This design comes from an exercise in tuning for small area on the open sky130 flow, not from production work. Where RTL was checked, it was by simulation tests only, not by an equivalence proof against the original. Not every run is shown, and edits may drop behaviour that the tests do not exercise. For runs 2, 3 and 10, only the layout was checked, not whether the RTL still works. In runs 6 to 10 the design's own scripts or RTL, not TritonCTS, make the clock network. No driver is modelled on the clock port, so clock power and skew are understated where the tree is cut down; a real chip needs a root buffer or a tree. Power and IR drop assume default switching activity.

`flow/design.v`:
```
module mac_tile_wrapper (
    clk,
    reset,
    execute,
    a_select,
    in_activation_flat,
    in_weight_flat,
    a_index_flat,
    w_index_flat,
    out_psum,
    w_index_out
);
    parameter bw = 4;
    parameter psum_bw = 16;
    parameter depth = 4;
    input clk;
    input reset;
    input execute;
    input a_select;
    input [2*bw-1:0] in_activation_flat;    
    input [depth*bw-1:0] in_weight_flat;    
    input [2*2-1:0] a_index_flat;            
    input [depth*2-1:0] w_index_flat;        
    output reg [psum_bw-1:0] out_psum;
    output [1:0] w_index_out;
    reg [bw-1:0] in_activation [0:1];
    reg [bw-1:0] in_weight [0:depth-1];
    reg [1:0] a_index [0:1];
    reg [1:0] w_index [0:depth-1];
    reg [bw-1:0] act_select, act_select_q;
    reg [1:0] act_select_index, act_select_index_q;
    reg [bw-1:0] select_w, select_w_q;
    reg [1:0] select_w_index, select_w_index_q;
    reg [1:0] out_w_index;
    wire [psum_bw-1:0] product;
    integer i;
    always @(*) begin
        for (i = 0; i < 2; i = i + 1) begin
            in_activation[i] = in_activation_flat[bw*i +: bw];
            a_index[i] = a_index_flat[2*i +: 2];
        end
        for (i = 0; i < depth; i = i + 1) begin
            in_weight[i] = in_weight_flat[bw*i +: bw];
            w_index[i] = w_index_flat[2*i +: 2];
        end
    end
    always @(*) begin
        if (a_select) begin
            act_select = in_activation[1];
            act_select_index = a_index[1];
        end else begin
            act_select = in_activation[0];
            act_select_index = a_index[0];
        end
        select_w = in_weight[act_select_index];
        select_w_index = w_index[act_select_index];
    end
    assign product = act_select_q * select_w_q;
    assign w_index_out = out_w_index;
    always @(posedge clk) begin
        if (reset) begin
            out_psum <= 0;
            out_w_index <= 0;
            act_select_q <= 0;
            act_select_index_q <= 0;
            select_w_q <= 0;
            select_w_index_q <= 0;
        end else begin
            act_select_q <= act_select;
            act_select_index_q <= act_select_index;
            select_w_q <= select_w;
            select_w_index_q <= select_w_index;
            if (execute) begin
                out_psum <= product;
                out_w_index <= select_w_index_q;
            end
        end
    end
endmodule
module mac_row (
    clk, reset, execute, load, a_select,
    nzero_weights_flat, w_indexes_flat,
    in_activation_flat, in_psum_flat, act_index_flat,
    final_psum_flat, load_out
);
    parameter nz = 8;
    parameter bw = 4;
    parameter psum_bw = 20;
    parameter ncol = 2;
    parameter col = 4;
    input clk, reset, execute, load, a_select;
    input [nz*bw-1:0] nzero_weights_flat;    
    input [nz*2-1:0] w_indexes_flat;         
    input [2*bw-1:0] in_activation_flat;     
    input [col*psum_bw-1:0] in_psum_flat;    
    input [2*2-1:0] act_index_flat;          
    output [col*psum_bw-1:0] final_psum_flat;
    output load_out;
    reg [psum_bw-1:0] int_psum [0:col-1];
    reg [psum_bw-1:0] final_psum [0:col-1];
    reg [psum_bw-1:0] temp_psum [0:col-1];
    wire [psum_bw-1:0] in_psum [0:col-1];
    wire [psum_bw-1:0] out_psum_wire [0:ncol-1];
    wire [1:0]         w_index_out_wire [0:ncol-1];
    reg load_q, execute_q;
    assign load_out = load_q;
    integer i;
    generate
        genvar idx;
        for (idx = 0; idx < col; idx = idx + 1) begin : UNPACK_PSUM
            assign in_psum[idx] = in_psum_flat[psum_bw*idx +: psum_bw];
            assign final_psum_flat[psum_bw*idx +: psum_bw] = final_psum[idx];
        end
    endgenerate
    always @(*) begin
        for (i = 0; i < col; i = i + 1)
            temp_psum[i] = int_psum[i];
        for (i = 0; i < ncol; i = i + 1)
            temp_psum[w_index_out_wire[i]] = temp_psum[w_index_out_wire[i]] + out_psum_wire[i];
    end       
  always @(*) begin
    for (i = 0; i < col; i = i + 1)
        final_psum[i] = int_psum[i];
    end
    always @(posedge clk) begin
        execute_q <= execute;
        load_q <= load;
        if (reset) begin
            for (i = 0; i < col; i = i + 1) begin
                int_psum[i] <= 0;
            end
        end else if (execute_q) begin
            if (load_q) begin
                for (i = 0; i < col; i = i + 1)
                    int_psum[i] <= in_psum[i];
            end else begin
                for (i = 0; i < col; i = i + 1)
                    int_psum[i] <= temp_psum[i];
            end
        end
    end                 
    generate
        genvar tile;
        for (tile = 0; tile < ncol; tile = tile + 1) begin : col_num
            localparam integer slice_start = tile * col;
            wire [bw*col-1:0] in_weight_slice;
            wire [2*col-1:0]  w_index_slice;
            assign in_weight_slice = nzero_weights_flat[(slice_start*bw) +: (col*bw)];
            assign w_index_slice   = w_indexes_flat[(slice_start*2) +: (col*2)];
            mac_tile_wrapper #(
                .bw(bw),
                .psum_bw(psum_bw),
                .depth(col)
            ) mac_tile_instance (
                .clk(clk),
                .reset(reset),
                .execute(execute_q),
                .a_select(a_select),
                .in_activation_flat(in_activation_flat),
                .in_weight_flat(in_weight_slice),
                .a_index_flat(act_index_flat),
                .w_index_flat(w_index_slice),
                .out_psum(out_psum_wire[tile]),         
                .w_index_out(w_index_out_wire[tile])    
            );
        end
    endgenerate
endmodule
```
`flow/run.sh`:
```
#!/bin/bash
# synth_recipe.tcl (not shown) runs the flow's synth.tcl, then flattens the netlist and writes it again
# the make line also repeats each setting of config.mk as NAME=value (left out here)
make -C /OpenROAD-flow-scripts/flow DESIGN_CONFIG=/design/flow/config.mk WORK_HOME=/design/flow/orfs CLKGATE_MAP_FILE= SYNTH_SCRIPT=/design/flow/synth_recipe.tcl finish
```
`flow/config.mk`:
```
export PLATFORM = sky130hd
export DESIGN_NAME = mac_row
export DESIGN_NICKNAME = mac_row
export VERILOG_FILES = /design/flow/design.v
export SDC_FILE = /design/flow/constraint.sdc
export NUM_CORES = 4
export LEC_CHECK = 0
export CAP_MARGIN = 20
export CORE_MARGIN = 2
export CORE_UTILIZATION = 40
export SLEW_MARGIN = 20
```
`flow/constraint.sdc`:
```
create_clock -name core_clock -period 8.0 [get_ports {clk}]
set_input_delay 1.6000 -clock core_clock [delete_from_list [all_inputs] [get_ports {clk}]]
set_output_delay 1.6000 -clock core_clock [all_outputs]
set_load 0.01 [all_outputs]
```
==> impl_metrics.toml, run 1 <==
[clock_tree]
cts_made_buffers = 17
clock_latency_ps = 430
cts_hold_repair.buffers = 0
clock_sinks = 118
cts_resized = 0
cts_post_setup_buffers_inserted = 0

[global_route]
gr-usage-met2_pct = 44.1
met3_usage_pct = 4.88
gr_peak_layer = "met2"
grt_start_max_net_pins = 81

[sta]
setup-tns-final_ps = 0
setup_viol = 0
post-route-worst-setup-slack_ps = 2160
unrepaired_setup_endpoints_after_global_routing = "no"
holdWs_ps = 468
maxSlewHeadroom_pct = 25.8
slew_limit_fails = 0

[synthesis]
synth.ff_latch_count = 118
compound_gate_fraction_of_synth_area_pct = 23.6
synth_simple_gate_area_share_pct = 21.9
ys_dominant_reg_cell = "sky130_fd_sc_hd__dfxtp_1"
combinational_family_with_the_most_area_after_synthesis = "compound AO/OA/AOI/OAI gates"
yosys_warnings = 12
syn-cell-area_sq_mm = 0.00996
synth.avg_cell_area_sq_um = 7.98
mappedNetlistNets = 1444
synth_sequential_area_ratio_pct = 23.7
synthAdderAreaFrac_pct = 7.16

[worst_hold_path]
timing.hold.worst.class = "register to register"
timing.hold.worst_path_depth = 2
min_delay_worst_endpoint = "col_num[1].mac_tile_instance.out_w_index[1]"

[cells_and_area]
final_core_utilization_pct = 53.4
finalInstanceArea_sq_mm = 0.0130
post_layout_nonfiller_instances = 1754
num_antenna_cells = 0
area_delta_synth_final_pct = 30.7
fillCellCount = 2297

[place]
placement.io_buffers = 225
detailedPlacementHpwl_um = 27100
place_inst = 1722
routabilityCongestion = 0.966
post_place_cell_area_sq_mm = 0.0124

[route]
detailroute.wirelength.met2_um = 16300
drt_pre_antenna_iters = 5
antenna_left = 0
avgViaCountPerCell = 5.83

[floorplanning]
die_height_um = 162
die_area_sq_mm = 0.0262
io_pins = 226

[power]
total_leakage_power_nw = 4.93
irDropWorstVdd_v = 0.000127

[worst_setup_path]
cp-end-kind = "register"
critical_path_most_common_cell = "sky130_fd_sc_hd__nor2_1"
cp_max_fo = 19
cp_slowest_cell = "sky130_fd_sc_hd__dfxtp_2"
worstPathArrival_ps = 6180
timing.reg2reg.setup_slack_ps = 2160
worst_path_dominant_cell_family = "compound AO/OA/AOI/OAI gates"

[status]
run_status = "no timing/DRC/antenna violations"

[flow_run]
maxCapViolCount = 0
[run 1: layout make-up]
cell class | count | area, sq um | share of cell area (%)
Clock buffer | 18 | 429 | 3.30
Inverter | 20 | 75.1 | 0.577
Tap cell | 324 | 405 | 3.11
Multi-Input combinational cell | 1011 | 7130 | 54.8
Clock inverter | 14 | 176 | 1.36
Sequential cell | 118 | 2370 | 18.2
Timing Repair Buffer | 249 | 2430 | 18.7
[run 1: flip-flops by register name, summed over array words and instances (netlist names)]
signal / flops
load_q: 1
int_psum: 80
col_num.mac_tile_instance.select_w_index_q: 4
col_num.mac_tile_instance.act_select_q: 4
col_num.mac_tile_instance.select_w_q: 8
col_num.mac_tile_instance.out_psum: 16
col_num.mac_tile_instance.out_w_index: 4
execute_q: 1
[run 1: placed cells by master (no fill, tap or decap), types with 27 or more instances in the layout]
master and instances:
sky130_fd_sc_hd__clkdlybuf4s50_1 224, sky130_fd_sc_hd__nand2_1 113, sky130_fd_sc_hd__ha_1 41, sky130_fd_sc_hd__mux4_2 35, sky130_fd_sc_hd__nor2b_1 34, sky130_fd_sc_hd__o211ai_1 34
sky130_fd_sc_hd__o21ai_0 72, sky130_fd_sc_hd__a211oi_1 38, sky130_fd_sc_hd__nor2_1 189, sky130_fd_sc_hd__dfxtp_1 115, sky130_fd_sc_hd__a21oi_1 68, sky130_fd_sc_hd__xnor2_1 41
sky130_fd_sc_hd__mux2i_1 46, sky130_fd_sc_hd__xor2_1 27
[run 1: where the power goes]
| group | total (mW) | internal (mW) | switching, mW |
|---|---|---|---|
| logic | 0.605 | 0.292 | 0.313 |
| clock network | 0.809 | 0.494 | 0.315 |
| registers | 0.699 | 0.630 | 0.0696 |
[run 1: how the worst max path moves through the flow]
stage	startpoint	end	slack [ps]	cells after the start
floorplan	col_num[0].mac_tile_instance.out_w_index[1]	int_psum[2][16]	2650	21
global placement	col_num[0].mac_tile_instance.out_w_index[1]	int_psum[3][10]	2350	20
detailed placement	col_num[0].mac_tile_instance.out_w_index[1]	int_psum[3][10]	2270	20
CTS	col_num[0].mac_tile_instance.out_w_index[1]	int_psum[3][10]	2210	20
global route	col_num[0].mac_tile_instance.out_w_index[1]	int_psum[2][15]	1610	23
finish	col_num[0].mac_tile_instance.out_w_index[1]	int_psum[3][10]	2160	20
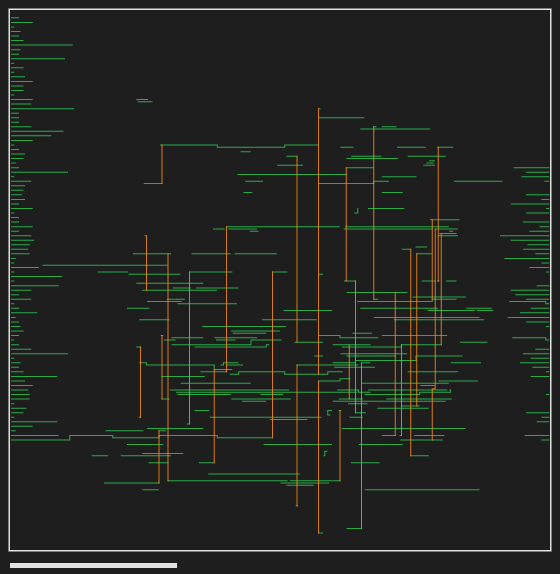
Figure 1: run 1, signal wires by layer.
The bar under the picture is 50 um long. Two of the layers only.
color	layer	wire length
green	met3	2900 um
orange	met4	1090 um

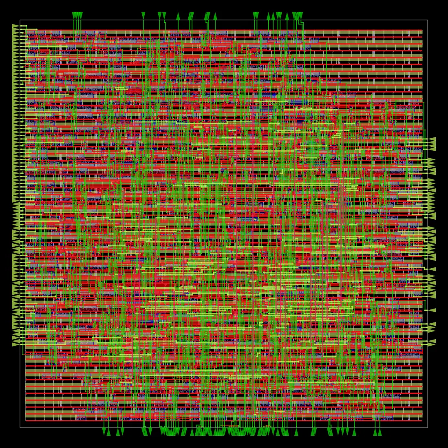
Figure 2: run 1, wires after detailed routing.
Routed wire per std cell: 20.9 um
highest layer used for signal routing: met4
WL met1: 16400 um
Total GRT Usage: 28.0%
vias: 10222

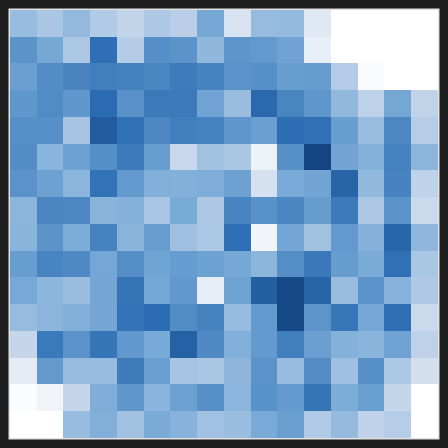
Figure 3: run 1, cell density map.
The die is cut into 16 by 16 equal tiles; white is low, dark blue is high, 0 to 100% covered.
fullest tile	92%
mean over tiles	48%
emptiest ninth of the die	north-east

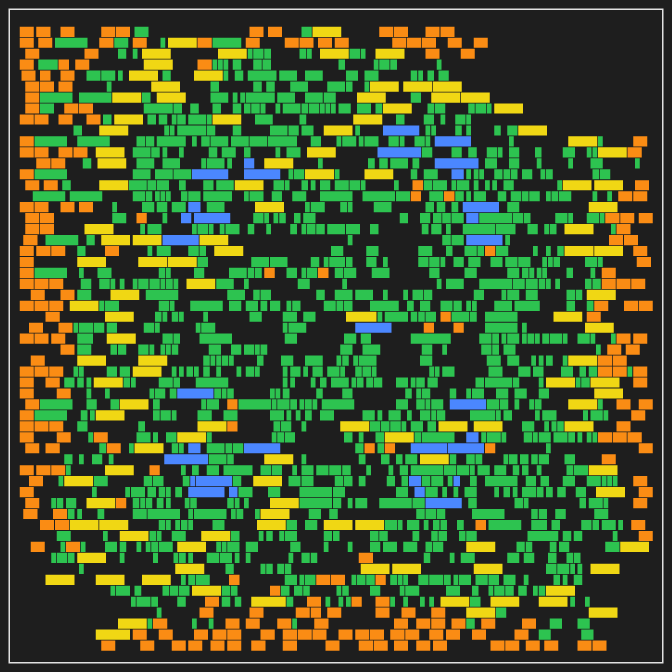
Figure 4: run 1, cell classes on the final placement.
color	class	cells
blue	clock drivers and dummy loads	32
yellow	flip-flops	118
orange	other buffers and delay cells	249
green	all other logic	1031

Figure 5. M3 wires (run 1).
The bar under the picture is 50 um long.
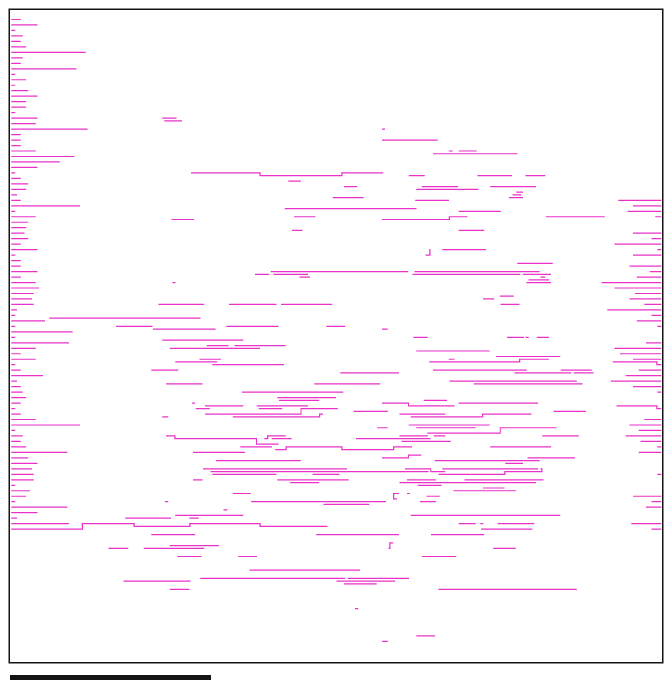

--- run 2 (changed files replaced; the others as in run 1) ---
==> flow/design.v <==
module mac_tile_wrapper (
    clk, en, index, in_weight_flat, w_index_flat, weight_out, w_index_out
);
    input clk;
    input en;                    
    input [1:0] index;           
    input [15:0] in_weight_flat;
    input [7:0] w_index_flat;
    output reg [3:0] weight_out;
    output reg [1:0] w_index_out;
    reg [3:0] w1;
    reg [1:0] c1;
    always @(posedge clk) begin
        w1 <= in_weight_flat[4*index +: 4];
        c1 <= w_index_flat[2*index +: 2];
        if (en) begin
            weight_out <= w1;
            w_index_out <= c1;
        end
    end
endmodule
module mac_row (
    clk, reset, execute, load, a_select,
    nzero_weights_flat, w_indexes_flat,
    in_activation_flat, in_psum_flat, act_index_flat,
    final_psum_flat, load_out
);
    input clk, reset, execute, load, a_select;
    input [31:0] nzero_weights_flat;
    input [15:0] w_indexes_flat;
    input [7:0] in_activation_flat;
    input [79:0] in_psum_flat;
    input [3:0] act_index_flat;
    output [79:0] final_psum_flat;
    output load_out;
    reg load_q, execute_q;
    reg [3:0] a1, a2;
    reg [19:0] psum [0:3];
    wire [1:0] idx = a_select ? act_index_flat[3:2] : act_index_flat[1:0];
    wire [3:0] act = a_select ? in_activation_flat[7:4] : in_activation_flat[3:0];
    wire [3:0] w0, w1;
    wire [1:0] c0, c1;
    mac_tile_wrapper t0 (.clk(clk), .en(execute_q), .index(idx),
        .in_weight_flat(nzero_weights_flat[15:0]), .w_index_flat(w_indexes_flat[7:0]),
        .weight_out(w0), .w_index_out(c0));
    mac_tile_wrapper t1 (.clk(clk), .en(execute_q), .index(idx),
        .in_weight_flat(nzero_weights_flat[31:16]), .w_index_flat(w_indexes_flat[15:8]),
        .weight_out(w1), .w_index_out(c1));
    always @(posedge clk) begin
        execute_q <= execute;
        load_q <= load;
        a1 <= reset ? 4'd0 : act;
        if (reset) a2 <= 4'd0;
        else if (execute_q) a2 <= a1;
    end
    wire [7:0] p0, p1;
    mul4x4 m0 (.a(a2), .b(w0), .p(p0));
    mul4x4 m1 (.a(a2), .b(w1), .p(p1));
    wire [8:0] p01;
    wire [8:0] pc;
    assign pc[0] = 1'b0;
    genvar j;
    generate
        for (j = 0; j < 8; j = j + 1) begin : P01
            assign p01[j] = p0[j] ^ p1[j] ^ pc[j];
            assign pc[j+1] = (p0[j] & p1[j]) | (pc[j] & (p0[j] ^ p1[j]));
        end
    endgenerate
    assign p01[8] = pc[8];
    assign load_out = load_q;
    genvar c;
    generate
        for (c = 0; c < 4; c = c + 1) begin : COL
            wire s0 = execute_q && (c0 == c);
            wire s1 = execute_q && (c1 == c);
            wire [8:0] addend = (s0 && s1) ? p01 : s0 ? {1'b0, p0} : s1 ? {1'b0, p1} : 9'd0;
            wire [19:0] b = {11'd0, addend};
            wire [19:0] sum;
            wire [20:0] cy;
            assign cy[0] = 1'b0;
            for (j = 0; j < 9; j = j + 1) begin : ADD
                assign sum[j] = psum[c][j] ^ b[j] ^ cy[j];
                assign cy[j+1] = (psum[c][j] & b[j]) | (cy[j] & (psum[c][j] ^ b[j]));
            end
            for (j = 9; j < 20; j = j + 1) begin : INC
                wire ci = (j == 15) ? (cy[9] & (&psum[c][14:9])) : cy[j];
                assign sum[j] = psum[c][j] ^ ci;
                assign cy[j+1] = psum[c][j] & ci;
            end
            always @(posedge clk) begin
                if (reset) psum[c] <= 20'd0;
                else if (execute_q && load_q) psum[c] <= in_psum_flat[20*c +: 20];
                else psum[c] <= sum;
            end
            assign final_psum_flat[20*c +: 20] = psum[c];
        end
    endgenerate
endmodule
module mul4x4 (a, b, p);
    input [3:0] a, b;
    output [7:0] p;
    wire [3:0] pp0 = a & {4{b[0]}};
    wire [3:0] pp1 = a & {4{b[1]}};
    wire [3:0] pp2 = a & {4{b[2]}};
    wire [3:0] pp3 = a & {4{b[3]}};
    wire [4:0] r1; wire [4:0] k1;
    assign k1[0] = 1'b0;
    genvar i;
    generate
        for (i = 0; i < 4; i = i + 1) begin : R1
            wire x = (i < 3) ? pp0[i+1] : 1'b0;
            assign r1[i] = x ^ pp1[i] ^ k1[i];
            assign k1[i+1] = (x & pp1[i]) | (k1[i] & (x ^ pp1[i]));
        end
    endgenerate
    assign r1[4] = k1[4];
    wire [4:0] r2; wire [4:0] k2;
    assign k2[0] = 1'b0;
    generate
        for (i = 0; i < 4; i = i + 1) begin : R2
            assign r2[i] = r1[i+1] ^ pp2[i] ^ k2[i];
            assign k2[i+1] = (r1[i+1] & pp2[i]) | (k2[i] & (r1[i+1] ^ pp2[i]));
        end
    endgenerate
    assign r2[4] = k2[4];
    wire [4:0] r3; wire [4:0] k3;
    assign k3[0] = 1'b0;
    generate
        for (i = 0; i < 4; i = i + 1) begin : R3
            assign r3[i] = r2[i+1] ^ pp3[i] ^ k3[i];
            assign k3[i+1] = (r2[i+1] & pp3[i]) | (k3[i] & (r2[i+1] ^ pp3[i]));
        end
    endgenerate
    assign r3[4] = k3[4];
    assign p = {r3, r2[0], r1[0], pp0[0]};
endmodule
==> flow/config.mk <==
export PLATFORM = sky130hd
export DESIGN_NAME = mac_row
export DESIGN_NICKNAME = mac_row
export VERILOG_FILES = /design/flow/design.v
export SDC_FILE = /design/flow/constraint.sdc
export NUM_CORES = 4
export LEC_CHECK = 0
export CAP_MARGIN = 20
export CORE_MARGIN = 2
export CORE_UTILIZATION = 60
export CTS_BUF_LIST = sky130_fd_sc_hd__clkbuf_4 sky130_fd_sc_hd__clkbuf_8
export CTS_CLUSTER_SIZE = 30
export SLEW_MARGIN = 20
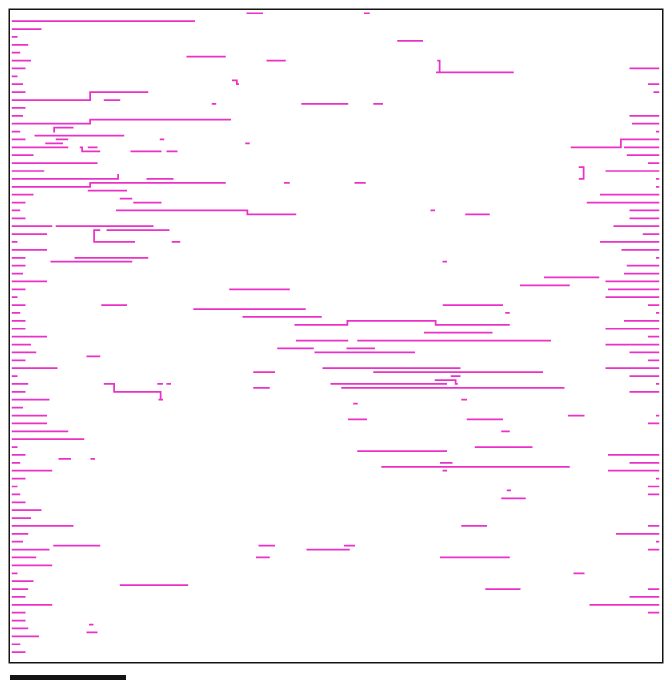
Figure 6: run 2, M3 wires.
The bar under the picture is 20 um long.
nets with wire on the layer	196
wire length on this layer	1340 um
longest straight run	38.2 um

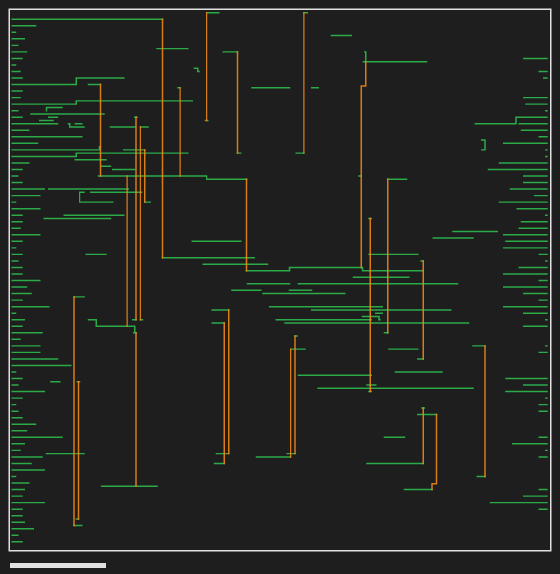
Figure 7: run 2, signal wires by layer.
The bar under the picture is 20 um long. Two of the layers only.
color	layer	wire length
orange	met4	705 um
green	met3	1340 um

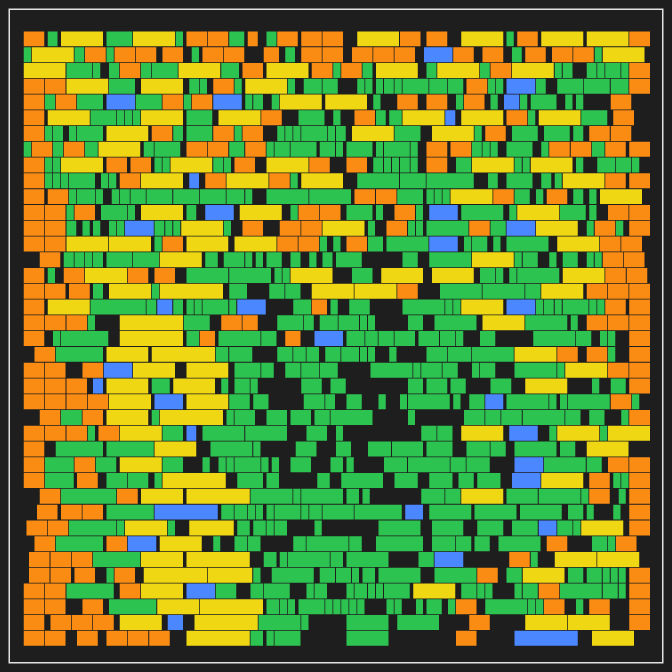
Figure 8: run 2, cell classes on the final placement.
color	class	cells
orange	other buffers and delay cells	230
green	all other logic	545
blue	clock drivers and dummy loads	32
yellow	flip-flops	114

==> run 2 against run 1 <==
Non-clock buffer count shrank 19. Die area shrank 52%. Design area shrank 25%. Still clean on timing, DRC and antenna. Count of clock-buffer cells in the layout grew 5. Global-route usage increased by 5.0 points. Area after synthesis down 29%.
==> impl_metrics.toml, run 2 <==
[sta]
maxSlewHeadroom_pct = 36.1
unrepaired_setup_endpoints_after_global_routing = "no"
post-route-worst-setup-slack_ps = 334
slew_limit_fails = 0
setup_viol = 0
setup-tns-final_ps = 0
holdWs_ps = 389

[worst_setup_path]
cp-end-kind = "register"
cp_slowest_cell = "sky130_fd_sc_hd__fa_1"
critical_path_most_common_cell = "sky130_fd_sc_hd__fa_1"

[worst_hold_path]
timing.hold.worst.class = "register to register"
timing.hold.worst_path_depth = 0
min_delay_worst_endpoint = "t1.weight_out[1]"

[cells_and_area]
most-common-layout-cells = "sky130_fd_sc_hd__clkdlybuf4s50_1, sky130_fd_sc_hd__dfxtp_1, sky130_fd_sc_hd__nand2_1, sky130_fd_sc_hd__inv_1, sky130_fd_sc_hd__fa_1"
num_antenna_cells = 0
largest_reg_flops = 80
post_layout_nonfiller_instances = 1064
top_register_by_number_of_flip_flops = "psum"
layout.cells.most_common = "sky130_fd_sc_hd__clkdlybuf4s50_1"
finalInstanceArea_sq_mm = 0.00973
final_core_utilization_pct = 84.8

[route]
detailroute.wirelength.met2_um = 10600
top_layer_used = "met4"
avgViaCountPerCell = 5.63
routedWlPerCell_um = 19.1

[floorplanning]
die_height_um = 112
io_pins = 226

[synthesis]
syn-cell-area_sq_mm = 0.00705
mappedNetlistNets = 950
synth_simple_gate_area_share_pct = 12.5
combinational_family_with_the_most_area_after_synthesis = "adder cells"
synth.avg_cell_area_sq_um = 10.1
ys_dominant_reg_cell = "sky130_fd_sc_hd__dfxtp_1"
netlist-cell-type-count = 38
synth_sequential_area_ratio_pct = 34.1
synthAdderAreaFrac_pct = 24.3
yosys_warnings = 3

[place]
routabilityCongestion = 0.882
post_place_cell_area_sq_mm = 0.00930
place_inst = 1032
detailedPlacementHpwl_um = 15400

[clock_tree]
cts_made_buffers = 17
cts_hold_repair.buffers = 0
clock_latency_ps = 460

[global_route]
track_usage_pct = 33.0
met3_usage_pct = 6.70
gr-usage-met2_pct = 59.5
grt_start_max_net_pins = 121

[power]
power.switching_fraction_pct = 27.5
power_switching_mw = 0.423
cell_internal_pwr_mw = 1.12
irDropWorstVdd_v = 0.000154
total_leakage_power_nw = 3.90
share_comb_of_total_power_pct = 21.4

[status]
run_status = "no timing/DRC/antenna violations"

[flow_run]
maxCapViolCount = 0
==> run 2: cell count changes in the layout (fill, tap and decap cells not counted), moves of 25 or more <==
cell | previous run | this run
sky130_fd_sc_hd__o21ai_0 | 72 | 0
sky130_fd_sc_hd__nor2_1 | 189 | 51
sky130_fd_sc_hd__mux4_2 | 35 | 10
sky130_fd_sc_hd__fa_1 | 10 | 52
sky130_fd_sc_hd__a22oi_1 | 0 | 25
sky130_fd_sc_hd__xnor2_1 | 41 | 8
sky130_fd_sc_hd__inv_1 | 19 | 71
sky130_fd_sc_hd__a21oi_1 | 68 | 40
sky130_fd_sc_hd__o211ai_1 | 34 | 0
sky130_fd_sc_hd__xor2_1 | 27 | 0
sky130_fd_sc_hd__nor2b_1 | 34 | 0
==> run 2: worst max-delay path by stage <==
stage,start,end,slack (ps),cells past startpoint
floorplan,t1.weight_out[1],psum[0][19],1020,25
global placement,t0.weight_out[1],psum[3][19],670,27
detailed placement,a2[1],psum[0][19],250,27
CTS,a2[1],psum[0][19],150,27
global route,t0.weight_out[1],psum[0][19],10,29
finish,t1.weight_out[1],psum[0][19],330,25
==> run 2: area by class of cell <==
cell class | count | area, sq um
multi-input combinational | 474 | 4190
sequential | 114 | 2400
timing repair buffer | 230 | 2280
fill | 597 | 1740
clock buffer | 23 | 298
inverter | 71 | 267
tap | 143 | 179
clock inverter | 9 | 106
==> run 2: cells by family (layout without fill, tap and decap cells) <==
group	after synthesis	after routing
simple gates	196	196
flops	114	114
buf+inv	113	333
compound gates	112	112
fa+ha+maj	104	104
mux	54	54
xor+xnor	8	8
==> run 2: repair_timing <==
item / 4_1_cts / 5_1_grt
setup buffers: 0 / 0
hold endpoints to repair: 0 / 0
gates resized for setup: 0 / 7
endpoints found under the setup margin: 0 / 2
==> run 2: power by group through the flow <==
stage | clock network, mW | logic [mW] | registers, mW
finish | 0.552 | 0.330 | 0.658
global route | 0.576 | 0.358 | 0.662
CTS | 0.554 | 0.330 | 0.656
detailed placement | 0 | 0.326 | 0.668
global placement | 0 | 0.314 | 0.664
floorplan | 0 | 0.155 | 0.673
==> run 2: critical path, delay by kind of cell, from the launching register on <==
kind / cells / cell delay [ps]
compound gates: 2 / 240
xor+xnor: 1 / 210
mux: 1 / 140
simple gates: 3 / 450
fa+ha+maj: 16 / 5890
buf+inv: 2 / 160
flops: 1 / 420
Figure 9. Wires after detailed routing (run 2).
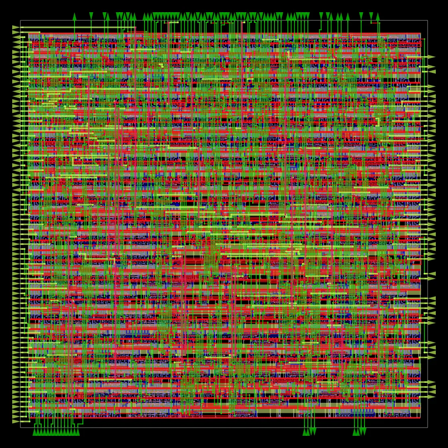

==> inputs of run 3 (changes only) <==
--- a/flow/config.mk
+++ b/flow/config.mk
@@ -8,6 +8,4 @@
 export CAP_MARGIN = 20
 export CORE_MARGIN = 2
-export CORE_UTILIZATION = 60
-export CTS_BUF_LIST = sky130_fd_sc_hd__clkbuf_4 sky130_fd_sc_hd__clkbuf_8
-export CTS_CLUSTER_SIZE = 30
+export CORE_UTILIZATION = 40
 export SLEW_MARGIN = 20
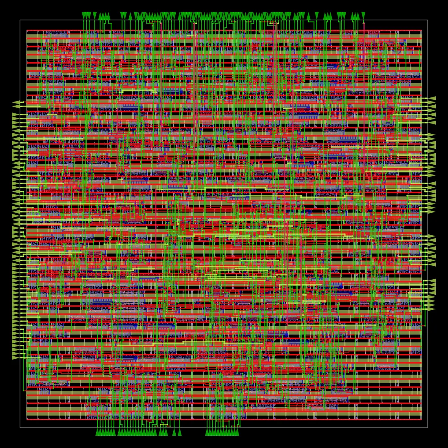
Figure 10: run 3, wires after detailed routing.
vias: 5706
met2 routed wirelength: 8950 um

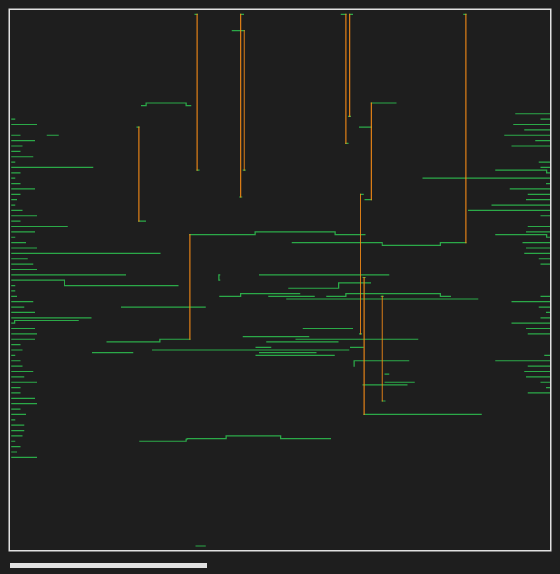
Figure 11: run 3, signal wires by layer.
The bar under the picture is 50 um long. Two of the layers only.
color	layer	wire length
orange	met4	409 um
green	met3	1290 um

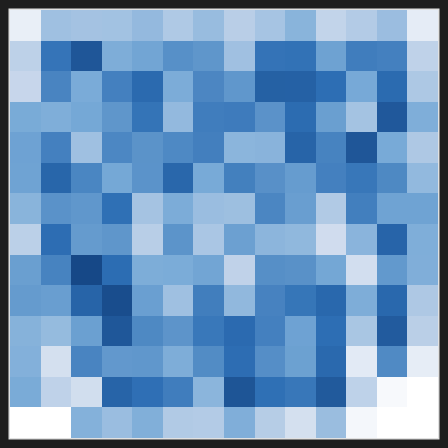
Figure 12: run 3, cell density map.
The die is cut into 14 by 14 equal tiles; white is low, dark blue is high, 0 to 100% covered.
emptiest ninth of the die	south-east
mean over tiles	52%
nearly empty tiles	2.6%
tiles over 75% full	14%

==> run 3 against run 2 <==
Still clean on timing, DRC and antenna. Setup slack improved by 120 ps. Register-to-register slack improved by 120 ps. Design area increased by 3.3%. Total power grew 16%. Die area rose by 48%.
==> impl_metrics.toml, run 3 <==
[worst_setup_path]
critical_path_most_common_cell = "sky130_fd_sc_hd__fa_1"
cp_slowest_cell = "sky130_fd_sc_hd__fa_1"
worst-path-stages = 27
cp-end-kind = "register"
worstSetupEndpoint = "psum[2][19]"
worst_path_dominant_cell_family = "adder cells"

[cells_and_area]
post_layout_nonfiller_instances = 1146
num_antenna_cells = 0
design.final.nets = 1157
largest_reg_flops = 80
most-common-layout-cells = "sky130_fd_sc_hd__clkdlybuf4s50_1, sky130_fd_sc_hd__dfxtp_1, sky130_fd_sc_hd__nand2_1, sky130_fd_sc_hd__inv_1, sky130_fd_sc_hd__fa_1"
layout.cells.most_common = "sky130_fd_sc_hd__clkdlybuf4s50_1"
top_register_by_number_of_flip_flops = "psum"

[synthesis]
synthAdderAreaFrac_pct = 24.3
synth.avg_cell_area_sq_um = 10.1
synth_simple_gate_area_share_pct = 12.5
combinational_family_with_the_most_area_after_synthesis = "adder cells"
netlist-cell-type-count = 38
synth_sequential_area_ratio_pct = 34.1
yosys_warnings = 3
mappedNetlistNets = 950

[sta]
setup-tns-final_ps = 0
post-route-worst-setup-slack_ps = 451
setup_viol = 0
maxSlewHeadroom_pct = 33.7
slew_limit_fails = 0

[place]
routabilityCongestion = 0.879
post_place_cell_area_sq_mm = 0.00941
detailedPlacementHpwl_um = 14600
place_inst = 1114

[global_route]
track_usage_pct = 21.0

[power]
irDropWorstVdd_v = 0.000136
total_leakage_power_nw = 4.00

[floorplanning]
die_height_um = 137
io_pins = 226

[clock_tree]
clock_latency_ps = 420
cts_made_buffers = 17
cts_resized = 0
cts_hold_repair.buffers = 0
cts_post_setup_buffers_inserted = 0

[status]
run_status = "no timing/DRC/antenna violations"

[route]
top_layer_used = "met4"
routedWlPerCell_um = 16.6
drc_errors = 0
avgViaCountPerCell = 4.98

[worst_hold_path]
timing.hold.worst.class = "register to register"

[flow_run]
maxCapViolCount = 0
==> run 3: per-stage QoR <==
step | hold slack [ps] | power, mW
global route | 405 | 1.87
global placement | 389 | 0.988
floorplan | 386 | 0.827
finish | 398 | 1.79
detailed placement | 390 | 0.995
CTS | 400 | 1.81
==> run 3: final cells by class <==
cell class / count / area, sq um / share of cell area, %
flip-flops and latches: 114 / 2400 / 23.9
well taps: 225 / 282 / 2.80
multi-input cells: 474 / 4170 / 41.5
repair buffers: 230 / 2280 / 22.7
inverters: 71 / 267 / 2.65
clock buffers: 19 / 464 / 4.62
clock inverters: 13 / 170 / 1.69
==> run 3: metal layers <==
metal | GRT usage (%) | vias up
met4 | 7.27 | 0
met3 | 5.74 | 25
met5 | 0 | -
li1 | - | 2786
met2 | 33.8 | 188
met1 | 27.4 | 2707
==> run 3: kinds of logic (layout without fill, tap and decap cells) <==
| family | after synthesis | in the layout |
|---|---|---|
| AO/OA/AOI/OAI | 112 | 112 |
| XOR/XNOR | 8 | 8 |
| adder cells (fa/ha/maj) | 104 | 104 |
| buffers and inverters | 113 | 333 |
| flip-flops | 114 | 114 |
| multiplexers | 54 | 54 |
| AND/OR/NAND/NOR | 196 | 196 |
==> run 3: worst min path at each step <==
| stage | depth (start not counted) | end |
|---|---|---|
| after floorplan | 0 | t0.w_index_out[0] |
| after global placement | 0 | t1.weight_out[1] |
| after detailed placement | 0 | t1.weight_out[0] |
| after CTS | 0 | t1.weight_out[0] |
| after global routing | 0 | t0.weight_out[3] |
| final | 0 | t1.weight_out[0] |
==> run 3: power by group <==
part | leakage [nW] | total (mW) | internal (mW) | switching [mW]
logic | 2.73 | 0.325 | 0.181 | 0.144
registers | 0.960 | 0.657 | 0.625 | 0.0316
clock network | 0.306 | 0.804 | 0.520 | 0.284
Figure 13. Cell classes on the final placement (run 3).
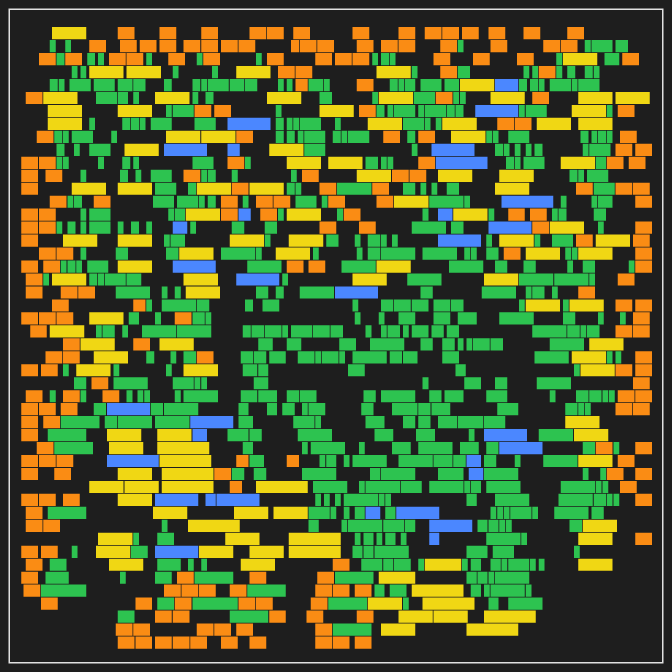

==> run 4: a larger rewrite; changed files in full <==
removed: flow/run.sh
==> flow/design.v <==
module mac_fa (a, b, c, s, co);
    input a, b, c;
    output s, co;
    assign s = a ^ b ^ c;
    assign co = (a & b) | (c & (a ^ b));
endmodule
module mac_ha (a, b, s, co);
    input a, b;
    output s, co;
    assign s = a ^ b;
    assign co = a & b;
endmodule
module mac_sel (ld, ad, d, s, q);
    input ld, ad, d, s;
    output q;
    assign q = (ld & d) | (ad & s);
endmodule
module mac_mul4 (a, b, p);
    input [3:0] a, b;
    output [7:0] p;
    wire [3:0] pp0 = a & {4{b[0]}};
    wire [3:0] pp1 = a & {4{b[1]}};
    wire [3:0] pp2 = a & {4{b[2]}};
    wire [3:0] pp3 = a & {4{b[3]}};
    wire s3a, c3a, s4a, c4a;
    mac_ha h3 (.a(pp0[3]), .b(pp1[2]), .s(s3a), .co(c3a));
    mac_ha h4 (.a(pp1[3]), .b(pp2[2]), .s(s4a), .co(c4a));
    wire s2b, c2b, s3b, c3b, s4b, c4b, s5b, c5b;
    mac_fa f2 (.a(pp0[2]), .b(pp1[1]), .c(pp2[0]), .s(s2b), .co(c2b));
    mac_fa f3 (.a(s3a), .b(pp2[1]), .c(pp3[0]), .s(s3b), .co(c3b));
    mac_fa f4 (.a(s4a), .b(pp3[1]), .c(c3a), .s(s4b), .co(c4b));
    mac_fa f5 (.a(pp2[3]), .b(pp3[2]), .c(c4a), .s(s5b), .co(c5b));
    wire k2, k3, k4, k5, k6;
    assign p[0] = pp0[0];
    mac_ha r1 (.a(pp0[1]), .b(pp1[0]), .s(p[1]), .co(k2));
    mac_ha r2 (.a(s2b), .b(k2), .s(p[2]), .co(k3));
    mac_fa r3 (.a(s3b), .b(c2b), .c(k3), .s(p[3]), .co(k4));
    mac_fa r4 (.a(s4b), .b(c3b), .c(k4), .s(p[4]), .co(k5));
    mac_fa r5 (.a(s5b), .b(c4b), .c(k5), .s(p[5]), .co(k6));
    mac_fa r6 (.a(pp3[3]), .b(c5b), .c(k6), .s(p[6]), .co(p[7]));
endmodule
module mac_row (
    clk, reset, execute, load, a_select,
    nzero_weights_flat, w_indexes_flat,
    in_activation_flat, in_psum_flat, act_index_flat,
    final_psum_flat, load_out
);
    input clk, reset, execute, load, a_select;
    input [31:0] nzero_weights_flat;
    input [15:0] w_indexes_flat;
    input [7:0] in_activation_flat;
    input [79:0] in_psum_flat;
    input [3:0] act_index_flat;
    output [79:0] final_psum_flat;
    output load_out;
    reg execute_q, load_q;
    reg [3:0] a1, a2, w1_0, w1_1, w2_0, w2_1;
    reg [1:0] c1_0, c1_1, c2_0, c2_1;
    reg [19:0] psum0, psum1, psum2, psum3;
    wire [1:0] idx = a_select ? act_index_flat[3:2] : act_index_flat[1:0];
    wire [3:0] act = a_select ? in_activation_flat[7:4] : in_activation_flat[3:0];
    always @(posedge clk) begin
        execute_q <= execute;
        load_q <= load;
        a1 <= reset ? 4'd0 : act;
        w1_0 <= nzero_weights_flat[4*idx +: 4];
        w1_1 <= nzero_weights_flat[16 + 4*idx +: 4];
        c1_0 <= w_indexes_flat[2*idx +: 2];
        c1_1 <= w_indexes_flat[8 + 2*idx +: 2];
        if (reset) a2 <= 4'd0;
        else if (execute_q) a2 <= a1;
        if (execute_q) begin
            w2_0 <= w1_0;
            w2_1 <= w1_1;
            c2_0 <= c1_0;
            c2_1 <= c1_1;
        end
    end
    assign load_out = load_q;
    wire [7:0] p0, p1;
    mac_mul4 m0 (.a(a2), .b(w2_0), .p(p0));
    mac_mul4 m1 (.a(a2), .b(w2_1), .p(p1));
    wire eq = (c2_0 == c2_1);
    wire [7:0] p1e = p1 & {8{eq}};
    wire [8:0] q0;
    wire [8:0] qk;
    assign q0[0] = p0[0] ^ p1e[0];
    assign qk[1] = p0[0] & p1e[0];
    genvar j;
    generate
        for (j = 1; j < 8; j = j + 1) begin : Q0
            mac_fa u (.a(p0[j]), .b(p1e[j]), .c(qk[j]), .s(q0[j]), .co(qk[j+1]));
        end
    endgenerate
    assign q0[8] = qk[8];
    wire ld = execute_q & load_q;
    wire ldv = ld & ~reset;           
    wire adv = ~ld & ~reset;          
    wire e0 = execute_q;
    wire e1 = execute_q & ~eq;
    wire g0_0 = e0 & (c2_0 == 2'd0);
    wire g1_0 = e1 & (c2_1 == 2'd0);
    wire [8:0] ad0 = ({9{g0_0}} & q0) | ({9{g1_0}} & {1'b0, p1});
    wire [19:0] sum0;
    wire [20:0] cy0;
    mac_ha a0_0 (.a(psum0[0]), .b(ad0[0]), .s(sum0[0]), .co(cy0[1]));
    generate
        for (j = 1; j < 9; j = j + 1) begin : ADD0
            mac_fa u (.a(psum0[j]), .b(ad0[j]), .c(cy0[j]), .s(sum0[j]), .co(cy0[j+1]));
        end
    endgenerate
    assign cy0[15] = cy0[9] & (&psum0[14:9]);
    generate
        for (j = 9; j < 19; j = j + 1) begin : INC0
            if (j != 14) begin : h
                mac_ha u (.a(psum0[j]), .b(cy0[j]), .s(sum0[j]), .co(cy0[j+1]));
            end else begin : x
                assign sum0[j] = psum0[j] ^ cy0[j];
            end
        end
    endgenerate
    assign sum0[19] = psum0[19] ^ cy0[19];
    wire [19:0] nx0;
    generate
        for (j = 0; j < 20; j = j + 1) begin : SEL0
            mac_sel u (.ld(ldv), .ad(adv), .d(in_psum_flat[20*0 + j]), .s(sum0[j]), .q(nx0[j]));
        end
    endgenerate
    always @(posedge clk) psum0 <= nx0;
    assign final_psum_flat[20*0 +: 20] = psum0;
    wire g0_1 = e0 & (c2_0 == 2'd1);
    wire g1_1 = e1 & (c2_1 == 2'd1);
    wire [8:0] ad1 = ({9{g0_1}} & q0) | ({9{g1_1}} & {1'b0, p1});
    wire [19:0] sum1;
    wire [20:0] cy1;
    mac_ha a1_0 (.a(psum1[0]), .b(ad1[0]), .s(sum1[0]), .co(cy1[1]));
    generate
        for (j = 1; j < 9; j = j + 1) begin : ADD1
            mac_fa u (.a(psum1[j]), .b(ad1[j]), .c(cy1[j]), .s(sum1[j]), .co(cy1[j+1]));
        end
    endgenerate
    assign cy1[15] = cy1[9] & (&psum1[14:9]);
    generate
        for (j = 9; j < 19; j = j + 1) begin : INC1
            if (j != 14) begin : h
                mac_ha u (.a(psum1[j]), .b(cy1[j]), .s(sum1[j]), .co(cy1[j+1]));
            end else begin : x
                assign sum1[j] = psum1[j] ^ cy1[j];
            end
        end
    endgenerate
    assign sum1[19] = psum1[19] ^ cy1[19];
    wire [19:0] nx1;
    generate
        for (j = 0; j < 20; j = j + 1) begin : SEL1
            mac_sel u (.ld(ldv), .ad(adv), .d(in_psum_flat[20*1 + j]), .s(sum1[j]), .q(nx1[j]));
        end
    endgenerate
    always @(posedge clk) psum1 <= nx1;
    assign final_psum_flat[20*1 +: 20] = psum1;
    wire g0_2 = e0 & (c2_0 == 2'd2);
    wire g1_2 = e1 & (c2_1 == 2'd2);
    wire [8:0] ad2 = ({9{g0_2}} & q0) | ({9{g1_2}} & {1'b0, p1});
    wire [19:0] sum2;
    wire [20:0] cy2;
    mac_ha a2_0 (.a(psum2[0]), .b(ad2[0]), .s(sum2[0]), .co(cy2[1]));
    generate
        for (j = 1; j < 9; j = j + 1) begin : ADD2
            mac_fa u (.a(psum2[j]), .b(ad2[j]), .c(cy2[j]), .s(sum2[j]), .co(cy2[j+1]));
        end
    endgenerate
    assign cy2[15] = cy2[9] & (&psum2[14:9]);
    generate
        for (j = 9; j < 19; j = j + 1) begin : INC2
            if (j != 14) begin : h
                mac_ha u (.a(psum2[j]), .b(cy2[j]), .s(sum2[j]), .co(cy2[j+1]));
            end else begin : x
                assign sum2[j] = psum2[j] ^ cy2[j];
            end
        end
    endgenerate
    assign sum2[19] = psum2[19] ^ cy2[19];
    wire [19:0] nx2;
    generate
        for (j = 0; j < 20; j = j + 1) begin : SEL2
            mac_sel u (.ld(ldv), .ad(adv), .d(in_psum_flat[20*2 + j]), .s(sum2[j]), .q(nx2[j]));
        end
    endgenerate
    always @(posedge clk) psum2 <= nx2;
    assign final_psum_flat[20*2 +: 20] = psum2;
    wire g0_3 = e0 & (c2_0 == 2'd3);
    wire g1_3 = e1 & (c2_1 == 2'd3);
    wire [8:0] ad3 = ({9{g0_3}} & q0) | ({9{g1_3}} & {1'b0, p1});
    wire [19:0] sum3;
    wire [20:0] cy3;
    mac_ha a3_0 (.a(psum3[0]), .b(ad3[0]), .s(sum3[0]), .co(cy3[1]));
    generate
        for (j = 1; j < 9; j = j + 1) begin : ADD3
            mac_fa u (.a(psum3[j]), .b(ad3[j]), .c(cy3[j]), .s(sum3[j]), .co(cy3[j+1]));
        end
    endgenerate
    assign cy3[15] = cy3[9] & (&psum3[14:9]);
    generate
        for (j = 9; j < 19; j = j + 1) begin : INC3
            if (j != 14) begin : h
                mac_ha u (.a(psum3[j]), .b(cy3[j]), .s(sum3[j]), .co(cy3[j+1]));
            end else begin : x
                assign sum3[j] = psum3[j] ^ cy3[j];
            end
        end
    endgenerate
    assign sum3[19] = psum3[19] ^ cy3[19];
    wire [19:0] nx3;
    generate
        for (j = 0; j < 20; j = j + 1) begin : SEL3
            mac_sel u (.ld(ldv), .ad(adv), .d(in_psum_flat[20*3 + j]), .s(sum3[j]), .q(nx3[j]));
        end
    endgenerate
    always @(posedge clk) psum3 <= nx3;
    assign final_psum_flat[20*3 +: 20] = psum3;
endmodule
==> flow/flow/run.sh <==
#!/bin/bash
# Layout flow: the standard flow, with port buffers of the smallest buffer.
cd "$(dirname "$0")/.."
export BUFFER_PORTS_ARGS="-buffer_cell sky130_fd_sc_hd__buf_1"
bash standard.sh > standard.log 2>&1
==> flow/standard.sh <==
#!/bin/bash
# synth_recipe.tcl (not shown) runs the flow's synth.tcl, then flattens the netlist and writes it again
# the make line also repeats each setting of config.mk as NAME=value (left out here)
make -C /OpenROAD-flow-scripts/flow DESIGN_CONFIG=/design/flow/config.mk WORK_HOME=/design/flow/orfs CLKGATE_MAP_FILE= SYNTH_SCRIPT=/design/flow/synth_recipe.tcl "${@:-finish}"
==> flow/config.mk <==
export PLATFORM = sky130hd
export DESIGN_NAME = mac_row
export DESIGN_NICKNAME = mac_row
export VERILOG_FILES = /design/flow/design.v
export SDC_FILE = /design/flow/constraint.sdc
export NUM_CORES = 4
export LEC_CHECK = 0
export CAP_MARGIN = 20
export CORE_MARGIN = 2
export CORE_UTILIZATION = 40
export SLEW_MARGIN = 20
export SYNTH_HIERARCHICAL = 1
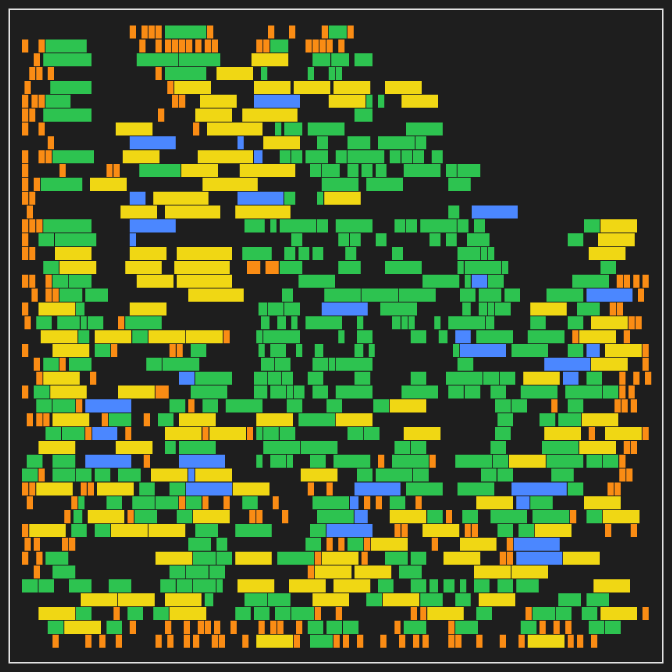
Figure 14: run 4, cell classes on the final placement.
color	class	cells
blue	clock drivers and dummy loads	32
yellow	flip-flops	114
green	all other logic	344
orange	other buffers and delay cells	228

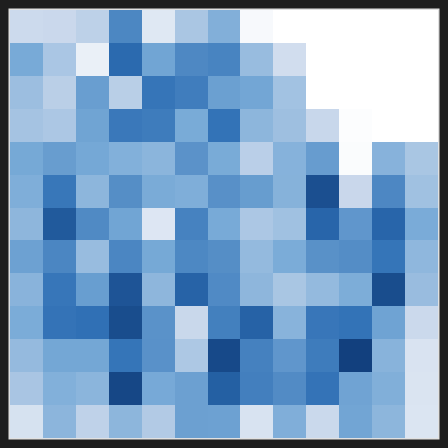
Figure 15: run 4, cell density map.
The die is cut into 13 by 13 equal tiles; white is low, dark blue is high, 0 to 100% covered.
emptiest ninth of the die	north-east
fullest tile	93%
tiles over 75% full	8.3%
mean over tiles	46%
nearly empty tiles	9.5%

==> run 4 against run 3 <==
Wire length down 19%. Setup slack better by 620 ps. First-iteration DRC count rose by 13%. Die area is 12% lower. Combinational power fell by 38%. Sequential share of layout area increased by 7.0 points. Register-to-register slack gained 620 ps. Critical endpoint is now psum3[14]. Largest cell class unchanged.
==> impl_metrics.toml, run 4 <==
[status]
run_status = "no timing/DRC/antenna violations"

[power]
total_leakage_power_nw = 3.37
irDropWorstVdd_v = 0.000142
power.switching_fraction_pct = 26.9
cell_internal_pwr_mw = 1.15
power_switching_mw = 0.421
clock_power_share_pct = 45.2
seqPwrFrac_pct = 42.0

[sta]
post-route-worst-setup-slack_ps = 1080
setup-tns-final_ps = 0
setup_viol = 0
maxSlewHeadroom_pct = 41.5
final_hold_violation_count = 0
holdWs_ps = 405

[route]
antenna_left = 0
met1Wirelength_um = 6510
top_layer_used = "met4"
detailroute.wirelength.met2_um = 7420
avgViaCountPerCell = 5.33
routedWlPerCell_um = 17.0

[worst_setup_path]
critical_path_most_common_cell = "sky130_fd_sc_hd__fa_1"
cp-end-kind = "register"
critPathMaxStageDelay_ps = 550
cp_slowest_cell = "sky130_fd_sc_hd__fa_1"
worst_path_dominant_cell_family = "adder cells"
timing.critical_path.from = "w2_1[0]"

[global_route]
gr-usage-met2_pct = 31.9
met3_usage_pct = 6.72
gr_peak_layer = "met2"
track_usage_pct = 19.7

[synthesis]
synth_sequential_area_ratio_pct = 39.0
synth.avg_cell_area_sq_um = 13.1
mappedNetlistNets = 721
yosys_warnings = 7
async_reset_ff_share_pct = 0

[place]
detailedPlacementHpwl_um = 11900
post_place_cell_area_sq_mm = 0.00720
routabilityCongestion = 0.854

[cells_and_area]
regArea_sq_mm = 0.00240
multi_input_comb_area_sq_mm = 0.00364
design.final.nets = 954
layout.cells.most_common = "sky130_fd_sc_hd__buf_1"

[clock_tree]
cts_post_setup_buffers_inserted = 0
cts_resized = 0
cts_hold_repair.buffers = 0

[worst_hold_path]
timing.hold.worst.class = "register to register"

[floorplanning]
die_width_um = 128
io_pins = 226
die_height_um = 128

[flow_run]
maxCapViolCount = 0
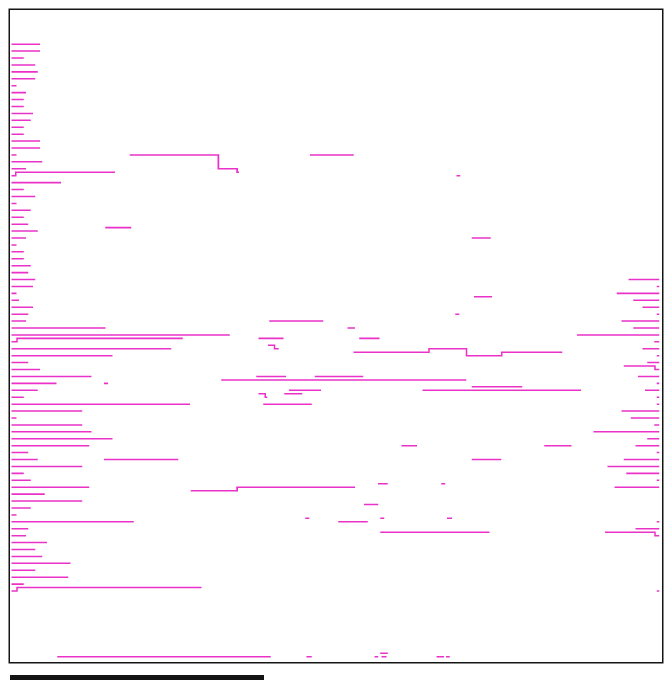
Figure 16: run 4, M3 wires.
The bar under the picture is 50 um long.
nets with wire on the layer	139
longest straight run	47.8 um
share of all routed wire	7.4%
wire length on this layer	1150 um
main direction	horizontal

## run 4: changes by cell type in the layout (fill, tap and decap cells not counted), moves of 10 or more
cell	change
sky130_fd_sc_hd__buf_1	+225
sky130_fd_sc_hd__clkdlybuf4s50_1	-224
sky130_fd_sc_hd__nand2_1	-94
sky130_fd_sc_hd__a22o_1	+79
sky130_fd_sc_hd__inv_1	-54
sky130_fd_sc_hd__a211oi_1	-40
sky130_fd_sc_hd__a21oi_1	-40
sky130_fd_sc_hd__nor2_1	-34
sky130_fd_sc_hd__o32ai_1	+32
sky130_fd_sc_hd__a22oi_1	-25
sky130_fd_sc_hd__mux2i_1	-19
sky130_fd_sc_hd__mux2_2	-10
sky130_fd_sc_hd__xor2_1	+10
## run 4: cells by family (layout without fill, tap and decap cells)
group	count (synthesis)	in the layout	share of synthesized area [%]
adder cells (fa/ha/maj)	104	104	27.8
XOR/XNOR	10	10	1.42
AND/OR/NAND/NOR	78	78	7.03
AO/OA/AOI/OAI	113	113	16.0
buffers and inverters	31	277	2.32
flip-flops	114	114	39.0
multiplexers	22	22	6.40
## run 4: Yosys stat by module, one instance, submodules excluded
module    cell area [sq um]  flops+latches  cells  copies in the design
mac_ha                 12.5              0      1                    48
mac_fa                 20.0              0      1                    55
mac_row                3540            114    255                     1
mac_mul4                108              0     17                     2
mac_sel                8.76              0      1                    80
## run 4: power by group through the flow
stage | combinational (mW) | clock (mW) | sequential, mW
after floorplan | 0.117 | 0 | 0.670
after global placement | 0.196 | 0 | 0.668
after detailed placement | 0.202 | 0 | 0.670
after global routing | 0.226 | 0.755 | 0.664
final | 0.202 | 0.708 | 0.658
after CTS | 0.204 | 0.728 | 0.658
## run 4: metrics by stage
stage	utilization (%)	total power, mW	std cells
CTS	51.2	1.59	906
floorplan	-	0.787	472
detailed placement	47.6	0.872	874
global placement	47.6	0.864	874
global route	51.3	1.65	906
finish	51.3	1.57	906
## run 4: path summary, 6_finish.rpt
kind,depth (start not counted),end
worst max register to register,22,psum3[14]
worst min register to register,0,c2_1[0]
worst max-delay path,22,psum3[14]
worst min-delay path,0,c2_1[0]
## run 4: layout make-up
class | instances | share of cell area [%]
clock buffers | 21 | 5.80
multi-input cells | 327 | 46.9
inverters | 17 | 0.822
repair buffers | 228 | 11.2
flip-flops and latches | 114 | 30.9
clock inverters | 11 | 1.37
well taps | 188 | 3.03
==> inputs of run 5 (changes only) <==
==> flow/flow/run.sh (replaced) <==
#!/bin/bash
# Layout flow: the standard ORFS flow (standard.sh) with two changes:
#  - port buffers use the smallest buffer cell (buffer_ports -buffer_cell)
#  - the clock tree is built by flow/cts_tree.tcl instead of TritonCTS
set -euo pipefail
cd "$(dirname "$0")/.."
export BUFFER_PORTS_ARGS="-buffer_cell sky130_fd_sc_hd__buf_1"
export PRE_CTS_TCL="$PWD/flow/cts_tree.tcl"
export CLK_LEAVES=${CLK_LEAVES:-8}
export CLK_BUF=${CLK_BUF:-sky130_fd_sc_hd__clkbuf_8}
export CLK_ROOT_BUF=${CLK_ROOT_BUF:-sky130_fd_sc_hd__clkbuf_8}
bash standard.sh > standard.log 2>&1
==> flow/flow/cts_tree.tcl (new file) <==
# Hook sourced by ORFS's cts.tcl before clock_tree_synthesis (PRE_CTS_TCL).
# It replaces TritonCTS with a small balanced tree built by hand: the clock
# port drives one root buffer (CLK_ROOT_BUF), which drives CLK_LEAVES leaf
# buffers (CLK_BUF). The registers are split into CLK_LEAVES groups of equal
# size by recursive bisection of their placement, and each leaf buffer sits at
# the centre of its group.
proc mk_clock_tree {args} {
  set db [ord::get_db]
  set block [ord::get_db_block]
  set k $::env(CLK_LEAVES)
  set master [$db findMaster $::env(CLK_BUF)]
  set bt [$block findBTerm clk]
  set net [$bt getNet]
  set sinks [list]
  set xs [list]
  set ys [list]
  foreach it [$net getITerms] {
    set bb [[$it getInst] getBBox]
    lappend sinks $it
    lappend xs [expr {([$bb xMin] + [$bb xMax]) / 2}]
    lappend ys [expr {([$bb yMin] + [$bb yMax]) / 2}]
  }
  set n [llength $sinks]
  # split the registers into k groups of equal size by recursive bisection
  # along the longer side of each group's bounding box
  set groups [list [list 0 $k [lsearch -all -integer -not $xs -999999999]]]
  set asg [lrepeat $n 0]
  while {[llength $groups] > 0} {
    set g [lindex $groups 0]
    set groups [lrange $groups 1 end]
    lassign $g c0 kk idx
    if {$kk == 1} {
      foreach i $idx { lset asg $i $c0 }
      continue
    }
    set minx 1e18; set maxx -1e18; set miny 1e18; set maxy -1e18
    foreach i $idx {
      set x [lindex $xs $i]; set y [lindex $ys $i]
      if {$x < $minx} {set minx $x}; if {$x > $maxx} {set maxx $x}
      if {$y < $miny} {set miny $y}; if {$y > $maxy} {set maxy $y}
    }
    set keys [list]
    foreach i $idx {
      if {$maxx - $minx >= $maxy - $miny} { lappend keys [list $i [lindex $xs $i]] } else { lappend keys [list $i [lindex $ys $i]] }
    }
    set keys [lsort -real -index 1 $keys]
    set k1 [expr {$kk / 2}]
    set n1 [expr {int(round(double([llength $idx]) * $k1 / $kk))}]
    set a [list]; set b [list]
    set j 0
    foreach e $keys { if {$j < $n1} { lappend a [lindex $e 0] } else { lappend b [lindex $e 0] }; incr j }
    lappend groups [list $c0 $k1 $a] [list [expr {$c0 + $k1}] [expr {$kk - $k1}] $b]
  }
  for {set c 0} {$c < $k} {incr c} { set sx($c) 0; set sy($c) 0; set cnt($c) 0 }
  for {set i 0} {$i < $n} {incr i} {
    set c [lindex $asg $i]
    set sx($c) [expr {$sx($c) + [lindex $xs $i]}]
    set sy($c) [expr {$sy($c) + [lindex $ys $i]}]
    incr cnt($c)
  }
  set cx [list]; set cy [list]
  for {set c 0} {$c < $k} {incr c} {
    lappend cx [expr {$sx($c) / max(1, $cnt($c))}]; lappend cy [expr {$sy($c) / max(1, $cnt($c))}]
  }
  # optional root buffer between the port and the leaf buffers
  set src $net
  if {[info exists ::env(CLK_ROOT_BUF)] && $::env(CLK_ROOT_BUF) ne ""} {
    set r [odb::dbInst_create $block [$db findMaster $::env(CLK_ROOT_BUF)] "clkbuf_root"]
    set rn [odb::dbNet_create $block "clknet_root"]
    $rn setSigType CLOCK
    set mx 0; set my 0
    for {set c 0} {$c < $k} {incr c} { set mx [expr {$mx + [lindex $cx $c] / $k}]; set my [expr {$my + [lindex $cy $c] / $k}] }
    [$r findITerm A] connect $net
    [$r findITerm X] connect $rn
    $r setLocation [expr {int($mx)}] [expr {int($my)}]
    $r setPlacementStatus PLACED
    set src $rn
  }
  for {set c 0} {$c < $k} {incr c} {
    set b [odb::dbInst_create $block $master "clkbuf_leaf_$c"]
    set ln [odb::dbNet_create $block "clknet_leaf_$c"]
    $ln setSigType CLOCK
    [$b findITerm A] connect $src
    [$b findITerm X] connect $ln
    $b setLocation [expr {int([lindex $cx $c])}] [expr {int([lindex $cy $c])}]
    $b setPlacementStatus PLACED
    set leafnet($c) $ln
    puts "clock leaf $c: $cnt($c) registers"
  }
  for {set i 0} {$i < $n} {incr i} {
    set it [lindex $sinks $i]
    $it disconnect
    $it connect $leafnet([lindex $asg $i])
  }
  global_connect
}

rename clock_tree_synthesis triton_clock_tree_synthesis
proc clock_tree_synthesis {args} {
  puts "manual clock tree instead of: clock_tree_synthesis $args"
  mk_clock_tree
}
--- a/flow/config.mk
+++ b/flow/config.mk
@@ -8,5 +8,5 @@
 export CAP_MARGIN = 20
 export CORE_MARGIN = 2
-export CORE_UTILIZATION = 40
+export CORE_UTILIZATION = 80
 export SLEW_MARGIN = 20
 export SYNTH_HIERARCHICAL = 1
==> run 5 against run 4 <==
The flow now stops in 4_1_cts. Synthesized cell count is the same. Area after synthesis is the same.
==> impl_metrics.toml, run 5 <==
[clock_tree]
cts_post_setup_buffers_inserted = 0
cts_resized = 0
cts_hold_repair.buffers = 0

[status]
run_status = "aborted with a tool error"
error = "[ERROR DPL-0033] detailed placement checks failed during check placement."
stage_at_which_the_flow_ended = "4_1_cts"

[floorplanning]
die_width_um = 91.7
die_height_um = 91.7
io_pins = 226
initial_utilization_pct = 83.6

[synthesis]
combinational_family_with_the_most_area_after_synthesis = "adder cells"
synth.avg_cell_area_sq_um = 13.1
synthAdderAreaFrac_pct = 27.8
yosys_warnings = 7
synthDominantCellAreaShare_pct = 33.2
async_reset_ff_share_pct = 0
syn-cell-area_sq_mm = 0.00616
mappedNetlistNets = 721
synth_top_cell_by_area = "sky130_fd_sc_hd__dfxtp_1"
synth.ff_latch_count = 114
compound_gate_fraction_of_synth_area_pct = 16.0
synth_simple_gate_area_share_pct = 7.03
post_synth_mux_area_share_pct = 6.40
synth_xor_xnor_area_share_pct = 1.42
synth_sequential_area_ratio_pct = 39.0
post_synth_main_area_contributors = "sky130_fd_sc_hd__dfxtp_1, sky130_fd_sc_hd__fa_1, sky130_fd_sc_hd__a22o_1"

[place]
routabilityCongestion = 0.931
placement.io_buffers = 225
detailedPlacementHpwl_um = 16200
place_inst = 785
==> run 5: cell counts after synthesis <==
No cell type changed its count.
==> run 5: logic make-up after synthesis <==
kind of cell,after synthesis
xor+xnor,10
buf+inv,31
mux,22
flops,114
compound gates,113
fa+ha+maj,104
simple gates,78
==> run 5: power by group through the flow <==
stage | clock network [mW] | registers (mW) | logic (mW)
2_1_floorplan | 0 | 0.670 | 0.117
3_3_place_gp | 0 | 0.667 | 0.188
3_5_place_dp | 0 | 0.674 | 0.212
==> run 5: metrics by stage <==
stage          util, %  setup slack, ps  area, sq um
2_1_floorplan        -             1560         6160
3_3_place_gp      96.2             1280         7090
3_5_place_dp      96.2              879         7090
==> run 5: how the worst min path moves through the flow <==
stage                          to  slack, ps  cells past startpoint
after floorplan           c2_0[0]        390                      0
after detailed placement  w2_1[0]        390                      0
after global placement    w2_0[2]        390                      0
==> run 5: modules after synthesis, one instance, submodules excluded <==
| module | flip-flops and latches | cells |
|---|---|---|
| mac_mul4 | 0 | 17 |
| mac_sel | 0 | 1 |
| mac_ha | 0 | 1 |
| mac_fa | 0 | 1 |
| mac_row | 114 | 255 |
==> inputs of run 6 (changes only) <==
--- a/flow/config.mk
+++ b/flow/config.mk
@@ -8,5 +8,5 @@
 export CAP_MARGIN = 20
 export CORE_MARGIN = 2
-export CORE_UTILIZATION = 80
+export CORE_UTILIZATION = 60
 export SLEW_MARGIN = 20
 export SYNTH_HIERARCHICAL = 1
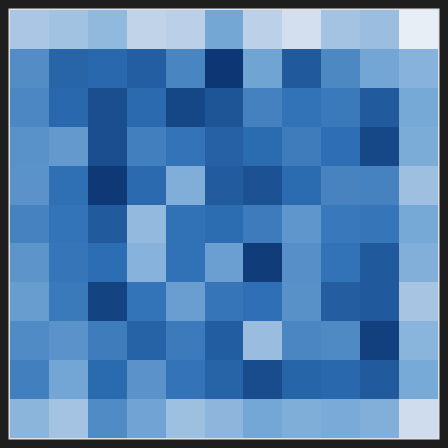
Figure 17: run 6, cell density map.
The die is cut into 11 by 11 equal tiles; white is low, dark blue is high, 0 to 100% covered.
mean over tiles	64%
tiles over 75% full	31%
fullest tile	97%

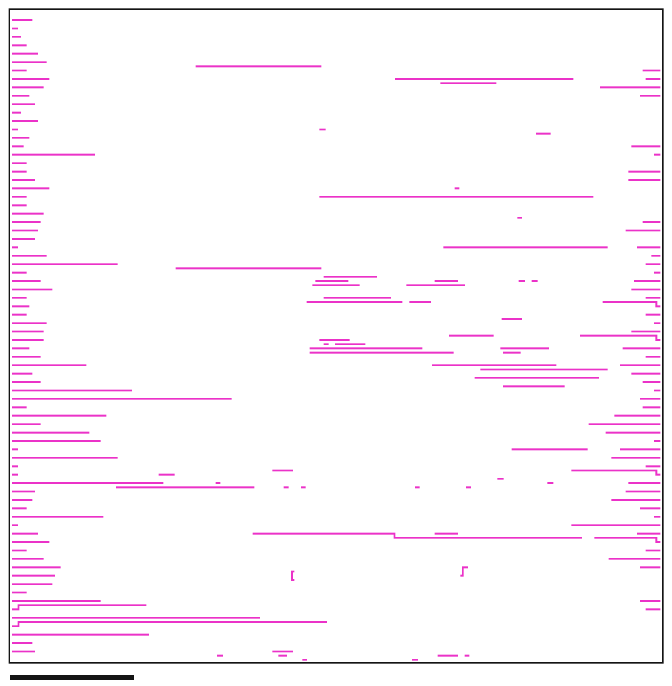
Figure 18: run 6, M3 wires.
The bar under the picture is 20 um long.
longest straight run	49.7 um
nets with wire on the layer	159

==> run 6 against run 5 <==
Area after synthesis unchanged. The run now finishes clean. Synthesized cell count unchanged.
==> impl_metrics.toml, run 6 <==
[sta]
clock.fmax_ghz = 0.145
setup_viol = 0
layout_worst_path_cycle_share_pct = 86.4
final_hold_violation_count = 0
setup-tns-final_ps = 0
final.setup_skew_ps = 17.4
maxSlewHeadroom_pct = 43.4
max_slew.worst_pin.slew_ps = 849

[synthesis]
mappedNetlistNets = 721
yosys_warnings = 7
async_reset_ff_share_pct = 0
synth-edff-count = 12
post_synth_main_area_contributors = "sky130_fd_sc_hd__dfxtp_1, sky130_fd_sc_hd__fa_1, sky130_fd_sc_hd__a22o_1"
synth_top_cell_by_area = "sky130_fd_sc_hd__dfxtp_1"
synth.avg_cell_area_sq_um = 13.1
synth.ff_latch_count = 114
synthDominantCellAreaShare_pct = 33.2
syn-cell-area_sq_mm = 0.00616
synth_sequential_area_ratio_pct = 39.0

[worst_setup_path]
req_time_crit_path_ps = 8290
cp-end-kind = "register"
worstSetupEndpoint = "psum3[14]"
worstRegToRegCells = 22
timing.reg2reg.setup_slack_ps = 1090
cp-start-kind = "register"
startpoint_to_endpoint_class_of_the_critical_path = "register to register"
timing.critical_path.from = "w2_1[1]"
worstPathArrival_ps = 7200

[power]
power_per_standard_cell_area_mw_per_mm2 = 156
total_leakage_power_nw = 3.17
irDropWorstVdd_v = 0.000133

[place]
routabilityCongestion = 0.861
placement.io_buffers = 225
detailedPlacementHpwl_um = 11700

[global_route]
first_pass_grt_wire_length_um = 23100
track_usage_pct = 25.5
gr-total-overflow = 0

[route]
drt_pre_antenna_iters = 5

[floorplanning]
die_width_um = 105
io_pins = 226
die_height_um = 105
core_area_sq_mm = 0.00986
initial_utilization_pct = 62.4
die_area_sq_mm = 0.0111

[worst_hold_path]
timing.hold.worst_path_depth = 0
timing.hold.worst.class = "register to register"

[cells_and_area]
layout.cells.most_common = "sky130_fd_sc_hd__buf_1"
area_delta_synth_final_pct = 17.8
most-common-layout-cells = "sky130_fd_sc_hd__buf_1, sky130_fd_sc_hd__dfxtp_1, sky130_fd_sc_hd__a22o_1, sky130_fd_sc_hd__fa_1, sky130_fd_sc_hd__ha_1"

[clock_tree]
cts_resized = 0
clock_latency_ps = 390
cts_post_setup_buffers_inserted = 0
cts_hold_repair.buffers = 0

[status]
run_status = "no timing/DRC/antenna violations"

[flow_run]
maxCapViolCount = 0
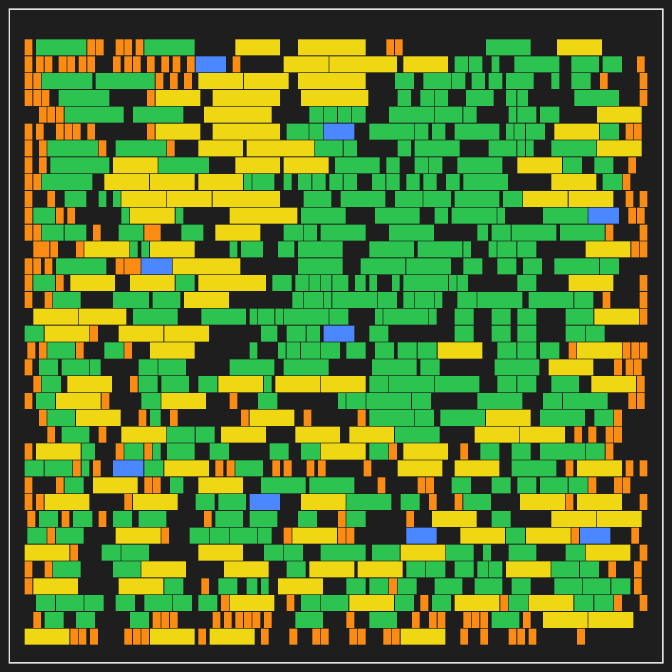
Figure 19: run 6, cell classes on the final placement.
color	class	cells
blue	cells driving clock nets	9
yellow	flip-flops	114
green	all other logic	344
orange	other buffers and delay cells	228

## run 6: kinds of logic (layout without fill, tap and decap cells)
group / after synthesis / count (layout) / synth area share, %
mux: 22 / 22 / 6.40
flops: 114 / 114 / 39.0
fa+ha+maj: 104 / 104 / 27.8
buf+inv: 31 / 254 / 2.32
xor+xnor: 10 / 10 / 1.42
compound gates: 113 / 113 / 16.0
simple gates: 78 / 78 / 7.03
## run 6: worst min-delay path by stage
stage,startpoint,endpoint,slack [ps]
3_5_place_dp,w1_1[1],w2_1[1],390
3_3_place_gp,c1_0[1],c2_0[1],390
5_1_grt,c1_0[1],c2_0[1],420
2_1_floorplan,c1_0[0],c2_0[0],390
6_report,c1_0[1],c2_0[1],410
4_1_cts,w1_1[1],w2_1[1],390
## run 6: layout make-up
cell class / count / area (sq um)
tap: 133 / 166
timing repair buffer: 228 / 867
buffer: 9 / 124
inverter: 17 / 63.8
multi-input combinational: 327 / 3630
fill: 746 / 2610
sequential: 114 / 2400
## run 6: metrics by stage
step	cell area (sq um)	hold slack (ps)	setup slack (ps)	power, mW	instances
floorplan	6160	386	1560	0.787	472
global placement	7130	388	1220	0.862	819
detailed placement	7130	389	1050	0.870	819
CTS	7260	389	1070	1.07	828
global route	7260	423	783	1.18	828
finish	7260	409	1090	1.13	828
## run 6: power breakdown
group | internal (mW) | total [mW] | switching, mW
combinational | 0.0873 | 0.199 | 0.112
clock | 0.101 | 0.273 | 0.172
sequential | 0.622 | 0.657 | 0.0356
total | 0.811 | 1.13 | 0.319
## run 6: modules after synthesis (local to each module, per instance)
module,times used,cells inside
mac_row,1,255
mac_fa,55,1
mac_ha,48,1
mac_sel,80,1
mac_mul4,2,17
## run 6: critical path, delay by kind of cell, from the launching register on
| kind | cells | cell delay (ps) |
|---|---|---|
| adders and majority gates | 15 | 5240 |
| AOI/OAI and AO/OA | 2 | 290 |
| and+or+nand+nor | 2 | 480 |
| DFF | 1 | 450 |
| buffers and inverters | 2 | 210 |
| xor gates and xnor gates | 1 | 140 |
## run 6: layer usage
layer	track usage (%)	wire (um)	part of all wire (%)
met2	46.0	7420	51
met4	6.57	415	2.9
met5	0	0	0
met3	5.07	1250	8.6
met1	31.0	5450	37
Figure 20. Wires after detailed routing (run 6).
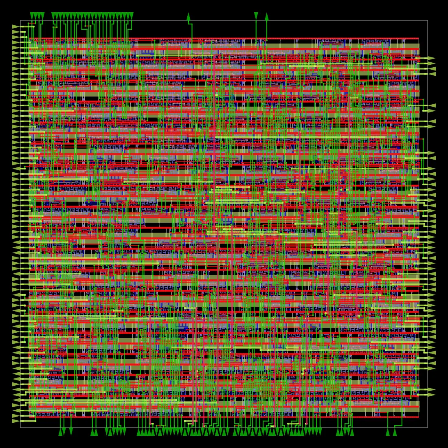

==> inputs of run 7 (changes only) <==
--- a/flow/design.v
+++ b/flow/design.v
@@ -10,4 +10,9 @@
     assign s = a ^ b;
     assign co = a & b;
+endmodule
+module mac_pick (s, d, y);
+    input [3:0] s, d;
+    output y;
+    assign y = |(s & d);
 endmodule
 module mac_sel (ld, ad, d, s, q);
@@ -60,12 +65,26 @@
     wire [1:0] idx = a_select ? act_index_flat[3:2] : act_index_flat[1:0];
     wire [3:0] act = a_select ? in_activation_flat[7:4] : in_activation_flat[3:0];
+    wire [3:0] oh = {idx == 2'd3, idx == 2'd2, idx == 2'd1, idx == 2'd0};
+    wire [3:0] sw0, sw1;
+    wire [1:0] sc0, sc1;
+    genvar b;
+    generate
+        for (b = 0; b < 4; b = b + 1) begin : PW
+            mac_pick u0 (.s(oh), .d({nzero_weights_flat[12+b], nzero_weights_flat[8+b], nzero_weights_flat[4+b], nzero_weights_flat[b]}), .y(sw0[b]));
+            mac_pick u1 (.s(oh), .d({nzero_weights_flat[28+b], nzero_weights_flat[24+b], nzero_weights_flat[20+b], nzero_weights_flat[16+b]}), .y(sw1[b]));
+        end
+        for (b = 0; b < 2; b = b + 1) begin : PC
+            mac_pick u0 (.s(oh), .d({w_indexes_flat[6+b], w_indexes_flat[4+b], w_indexes_flat[2+b], w_indexes_flat[b]}), .y(sc0[b]));
+            mac_pick u1 (.s(oh), .d({w_indexes_flat[14+b], w_indexes_flat[12+b], w_indexes_flat[10+b], w_indexes_flat[8+b]}), .y(sc1[b]));
+        end
+    endgenerate
     always @(posedge clk) begin
         execute_q <= execute;
         load_q <= load;
         a1 <= reset ? 4'd0 : act;
-        w1_0 <= nzero_weights_flat[4*idx +: 4];
-        w1_1 <= nzero_weights_flat[16 + 4*idx +: 4];
-        c1_0 <= w_indexes_flat[2*idx +: 2];
-        c1_1 <= w_indexes_flat[8 + 2*idx +: 2];
+        w1_0 <= sw0;
+        w1_1 <= sw1;
+        c1_0 <= sc0;
+        c1_1 <= sc1;
         if (reset) a2 <= 4'd0;
         else if (execute_q) a2 <= a1;
@@ -101,5 +120,11 @@
     wire g0_0 = e0 & (c2_0 == 2'd0);
     wire g1_0 = e1 & (c2_1 == 2'd0);
-    wire [8:0] ad0 = ({9{g0_0}} & q0) | ({9{g1_0}} & {1'b0, p1});
+    wire [8:0] ad0;
+    generate
+        for (j = 0; j < 8; j = j + 1) begin : AD0
+            mac_sel u (.ld(g0_0), .ad(g1_0), .d(q0[j]), .s(p1[j]), .q(ad0[j]));
+        end
+    endgenerate
+    assign ad0[8] = g0_0 & q0[8];
     wire [19:0] sum0;
     wire [20:0] cy0;
@@ -131,5 +156,11 @@
     wire g0_1 = e0 & (c2_0 == 2'd1);
     wire g1_1 = e1 & (c2_1 == 2'd1);
-    wire [8:0] ad1 = ({9{g0_1}} & q0) | ({9{g1_1}} & {1'b0, p1});
+    wire [8:0] ad1;
+    generate
+        for (j = 0; j < 8; j = j + 1) begin : AD1
+            mac_sel u (.ld(g0_1), .ad(g1_1), .d(q0[j]), .s(p1[j]), .q(ad1[j]));
+        end
+    endgenerate
+    assign ad1[8] = g0_1 & q0[8];
     wire [19:0] sum1;
     wire [20:0] cy1;
@@ -161,5 +192,11 @@
     wire g0_2 = e0 & (c2_0 == 2'd2);
     wire g1_2 = e1 & (c2_1 == 2'd2);
-    wire [8:0] ad2 = ({9{g0_2}} & q0) | ({9{g1_2}} & {1'b0, p1});
+    wire [8:0] ad2;
+    generate
+        for (j = 0; j < 8; j = j + 1) begin : AD2
+            mac_sel u (.ld(g0_2), .ad(g1_2), .d(q0[j]), .s(p1[j]), .q(ad2[j]));
+        end
+    endgenerate
+    assign ad2[8] = g0_2 & q0[8];
     wire [19:0] sum2;
     wire [20:0] cy2;
@@ -191,5 +228,11 @@
     wire g0_3 = e0 & (c2_0 == 2'd3);
     wire g1_3 = e1 & (c2_1 == 2'd3);
-    wire [8:0] ad3 = ({9{g0_3}} & q0) | ({9{g1_3}} & {1'b0, p1});
+    wire [8:0] ad3;
+    generate
+        for (j = 0; j < 8; j = j + 1) begin : AD3
+            mac_sel u (.ld(g0_3), .ad(g1_3), .d(q0[j]), .s(p1[j]), .q(ad3[j]));
+        end
+    endgenerate
+    assign ad3[8] = g0_3 & q0[8];
     wire [19:0] sum3;
     wire [20:0] cy3;
--- a/flow/flow/run.sh
+++ b/flow/flow/run.sh
@@ -7,5 +7,5 @@
 export BUFFER_PORTS_ARGS="-buffer_cell sky130_fd_sc_hd__buf_1"
 export PRE_CTS_TCL="$PWD/flow/cts_tree.tcl"
-export CLK_LEAVES=${CLK_LEAVES:-8}
+export CLK_LEAVES=${CLK_LEAVES:-7}
 export CLK_BUF=${CLK_BUF:-sky130_fd_sc_hd__clkbuf_8}
 export CLK_ROOT_BUF=${CLK_ROOT_BUF:-sky130_fd_sc_hd__clkbuf_8}
--- a/flow/config.mk
+++ b/flow/config.mk
@@ -8,5 +8,5 @@
 export CAP_MARGIN = 20
 export CORE_MARGIN = 2
-export CORE_UTILIZATION = 60
+export CORE_UTILIZATION = 70
 export SLEW_MARGIN = 20
 export SYNTH_HIERARCHICAL = 1
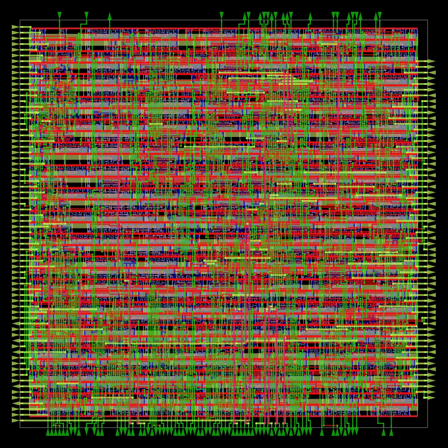
Figure 21: run 7, wires after detailed routing.
vias: 4895
WL met1: 5670 um
Total GRT Usage: 29.2%
total wire length: 14200 um
routed wire length on met3: 944 um

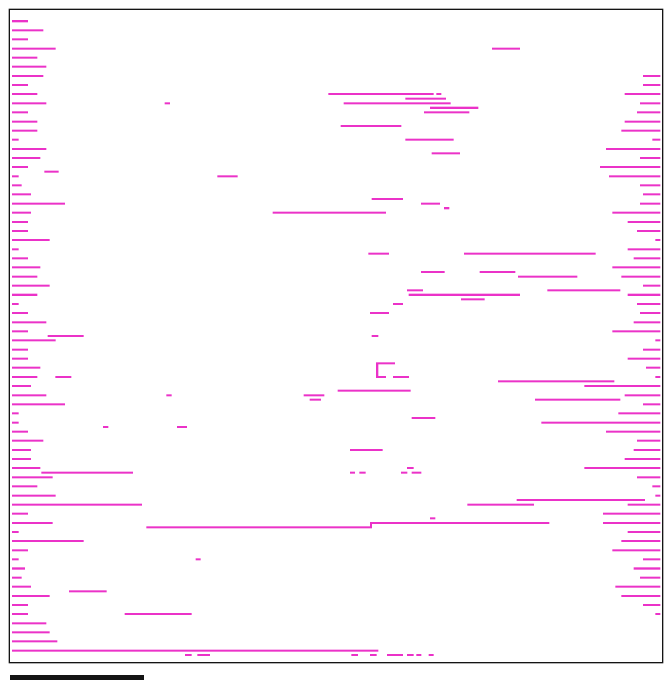
Figure 22: run 7, M3 wires.
The bar under the picture is 20 um long.
nets with wire on the layer	168
longest straight run	54.3 um
main direction	horizontal
wire length on this layer	944 um
share of all routed wire	6.6%

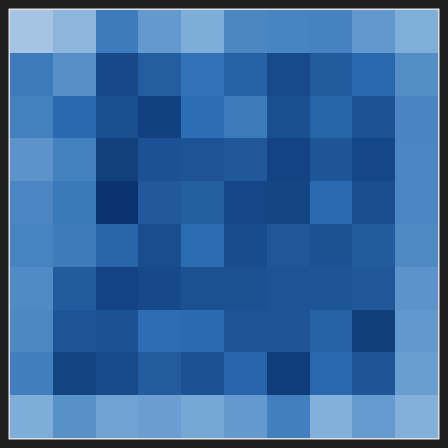
Figure 23: run 7, cell density map.
The die is cut into 10 by 10 equal tiles; white is low, dark blue is high, 0 to 100% covered.
densest ninth of the die	center
fullest tile	99%
mean over tiles	75%
tiles over 75% full	58%

==> run 7 against run 6 <==
Hold slack better by 4.6 ps. Wire length is 2.2% lower. Critical path depth is 2 lower. First-iteration DRC count is 16% lower. Core utilization is 11 points higher. Register-to-register slack worse by 120 ps. Critical path type unchanged.
==> impl_metrics.toml, run 7 <==
[place]
post_place_cell_area_sq_mm = 0.00709
routabilityCongestion = 0.870
place_ws_ps = 994
detailedPlacementHpwl_um = 11100
placement.io_buffers = 225
place_inst = 814

[sta]
max_slew.worst_pin.slew_ps = 991
layout_worst_path_cycle_share_pct = 87.8
maxSlewHeadroom_pct = 33.8
setup-tns-final_ps = 0
post-route-worst-setup-slack_ps = 973
clock.fmax_ghz = 0.142
holdWs_ps = 414

[worst_hold_path]
timing.hold.worst_path_depth = 0
hp-start = "w1_0[1]"
timing.hold.worst.class = "register to register"

[power]
power.switching_fraction_pct = 28.2
seqPwrFrac_pct = 59.0
power_switching_mw = 0.314
power_per_standard_cell_area_mw_per_mm2 = 154
irDropWorstVdd_v = 0.000121
total_leakage_power_nw = 3.29
clock_power_share_pct = 23.3
share_comb_of_total_power_pct = 17.8
cell_internal_pwr_mw = 0.798

[synthesis]
synth-edff-count = 12
synthDominantCellAreaShare_pct = 33.6
synth.avg_cell_area_sq_um = 12.6
synth_sequential_area_ratio_pct = 39.5
synth_top_cell_by_area = "sky130_fd_sc_hd__dfxtp_1"
synth.ff_latch_count = 114

[floorplanning]
die_area_sq_mm = 0.00945
die_height_um = 97.2
initial_utilization_pct = 71.1
die_width_um = 97.2

[cells_and_area]
area_delta_synth_final_pct = 18.4
post_layout_nonfiller_instances = 822
finalInstanceArea_sq_mm = 0.00720
most-common-layout-cells = "sky130_fd_sc_hd__buf_1, sky130_fd_sc_hd__a22o_1, sky130_fd_sc_hd__dfxtp_1, sky130_fd_sc_hd__fa_1, sky130_fd_sc_hd__ha_1"
layout.cells.most_common = "sky130_fd_sc_hd__buf_1"

[status]
run_status = "no timing/DRC/antenna violations"

[route]
drt_pre_antenna_iters = 4

[worst_setup_path]
worst_path_dominant_cell_family = "adder cells"
startpoint_to_endpoint_class_of_the_critical_path = "register to register"
timing.critical_path.buf_inv = 0
req_time_crit_path_ps = 8290
cp-end-kind = "register"
cp-start-kind = "register"
timing.critical_path.from = "a2[3]"
worstRegToRegCells = 20

[clock_tree]
cts_post_setup_buffers_inserted = 0
cts_resized = 0
cts_hold_repair.buffers = 0
clock_latency_ps = 390

[flow_run]
maxCapViolCount = 0

[global_route]
gr-total-overflow = 0
## run 7: per-layer routing
| layer | global-route usage, % | up-vias | wire (um) | share of wire [%] |
|---|---|---|---|---|
| li1 | - | 2290 | - | - |
| met1 | 38.1 | 2339 | 5670 | 40 |
| met2 | 51.3 | 227 | 7110 | 50 |
| met3 | 3.45 | 39 | 944 | 6.6 |
| met4 | 9.10 | 0 | 499 | 3.5 |
| met5 | 0 | - | 0 | 0 |
## run 7: cell type report
type	instances	area (sq um)
sequential	114	2400
tap	108	135
buffer	8	110
inverter	6	22.5
multi-input combinational	356	3650
fill	521	1350
timing repair buffer	230	882
## run 7: worst reg2reg max path, delay by kind of cell, from the launching register on
kind | cells | cell delay (ps)
AO/OA/AOI/OAI | 2 | 460
XOR/XNOR | 1 | 140
adder cells (fa/ha/maj) | 15 | 5380
flip-flops | 1 | 480
AND/OR/NAND/NOR | 2 | 490
## run 7: per-module statistics from Yosys, one instance, submodules excluded
module    flip-flops and latches  times used
mac_pick                       0          12
mac_row                      114           1
mac_sel                        0         112
mac_fa                         0          55
mac_ha                         0          48
mac_mul4                       0           2
## run 7: kinds of logic after synthesis
kind of cell	synth area share, %
compound gates	20.7
buf+inv	0.843
flops	39.5
simple gates	7.72
mux	1.32
fa+ha+maj	28.2
xor+xnor	1.69
## run 7: power by group through the flow
stage | Clock (mW) | Sequential (mW) | Combinational, mW
floorplan | 0 | 0.673 | 0.108
CTS | 0.189 | 0.669 | 0.198
finish | 0.259 | 0.655 | 0.198
detailed placement | 0 | 0.669 | 0.196
global placement | 0 | 0.666 | 0.187
global route | 0.279 | 0.661 | 0.220
## run 7: worst paths after layout
path	end	slack (ps)
hold reg to reg	w2_0[1]	410
setup / recovery	psum2[14]	970
hold / removal	w2_0[1]	410
setup reg to reg	psum2[14]	970
Figure 24. Signal wires by layer (run 7).
The bar under the picture is 20 um long. Two of the layers only.
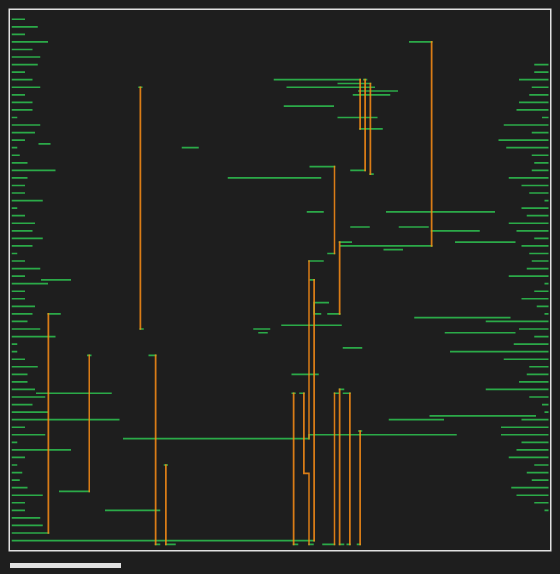

==> inputs of run 8 (changes only) <==
--- a/flow/flow/run.sh
+++ b/flow/flow/run.sh
@@ -9,4 +9,4 @@
 export CLK_LEAVES=${CLK_LEAVES:-7}
 export CLK_BUF=${CLK_BUF:-sky130_fd_sc_hd__clkbuf_8}
-export CLK_ROOT_BUF=${CLK_ROOT_BUF:-sky130_fd_sc_hd__clkbuf_8}
+export CLK_ROOT_BUF=${CLK_ROOT_BUF:-sky130_fd_sc_hd__clkbuf_4}
 bash standard.sh > standard.log 2>&1
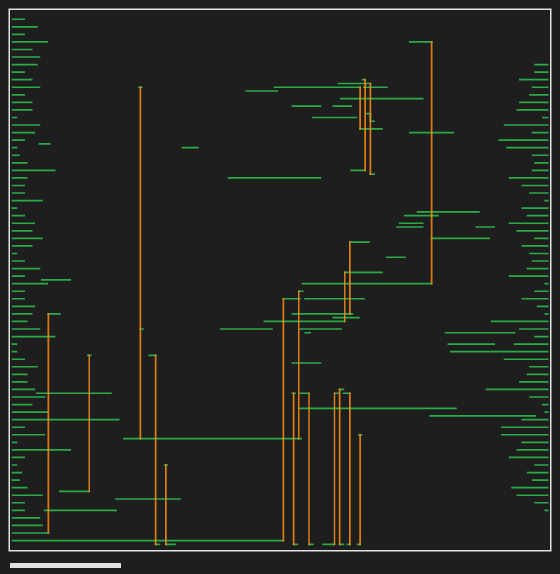
Figure 25: run 8, signal wires by layer.
The bar under the picture is 20 um long. Two of the layers only.
color	layer	wire length
orange	met4	507 um
green	met3	974 um

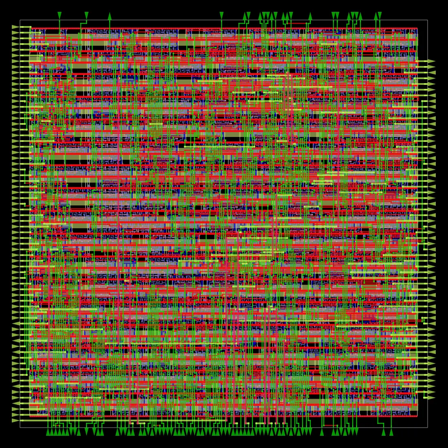
Figure 26: run 8, wires after detailed routing.
WL met1: 5640 um
Total GRT Usage: 29.1%
routed wire length on met3: 973 um

==> run 8 against run 7 <==
Clock skew about the same. Critical endpoint unchanged. Clock power decreased by 3%. Total power decreased by 0.69%. Die area unchanged. Critical path depth unchanged. Still clean. First-iteration DRC count increased by 13%. Design area about the same. Maximum frequency about the same.
==> impl_metrics.toml, run 8 <==
[status]
run_status = "no timing/DRC/antenna violations"

[floorplanning]
die_width_um = 97.2
die_area_sq_mm = 0.00945
die_height_um = 97.2

[cells_and_area]
regArea_sq_mm = 0.00240
multi_input_comb_area_sq_mm = 0.00365
fillCellCount = 522
post_layout_nonfiller_instances = 822
layout.cells.most_common = "sky130_fd_sc_hd__buf_1"

[sta]
max_slew.worst_pin.slew_ps = 978
layout_worst_path_cycle_share_pct = 87.8
setup-tns-final_ps = 0
post-route-worst-setup-slack_ps = 979
maxSlewHeadroom_pct = 34.7
clock.fmax_ghz = 0.142

[place]
detailedPlacementHpwl_um = 11100
place_inst = 814
place_ws_ps = 994

[clock_tree]
clock_latency_ps = 470
cts_hold_repair.buffers = 0
cts_post_setup_buffers_inserted = 0
cts_resized = 0

[worst_hold_path]
timing.hold.worst_path_depth = 0
timing.hold.worst.class = "register to register"
min_delay_worst_endpoint = "w2_1[2]"

[synthesis]
synth_sequential_area_ratio_pct = 39.5
synth.avg_cell_area_sq_um = 12.6
synth_top_cell_by_area = "sky130_fd_sc_hd__dfxtp_1"
synth.ff_latch_count = 114
synthDominantCellAreaShare_pct = 33.6

[power]
irDropWorstVdd_v = 0.000120
power_switching_mw = 0.313
share_comb_of_total_power_pct = 17.9
cell_internal_pwr_mw = 0.791
clock_power_share_pct = 22.7
total_leakage_power_nw = 3.28
power.switching_fraction_pct = 28.3
power_per_standard_cell_area_mw_per_mm2 = 153
seqPwrFrac_pct = 59.4

[global_route]
gr-total-overflow = 0

[worst_setup_path]
cp-start-kind = "register"
worstRegToRegCells = 20
startpoint_to_endpoint_class_of_the_critical_path = "register to register"
cp-end-kind = "register"

[route]
vias = 4887
detail_route.wirelength_um = 14200

[flow_run]
maxCapViolCount = 0
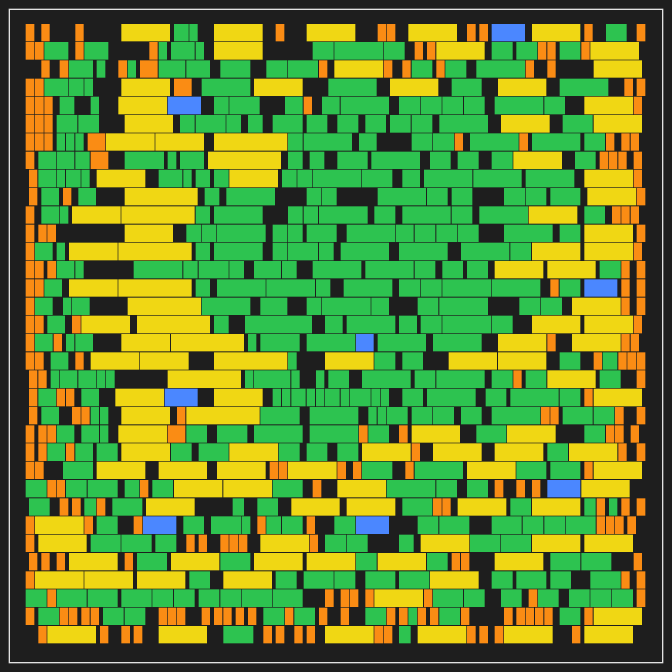
Figure 27: run 8, cell classes on the final placement.
color	class	cells
green	all other logic	362
orange	other buffers and delay cells	230
yellow	flip-flops	114
blue	cells driving clock nets	8

## run 8: Yosys stat by module (local to each module, per instance)
module / area, sq um / flops+latches
mac_pick: 18.8 / 0
mac_sel: 8.76 / 0
mac_ha: 12.5 / 0
mac_fa: 20.0 / 0
mac_mul4: 108 / 0
mac_row: 2960 / 114
## run 8: kinds of logic (layout without fill, tap and decap cells)
| group | Yosys count | in the layout | share of synthesized area [%] |
|---|---|---|---|
| muxes | 8 | 8 | 1.32 |
| and+or+nand+nor | 89 | 89 | 7.72 |
| DFF | 114 | 114 | 39.5 |
| adders and majority gates | 104 | 104 | 28.2 |
| AOI/OAI and AO/OA | 145 | 145 | 20.7 |
| buffers and inverters | 11 | 244 | 0.843 |
| xor gates and xnor gates | 10 | 10 | 1.69 |
## run 8: final cells by class
type	instances	area share (%)
sequential	114	33.4
buffer	8	1.44
timing repair buffer	230	12.3
tap	108	1.88
multi-input combinational	356	50.7
inverter	6	0.313
## run 8: worst max-delay path: cells and delay by family (launching register included)
kind	cells	cell delay [ps]
adder cells (fa/ha/maj)	15	5410
AND/OR/NAND/NOR	2	500
AO/OA/AOI/OAI	2	450
flip-flops	1	400
XOR/XNOR	1	140
## run 8: how the worst max path moves through the flow
| stage | start | to | slack [ps] | depth (start not counted) |
|---|---|---|---|---|
| 2_1_floorplan | w2_1[1] | psum1[14] | 1450 | 20 |
| 3_3_place_gp | w2_1[0] | psum2[14] | 1180 | 20 |
| 3_5_place_dp | w2_1[0] | psum2[14] | 990 | 20 |
| 4_1_cts | w2_1[0] | psum2[14] | 980 | 20 |
| 5_1_grt | a2[3] | psum1[14] | 730 | 20 |
| 6_report | a2[3] | psum2[14] | 980 | 20 |
## run 8: through the flow
step	cell area [sq um]	hold WS (ps)
finish	7190	414
global route	7190	421
global placement	7090	387
detailed placement	7090	389
CTS	7190	389
floorplan	6080	386
## run 8: per-layer routing
layer,up-vias,wire length [um],track usage [%]
li1,2293,-,-
met1,2317,5640,38.1
met2,236,7060,51.3
met3,41,973,3.09
met4,0,507,9.21
met5,-,0,0
## run 8: power by group through the flow
stage          logic, mW  clock network, mW  registers, mW
2_1_floorplan      0.108                  0          0.673
3_3_place_gp       0.187                  0          0.666
6_report           0.198              0.251          0.655
3_5_place_dp       0.196                  0          0.669
4_1_cts            0.198              0.184          0.669
5_1_grt            0.220              0.272          0.661
Figure 28. Cell density map (run 8).
The die is cut into 10 by 10 equal tiles; white is low, dark blue is high, 0 to 100% covered.
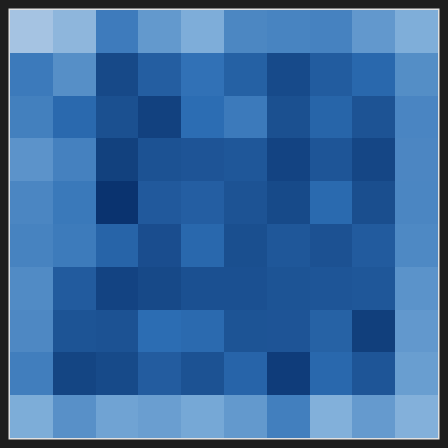

==> inputs of run 9 (changes only) <==
--- a/flow/design.v
+++ b/flow/design.v
@@ -44,4 +44,56 @@
     mac_fa r5 (.a(s5b), .b(c4b), .c(k5), .s(p[5]), .co(k6));
     mac_fa r6 (.a(pp3[3]), .b(c5b), .c(k6), .s(p[6]), .co(p[7]));
+endmodule
+module mac_x3 (a, t);
+    input [3:0] a;
+    output [5:0] t;
+    wire k2, k3, k4;
+    assign t[0] = a[0];
+    mac_ha h1 (.a(a[1]), .b(a[0]), .s(t[1]), .co(k2));
+    mac_fa f2 (.a(a[2]), .b(a[1]), .c(k2), .s(t[2]), .co(k3));
+    mac_fa f3 (.a(a[3]), .b(a[2]), .c(k3), .s(t[3]), .co(k4));
+    mac_ha h4 (.a(a[3]), .b(k4), .s(t[4]), .co(t[5]));
+endmodule
+module mac_dig (a, t, d, y);
+    input [3:0] a;
+    input [5:0] t;
+    input [1:0] d;
+    output [5:0] y;
+    wire one, two, thr;
+    mac_dsel s (.d(d), .one(one), .two(two), .thr(thr));
+    assign y[0] = d[0] & a[0];
+    mac_ao3 b1 (.a(one), .b(a[1]), .c(two), .d(a[0]), .e(thr), .f(t[1]), .y(y[1]));
+    mac_ao3 b2 (.a(one), .b(a[2]), .c(two), .d(a[1]), .e(thr), .f(t[2]), .y(y[2]));
+    mac_ao3 b3 (.a(one), .b(a[3]), .c(two), .d(a[2]), .e(thr), .f(t[3]), .y(y[3]));
+    assign y[4] = (two & a[3]) | (thr & t[4]);
+    assign y[5] = thr & t[5];
+endmodule
+module mac_dsel (d, one, two, thr);
+    input [1:0] d;
+    output one, two, thr;
+    assign one = d[0] & ~d[1];
+    assign two = d[1] & ~d[0];
+    assign thr = d[1] & d[0];
+endmodule
+module mac_ao3 (a, b, c, d, e, f, y);
+    input a, b, c, d, e, f;
+    output y;
+    assign y = (a & b) | (c & d) | (e & f);
+endmodule
+module mac_mul4r (a, t, b, p);
+    input [3:0] a, b;
+    input [5:0] t;
+    output [7:0] p;
+    wire [5:0] d0, d1;
+    mac_dig g0 (.a(a), .t(t), .d(b[1:0]), .y(d0));
+    mac_dig g1 (.a(a), .t(t), .d(b[3:2]), .y(d1));
+    wire k3, k4, k5, k6, k7;
+    assign p[1:0] = d0[1:0];
+    mac_ha r2 (.a(d0[2]), .b(d1[0]), .s(p[2]), .co(k3));
+    mac_fa r3 (.a(d0[3]), .b(d1[1]), .c(k3), .s(p[3]), .co(k4));
+    mac_fa r4 (.a(d0[4]), .b(d1[2]), .c(k4), .s(p[4]), .co(k5));
+    mac_fa r5 (.a(d0[5]), .b(d1[3]), .c(k5), .s(p[5]), .co(k6));
+    mac_ha r6 (.a(d1[4]), .b(k6), .s(p[6]), .co(k7));
+    assign p[7] = d1[5] ^ k7;
 endmodule
 module mac_row (
@@ -98,6 +150,8 @@
     assign load_out = load_q;
     wire [7:0] p0, p1;
-    mac_mul4 m0 (.a(a2), .b(w2_0), .p(p0));
-    mac_mul4 m1 (.a(a2), .b(w2_1), .p(p1));
+    wire [5:0] a2x3;
+    mac_x3 x3 (.a(a2), .t(a2x3));
+    mac_mul4r m0 (.a(a2), .t(a2x3), .b(w2_0), .p(p0));
+    mac_mul4r m1 (.a(a2), .t(a2x3), .b(w2_1), .p(p1));
     wire eq = (c2_0 == c2_1);
     wire [7:0] p1e = p1 & {8{eq}};
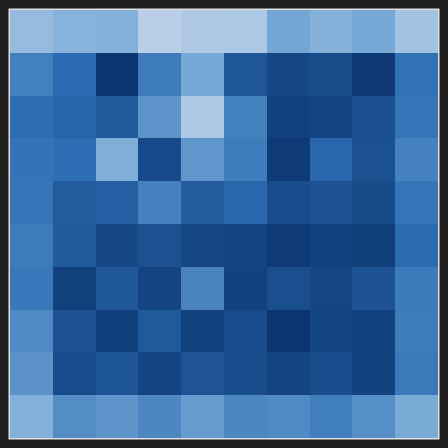
Figure 29: run 9, cell density map.
The die is cut into 10 by 10 equal tiles; white is low, dark blue is high, 0 to 100% covered.
tiles over 75% full	55%
emptiest ninth of the die	north
fullest tile	98%
mean over tiles	75%

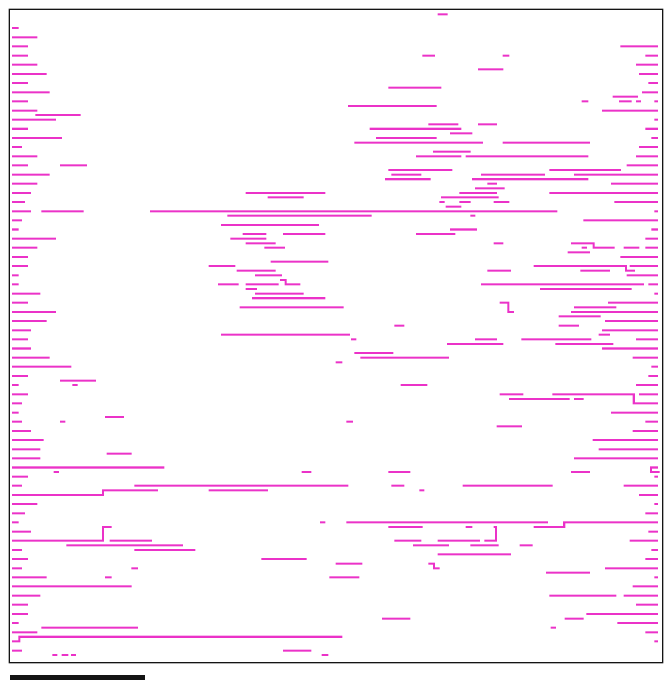
Figure 30: run 9, M3 wires.
The bar under the picture is 20 um long.
nets with wire on the layer	218
share of all routed wire	9.1%
wire length on this layer	1450 um

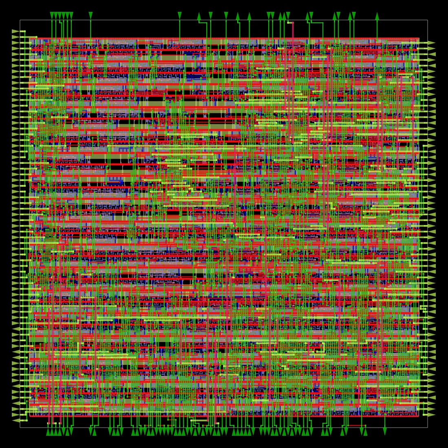
Figure 31: run 9, wires after detailed routing.
met2 routed wirelength: 8100 um
total wire length: 16000 um
Routed wire per std cell: 19.3 um

==> run 9 against run 8 <==
Via count increased by 6.9%. Die area decreased by 0.68%. Critical path type unchanged. Clock skew increased by 6.1 ps. Largest cell class unchanged. Core utilization increased by 2.3 points. Sequential cell count unchanged.
==> impl_metrics.toml, run 9 <==
[clock_tree]
cts_resized = 0
cts_hold_repair.buffers = 0
cts_post_setup_buffers_inserted = 0
clock_latency_ps = 470

[flow_run]
maxCapViolCount = 0

[power]
clock_power_share_pct = 22.5
power.switching_fraction_pct = 29.5
total_leakage_power_nw = 3.30
power_switching_mw = 0.334
share_comb_of_total_power_pct = 19.6
power_per_standard_cell_area_mw_per_mm2 = 158
seqPwrFrac_pct = 57.9
irDropWorstVdd_v = 0.000104
cell_internal_pwr_mw = 0.800

[global_route]
gr-total-overflow = 0
track_usage_pct = 32.5
grt_pass1_vias = 5375
antenna_found_initial = 0

[floorplanning]
die_width_um = 96.9
die_area_sq_mm = 0.00938
fp-row-count = 33
io_pins = 226
die_height_um = 96.9

[cells_and_area]
regArea_sq_mm = 0.00240
finalInstanceArea_sq_mm = 0.00717
multi_input_comb_area_sq_mm = 0.00357
fillCellCount = 409
layout.cells.most_common = "sky130_fd_sc_hd__buf_1"

[synthesis]
synth.avg_cell_area_sq_um = 12.4
syn-cell-area_sq_mm = 0.00604

[sta]
max_slew.worst_pin.slew_ps = 904
clock.fmax_ghz = 0.130
final.setup_skew_ps = 20.8
layout_worst_path_cycle_share_pct = 96.4
setup-tns-final_ps = 0
maxSlewHeadroom_pct = 39.8

[worst_setup_path]
cp-start-kind = "register"
cp-end-kind = "register"
worstPathArrival_ps = 8080
startpoint_to_endpoint_class_of_the_critical_path = "register to register"

[place]
post_place_cell_area_sq_mm = 0.00706
detailedPlacementHpwl_um = 12300

[worst_hold_path]
timing.hold.worst.class = "register to register"

[route]
vias = 5223

[status]
run_status = "no timing/DRC/antenna violations"
## run 9: layout make-up
cell class / count / share of cell area [%]
multi-input cells: 352 / 49.9
flip-flops and latches: 114 / 33.5
repair buffers: 231 / 12.4
well taps: 105 / 1.83
plain buffers: 8 / 1.45
inverters: 18 / 0.943
## run 9: through the flow
step | total power, mW | hold WS, ps | std cells | worst slack (ps)
after global routing | 1.18 | 421 | 828 | 22.7
after CTS | 1.07 | 389 | 828 | 337
final | 1.13 | 409 | 828 | 286
after global placement | 0.870 | 386 | 820 | 645
after detailed placement | 0.887 | 389 | 820 | 422
after floorplan | 0.796 | 386 | 487 | 952
## run 9: power by group through the flow
stage | logic (mW) | registers (mW) | clock network, mW
after global placement | 0.204 | 0.666 | 0
after detailed placement | 0.217 | 0.670 | 0
after CTS | 0.220 | 0.670 | 0.184
after floorplan | 0.122 | 0.675 | 0
after global routing | 0.241 | 0.663 | 0.275
final | 0.223 | 0.657 | 0.255
## run 9: worst paths after layout
path,start,to,slack (ps),cells after the start
max,a2[1],psum0[14],290,22
min,c1_0[0],c2_0[0],410,0
max reg2reg,a2[1],psum0[14],290,22
min reg2reg,c1_0[0],c2_0[0],410,0
## run 9: layer usage
metal / track usage, % / wire length [um]
met4: 13.2 / 678
met1: 38.9 / 5730
met3: 6.07 / 1450
met2: 57.5 / 8100
met5: 0 / 0
## run 9: worst max-delay path: stages (launching register included)
cell and delay, ps:
sky130_fd_sc_hd__dfxtp_1 430, sky130_fd_sc_hd__ha_1 270, sky130_fd_sc_hd__fa_1 390, sky130_fd_sc_hd__fa_1 500
sky130_fd_sc_hd__a222oi_1 310, sky130_fd_sc_hd__inv_1 110, sky130_fd_sc_hd__fa_1 670, sky130_fd_sc_hd__nor3b_1 320
sky130_fd_sc_hd__fa_1 540, sky130_fd_sc_hd__a22o_1 270, sky130_fd_sc_hd__fa_1 400, sky130_fd_sc_hd__fa_1 420
sky130_fd_sc_hd__fa_1 410, sky130_fd_sc_hd__fa_1 400, sky130_fd_sc_hd__fa_1 420, sky130_fd_sc_hd__fa_1 410
sky130_fd_sc_hd__ha_1 200, sky130_fd_sc_hd__ha_1 190, sky130_fd_sc_hd__ha_1 230, sky130_fd_sc_hd__ha_1 210
sky130_fd_sc_hd__ha_1 200, sky130_fd_sc_hd__xor2_1 140, sky130_fd_sc_hd__a22o_1 180
Figure 32. Signal wires by layer (run 9).
The bar under the picture is 20 um long. Two of the layers only.
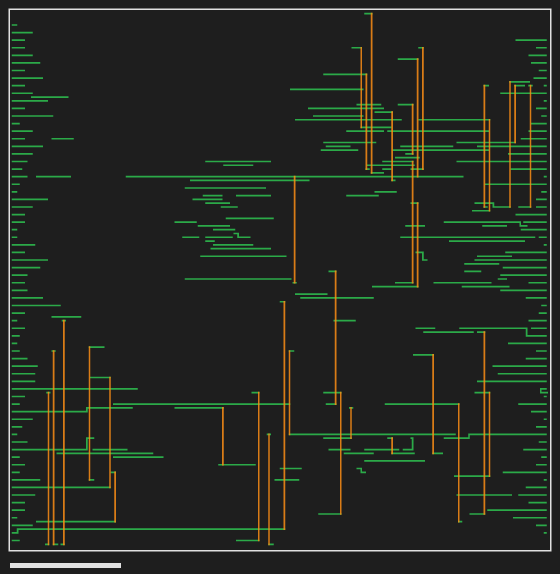

==> inputs of run 10 (changes only) <==
--- a/flow/design.v
+++ b/flow/design.v
@@ -11,8 +11,9 @@
     assign co = a & b;
 endmodule
-module mac_pick (s, d, y);
+module mac_pick (s, d, h, q, y);
     input [3:0] s, d;
+    input h, q;
     output y;
-    assign y = |(s & d);
+    assign y = |(s & d) | (h & q);
 endmodule
 module mac_sel (ld, ad, d, s, q);
@@ -117,5 +118,6 @@
     wire [1:0] idx = a_select ? act_index_flat[3:2] : act_index_flat[1:0];
     wire [3:0] act = a_select ? in_activation_flat[7:4] : in_activation_flat[3:0];
-    wire [3:0] oh = {idx == 2'd3, idx == 2'd2, idx == 2'd1, idx == 2'd0};
+    wire [3:0] oh = {4{execute}} & {idx == 2'd3, idx == 2'd2, idx == 2'd1, idx == 2'd0};
+    wire hold = ~execute;
     wire [3:0] sw0, sw1;
     wire [1:0] sc0, sc1;
@@ -123,10 +125,10 @@
     generate
         for (b = 0; b < 4; b = b + 1) begin : PW
-            mac_pick u0 (.s(oh), .d({nzero_weights_flat[12+b], nzero_weights_flat[8+b], nzero_weights_flat[4+b], nzero_weights_flat[b]}), .y(sw0[b]));
-            mac_pick u1 (.s(oh), .d({nzero_weights_flat[28+b], nzero_weights_flat[24+b], nzero_weights_flat[20+b], nzero_weights_flat[16+b]}), .y(sw1[b]));
+            mac_pick u0 (.s(oh), .d({nzero_weights_flat[12+b], nzero_weights_flat[8+b], nzero_weights_flat[4+b], nzero_weights_flat[b]}), .h(hold), .q(w1_0[b]), .y(sw0[b]));
+            mac_pick u1 (.s(oh), .d({nzero_weights_flat[28+b], nzero_weights_flat[24+b], nzero_weights_flat[20+b], nzero_weights_flat[16+b]}), .h(hold), .q(w1_1[b]), .y(sw1[b]));
         end
         for (b = 0; b < 2; b = b + 1) begin : PC
-            mac_pick u0 (.s(oh), .d({w_indexes_flat[6+b], w_indexes_flat[4+b], w_indexes_flat[2+b], w_indexes_flat[b]}), .y(sc0[b]));
-            mac_pick u1 (.s(oh), .d({w_indexes_flat[14+b], w_indexes_flat[12+b], w_indexes_flat[10+b], w_indexes_flat[8+b]}), .y(sc1[b]));
+            mac_pick u0 (.s(oh), .d({w_indexes_flat[6+b], w_indexes_flat[4+b], w_indexes_flat[2+b], w_indexes_flat[b]}), .h(hold), .q(c1_0[b]), .y(sc0[b]));
+            mac_pick u1 (.s(oh), .d({w_indexes_flat[14+b], w_indexes_flat[12+b], w_indexes_flat[10+b], w_indexes_flat[8+b]}), .h(hold), .q(c1_1[b]), .y(sc1[b]));
         end
     endgenerate
@@ -134,17 +136,15 @@
         execute_q <= execute;
         load_q <= load;
-        a1 <= reset ? 4'd0 : act;
+        if (reset) a1 <= 4'd0;
+        else if (execute) a1 <= act;
         w1_0 <= sw0;
         w1_1 <= sw1;
         c1_0 <= sc0;
         c1_1 <= sc1;
-        if (reset) a2 <= 4'd0;
-        else if (execute_q) a2 <= a1;
-        if (execute_q) begin
-            w2_0 <= w1_0;
-            w2_1 <= w1_1;
-            c2_0 <= c1_0;
-            c2_1 <= c1_1;
-        end
+        a2 <= reset ? 4'd0 : a1;
+        w2_0 <= w1_0;
+        w2_1 <= w1_1;
+        c2_0 <= c1_0;
+        c2_1 <= c1_1;
     end
     assign load_out = load_q;
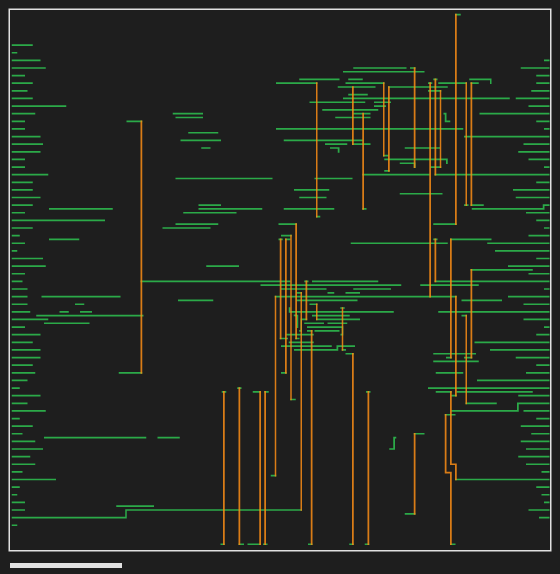
Figure 33: run 10, signal wires by layer.
The bar under the picture is 20 um long. Two of the layers only.
color	layer	wire length
orange	met4	811 um
green	met3	1440 um

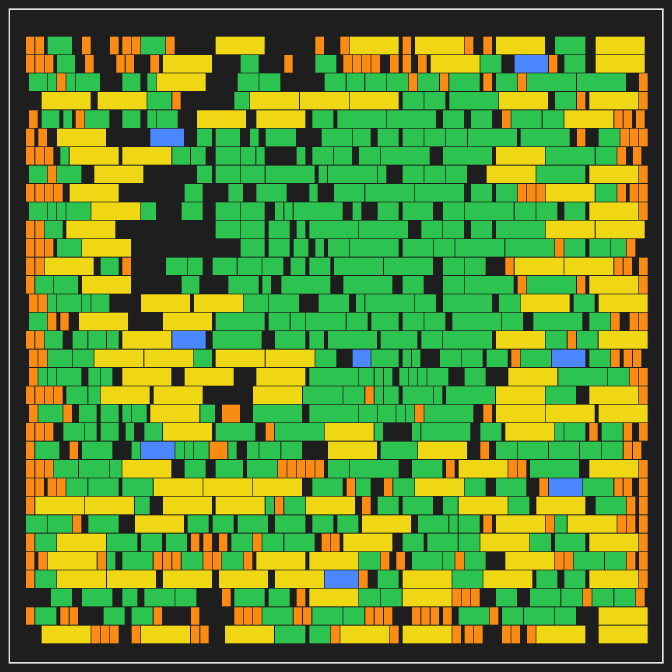
Figure 34: run 10, cell classes on the final placement.
color	class	cells
green	all other logic	374
yellow	flip-flops	114
orange	other buffers and delay cells	227
blue	cells driving clock nets	8

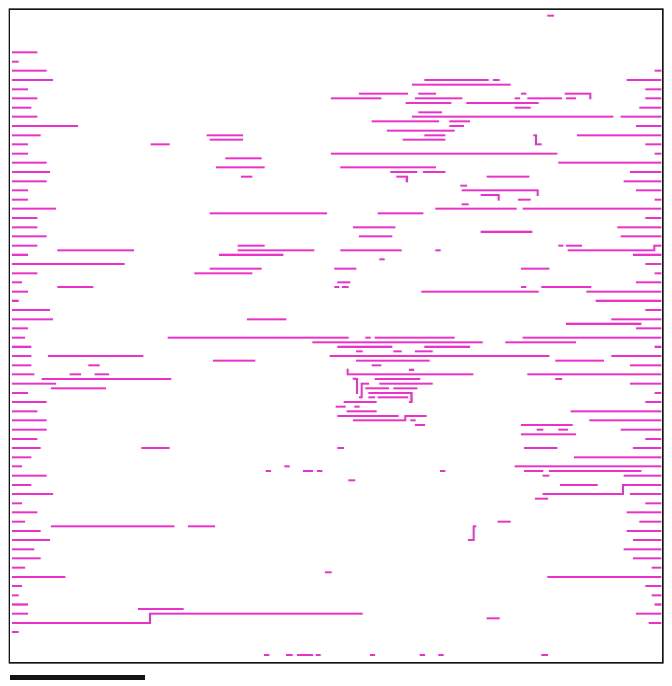
Figure 35: run 10, M3 wires.
The bar under the picture is 20 um long.
longest straight run	33.1 um
main direction	horizontal
nets with wire on the layer	219
share of all routed wire	9.1%
wire length on this layer	1440 um

==> run 10 against run 9 <==
Maximum frequency decreased by 1.2%. Core utilization decreased by 0.63 points. Sequential cell count stayed put. First-iteration DRC count grew 46%. Global-route usage rose by 0.080 points. Total power increased by 1.6%. Die area decreased by 1.1%. Critical path type unchanged. Highest routed layer unchanged.
==> impl_metrics.toml, run 10 <==
[worst_setup_path]
worst_path_dominant_cell_family = "adder cells"
cp_slowest_cell = "sky130_fd_sc_hd__fa_1"
startpoint_to_endpoint_class_of_the_critical_path = "register to register"
critPathMaxStageDelay_ps = 590
cp-end-kind = "register"
timing.critical_path.buf_inv = 1
critical_path_most_common_cell = "sky130_fd_sc_hd__fa_1"
cp-start-kind = "register"

[status]
run_status = "no timing/DRC/antenna violations"

[clock_tree]
cts_post_setup_buffers_inserted = 0
clock_latency_ps = 470

[synthesis]
synth.avg_cell_area_sq_um = 12.2
syn-cell-area_sq_mm = 0.00597

[sta]
clock.fmax_ghz = 0.128
final.setup_skew_ps = 10.8
setup-tns-final_ps = 0
max_slew.worst_pin.slew_ps = 1000
holdWs_ps = 358
post-route-worst-setup-slack_ps = 196
maxSlewHeadroom_pct = 33.0

[floorplanning]
die_area_sq_mm = 0.00929
die_height_um = 96.4
io_pins = 226
die_width_um = 96.4
fp-row-count = 33
core_area_sq_mm = 0.00826

[power]
irDropWorstVdd_v = 0.000114
report.power.total_mw = 1.15
total_leakage_power_nw = 3.26
power_per_standard_cell_area_mw_per_mm2 = 163

[route]
detail_route.wirelength_um = 15800
vias = 5382
routedWlPerCell_um = 19.1

[cells_and_area]
layout.cells.most_common = "sky130_fd_sc_hd__buf_1"
regArea_sq_mm = 0.00228
final_layout_size_suffix_gt1_share_pct = 3.87
post_layout_nonfiller_instances = 828
fillCellCount = 408
finalInstanceArea_sq_mm = 0.00708

[place]
post_place_cell_area_sq_mm = 0.00696
place_ws_ps = 327
detailedPlacementHpwl_um = 12100
place_inst = 820

[global_route]
gr-total-overflow = 0
antenna_found_initial = 0
grt_pass1_vias = 5101
track_usage_pct = 32.6

[worst_hold_path]
timing.hold.worst.class = "register to register"

[flow_run]
maxCapViolCount = 0
## run 10: cell count changes in the layout (fill, tap and decap cells not counted), moves of 3 or more
cell	change
sky130_fd_sc_hd__nor3b_1	-3
sky130_fd_sc_hd__a21oi_1	+4
sky130_fd_sc_hd__a211oi_1	+4
sky130_fd_sc_hd__nor2b_1	+4
sky130_fd_sc_hd__a22oi_1	-12
sky130_fd_sc_hd__dfxtp_1	+12
sky130_fd_sc_hd__nor3b_2	+3
sky130_fd_sc_hd__nor2_1	-4
sky130_fd_sc_hd__mux2i_1	-4
sky130_fd_sc_hd__or3b_1	+3
sky130_fd_sc_hd__edfxtp_1	-12
sky130_fd_sc_hd__buf_4	-4
sky130_fd_sc_hd__a222oi_1	+12
sky130_fd_sc_hd__nand3b_1	+3
## run 10: timing repair
| item | 4_1_cts | 5_1_grt |
|---|---|---|
| hold buffers | 0 | 0 |
| resized for setup | 0 | 3 |
| setup endpoints to repair | 0 | 8 |
## run 10: path summary, 6_finish.rpt
check / start / endpoint / slack (ps) / cells after the start
worst max-delay path: a2[1] / psum0[19] / 200 / 23
worst min-delay path: w1_1[2] / w2_1[2] / 360 / 0
worst max register to register: a2[1] / psum0[19] / 200 / 23
worst min register to register: w1_1[2] / w2_1[2] / 360 / 0
## run 10: layout make-up
| type | count | area share [%] |
|---|---|---|
| Buffer | 8 | 1.47 |
| Timing Repair Buffer | 227 | 12.1 |
| Sequential cell | 114 | 32.2 |
| Inverter | 17 | 0.901 |
| Multi-Input combinational cell | 357 | 51.4 |
| Tap cell | 105 | 1.86 |
## run 10: power breakdown
group,leakage [nW],total [mW],switching (mW),internal [mW]
Sequential,0.939,0.658,0.0429,0.615
Combinational,2.27,0.243,0.141,0.102
Clock,0.0549,0.252,0.168,0.0841
## run 10: routing by layer
| layer | share of wire [%] | wire length, um | global-route usage (%) | vias up |
|---|---|---|---|---|
| met5 | 0 | 0 | 0 | - |
| met2 | 50 | 7860 | 58.8 | 357 |
| met4 | 5.1 | 811 | 15.6 | 0 |
| li1 | - | - | - | 2386 |
| met1 | 36 | 5700 | 38.5 | 2563 |
| met3 | 9.1 | 1440 | 3.52 | 76 |

==> separate check: timing with driven ports <==
The flow's constraints put no driver on any port. The routed layouts listed below were extracted and timed again, unchanged, in two steps.
Step 1, drivers: a clkbuf_16 drives clk and a buf_2 each remaining input, both assumed.
Step 2, shift: input delay + t, output delay - t, t = (earliest + latest rising clock arrival at the registers) / 2. This alone moves slack from input paths to output paths.
Three values: no drivers, after step 1, after step 2; two values: the first two.
run	t, ns	setup slack, ns	hold slack, ns	latest minus earliest clock arrival (ns)	worst register clock-pin slew, ns
run 1	0.469	2.156 / 2.156 / 2.156	0.468 / 0.468 / 0.468	0.014 / 0.013	0.07 / 0.07
run 2	0.492	0.334 / 0.334 / 0.334	0.389 / 0.389 / 0.389	0.017 / 0.016	0.08 / 0.08
run 3	0.455	0.451 / 0.451 / 0.451	0.398 / 0.398 / 0.398	0.010 / 0.011	0.06 / 0.06
run 4	0.456	1.076 / 1.076 / 1.076	0.405 / 0.405 / 0.405	0.012 / 0.012	0.06 / 0.06
run 6	0.420	1.090 / 1.090 / 1.090	0.409 / 0.409 / 0.409	0.018 / 0.017	0.10 / 0.10
run 7	0.417	0.973 / 0.973 / 0.973	0.414 / 0.414 / 0.414	0.015 / 0.015	0.11 / 0.11
run 8	0.494	0.979 / 0.979 / 0.979	0.414 / 0.414 / 0.414	0.015 / 0.015	0.11 / 0.11
run 9	0.495	0.286 / 0.286 / 0.286	0.409 / 0.409 / 0.409	0.021 / 0.021	0.11 / 0.11
run 10	0.498	0.196 / 0.196 / 0.196	0.358 / 0.358 / 0.358	0.012 / 0.011	0.11 / 0.11
After both steps setup and hold are still met in every run listed.
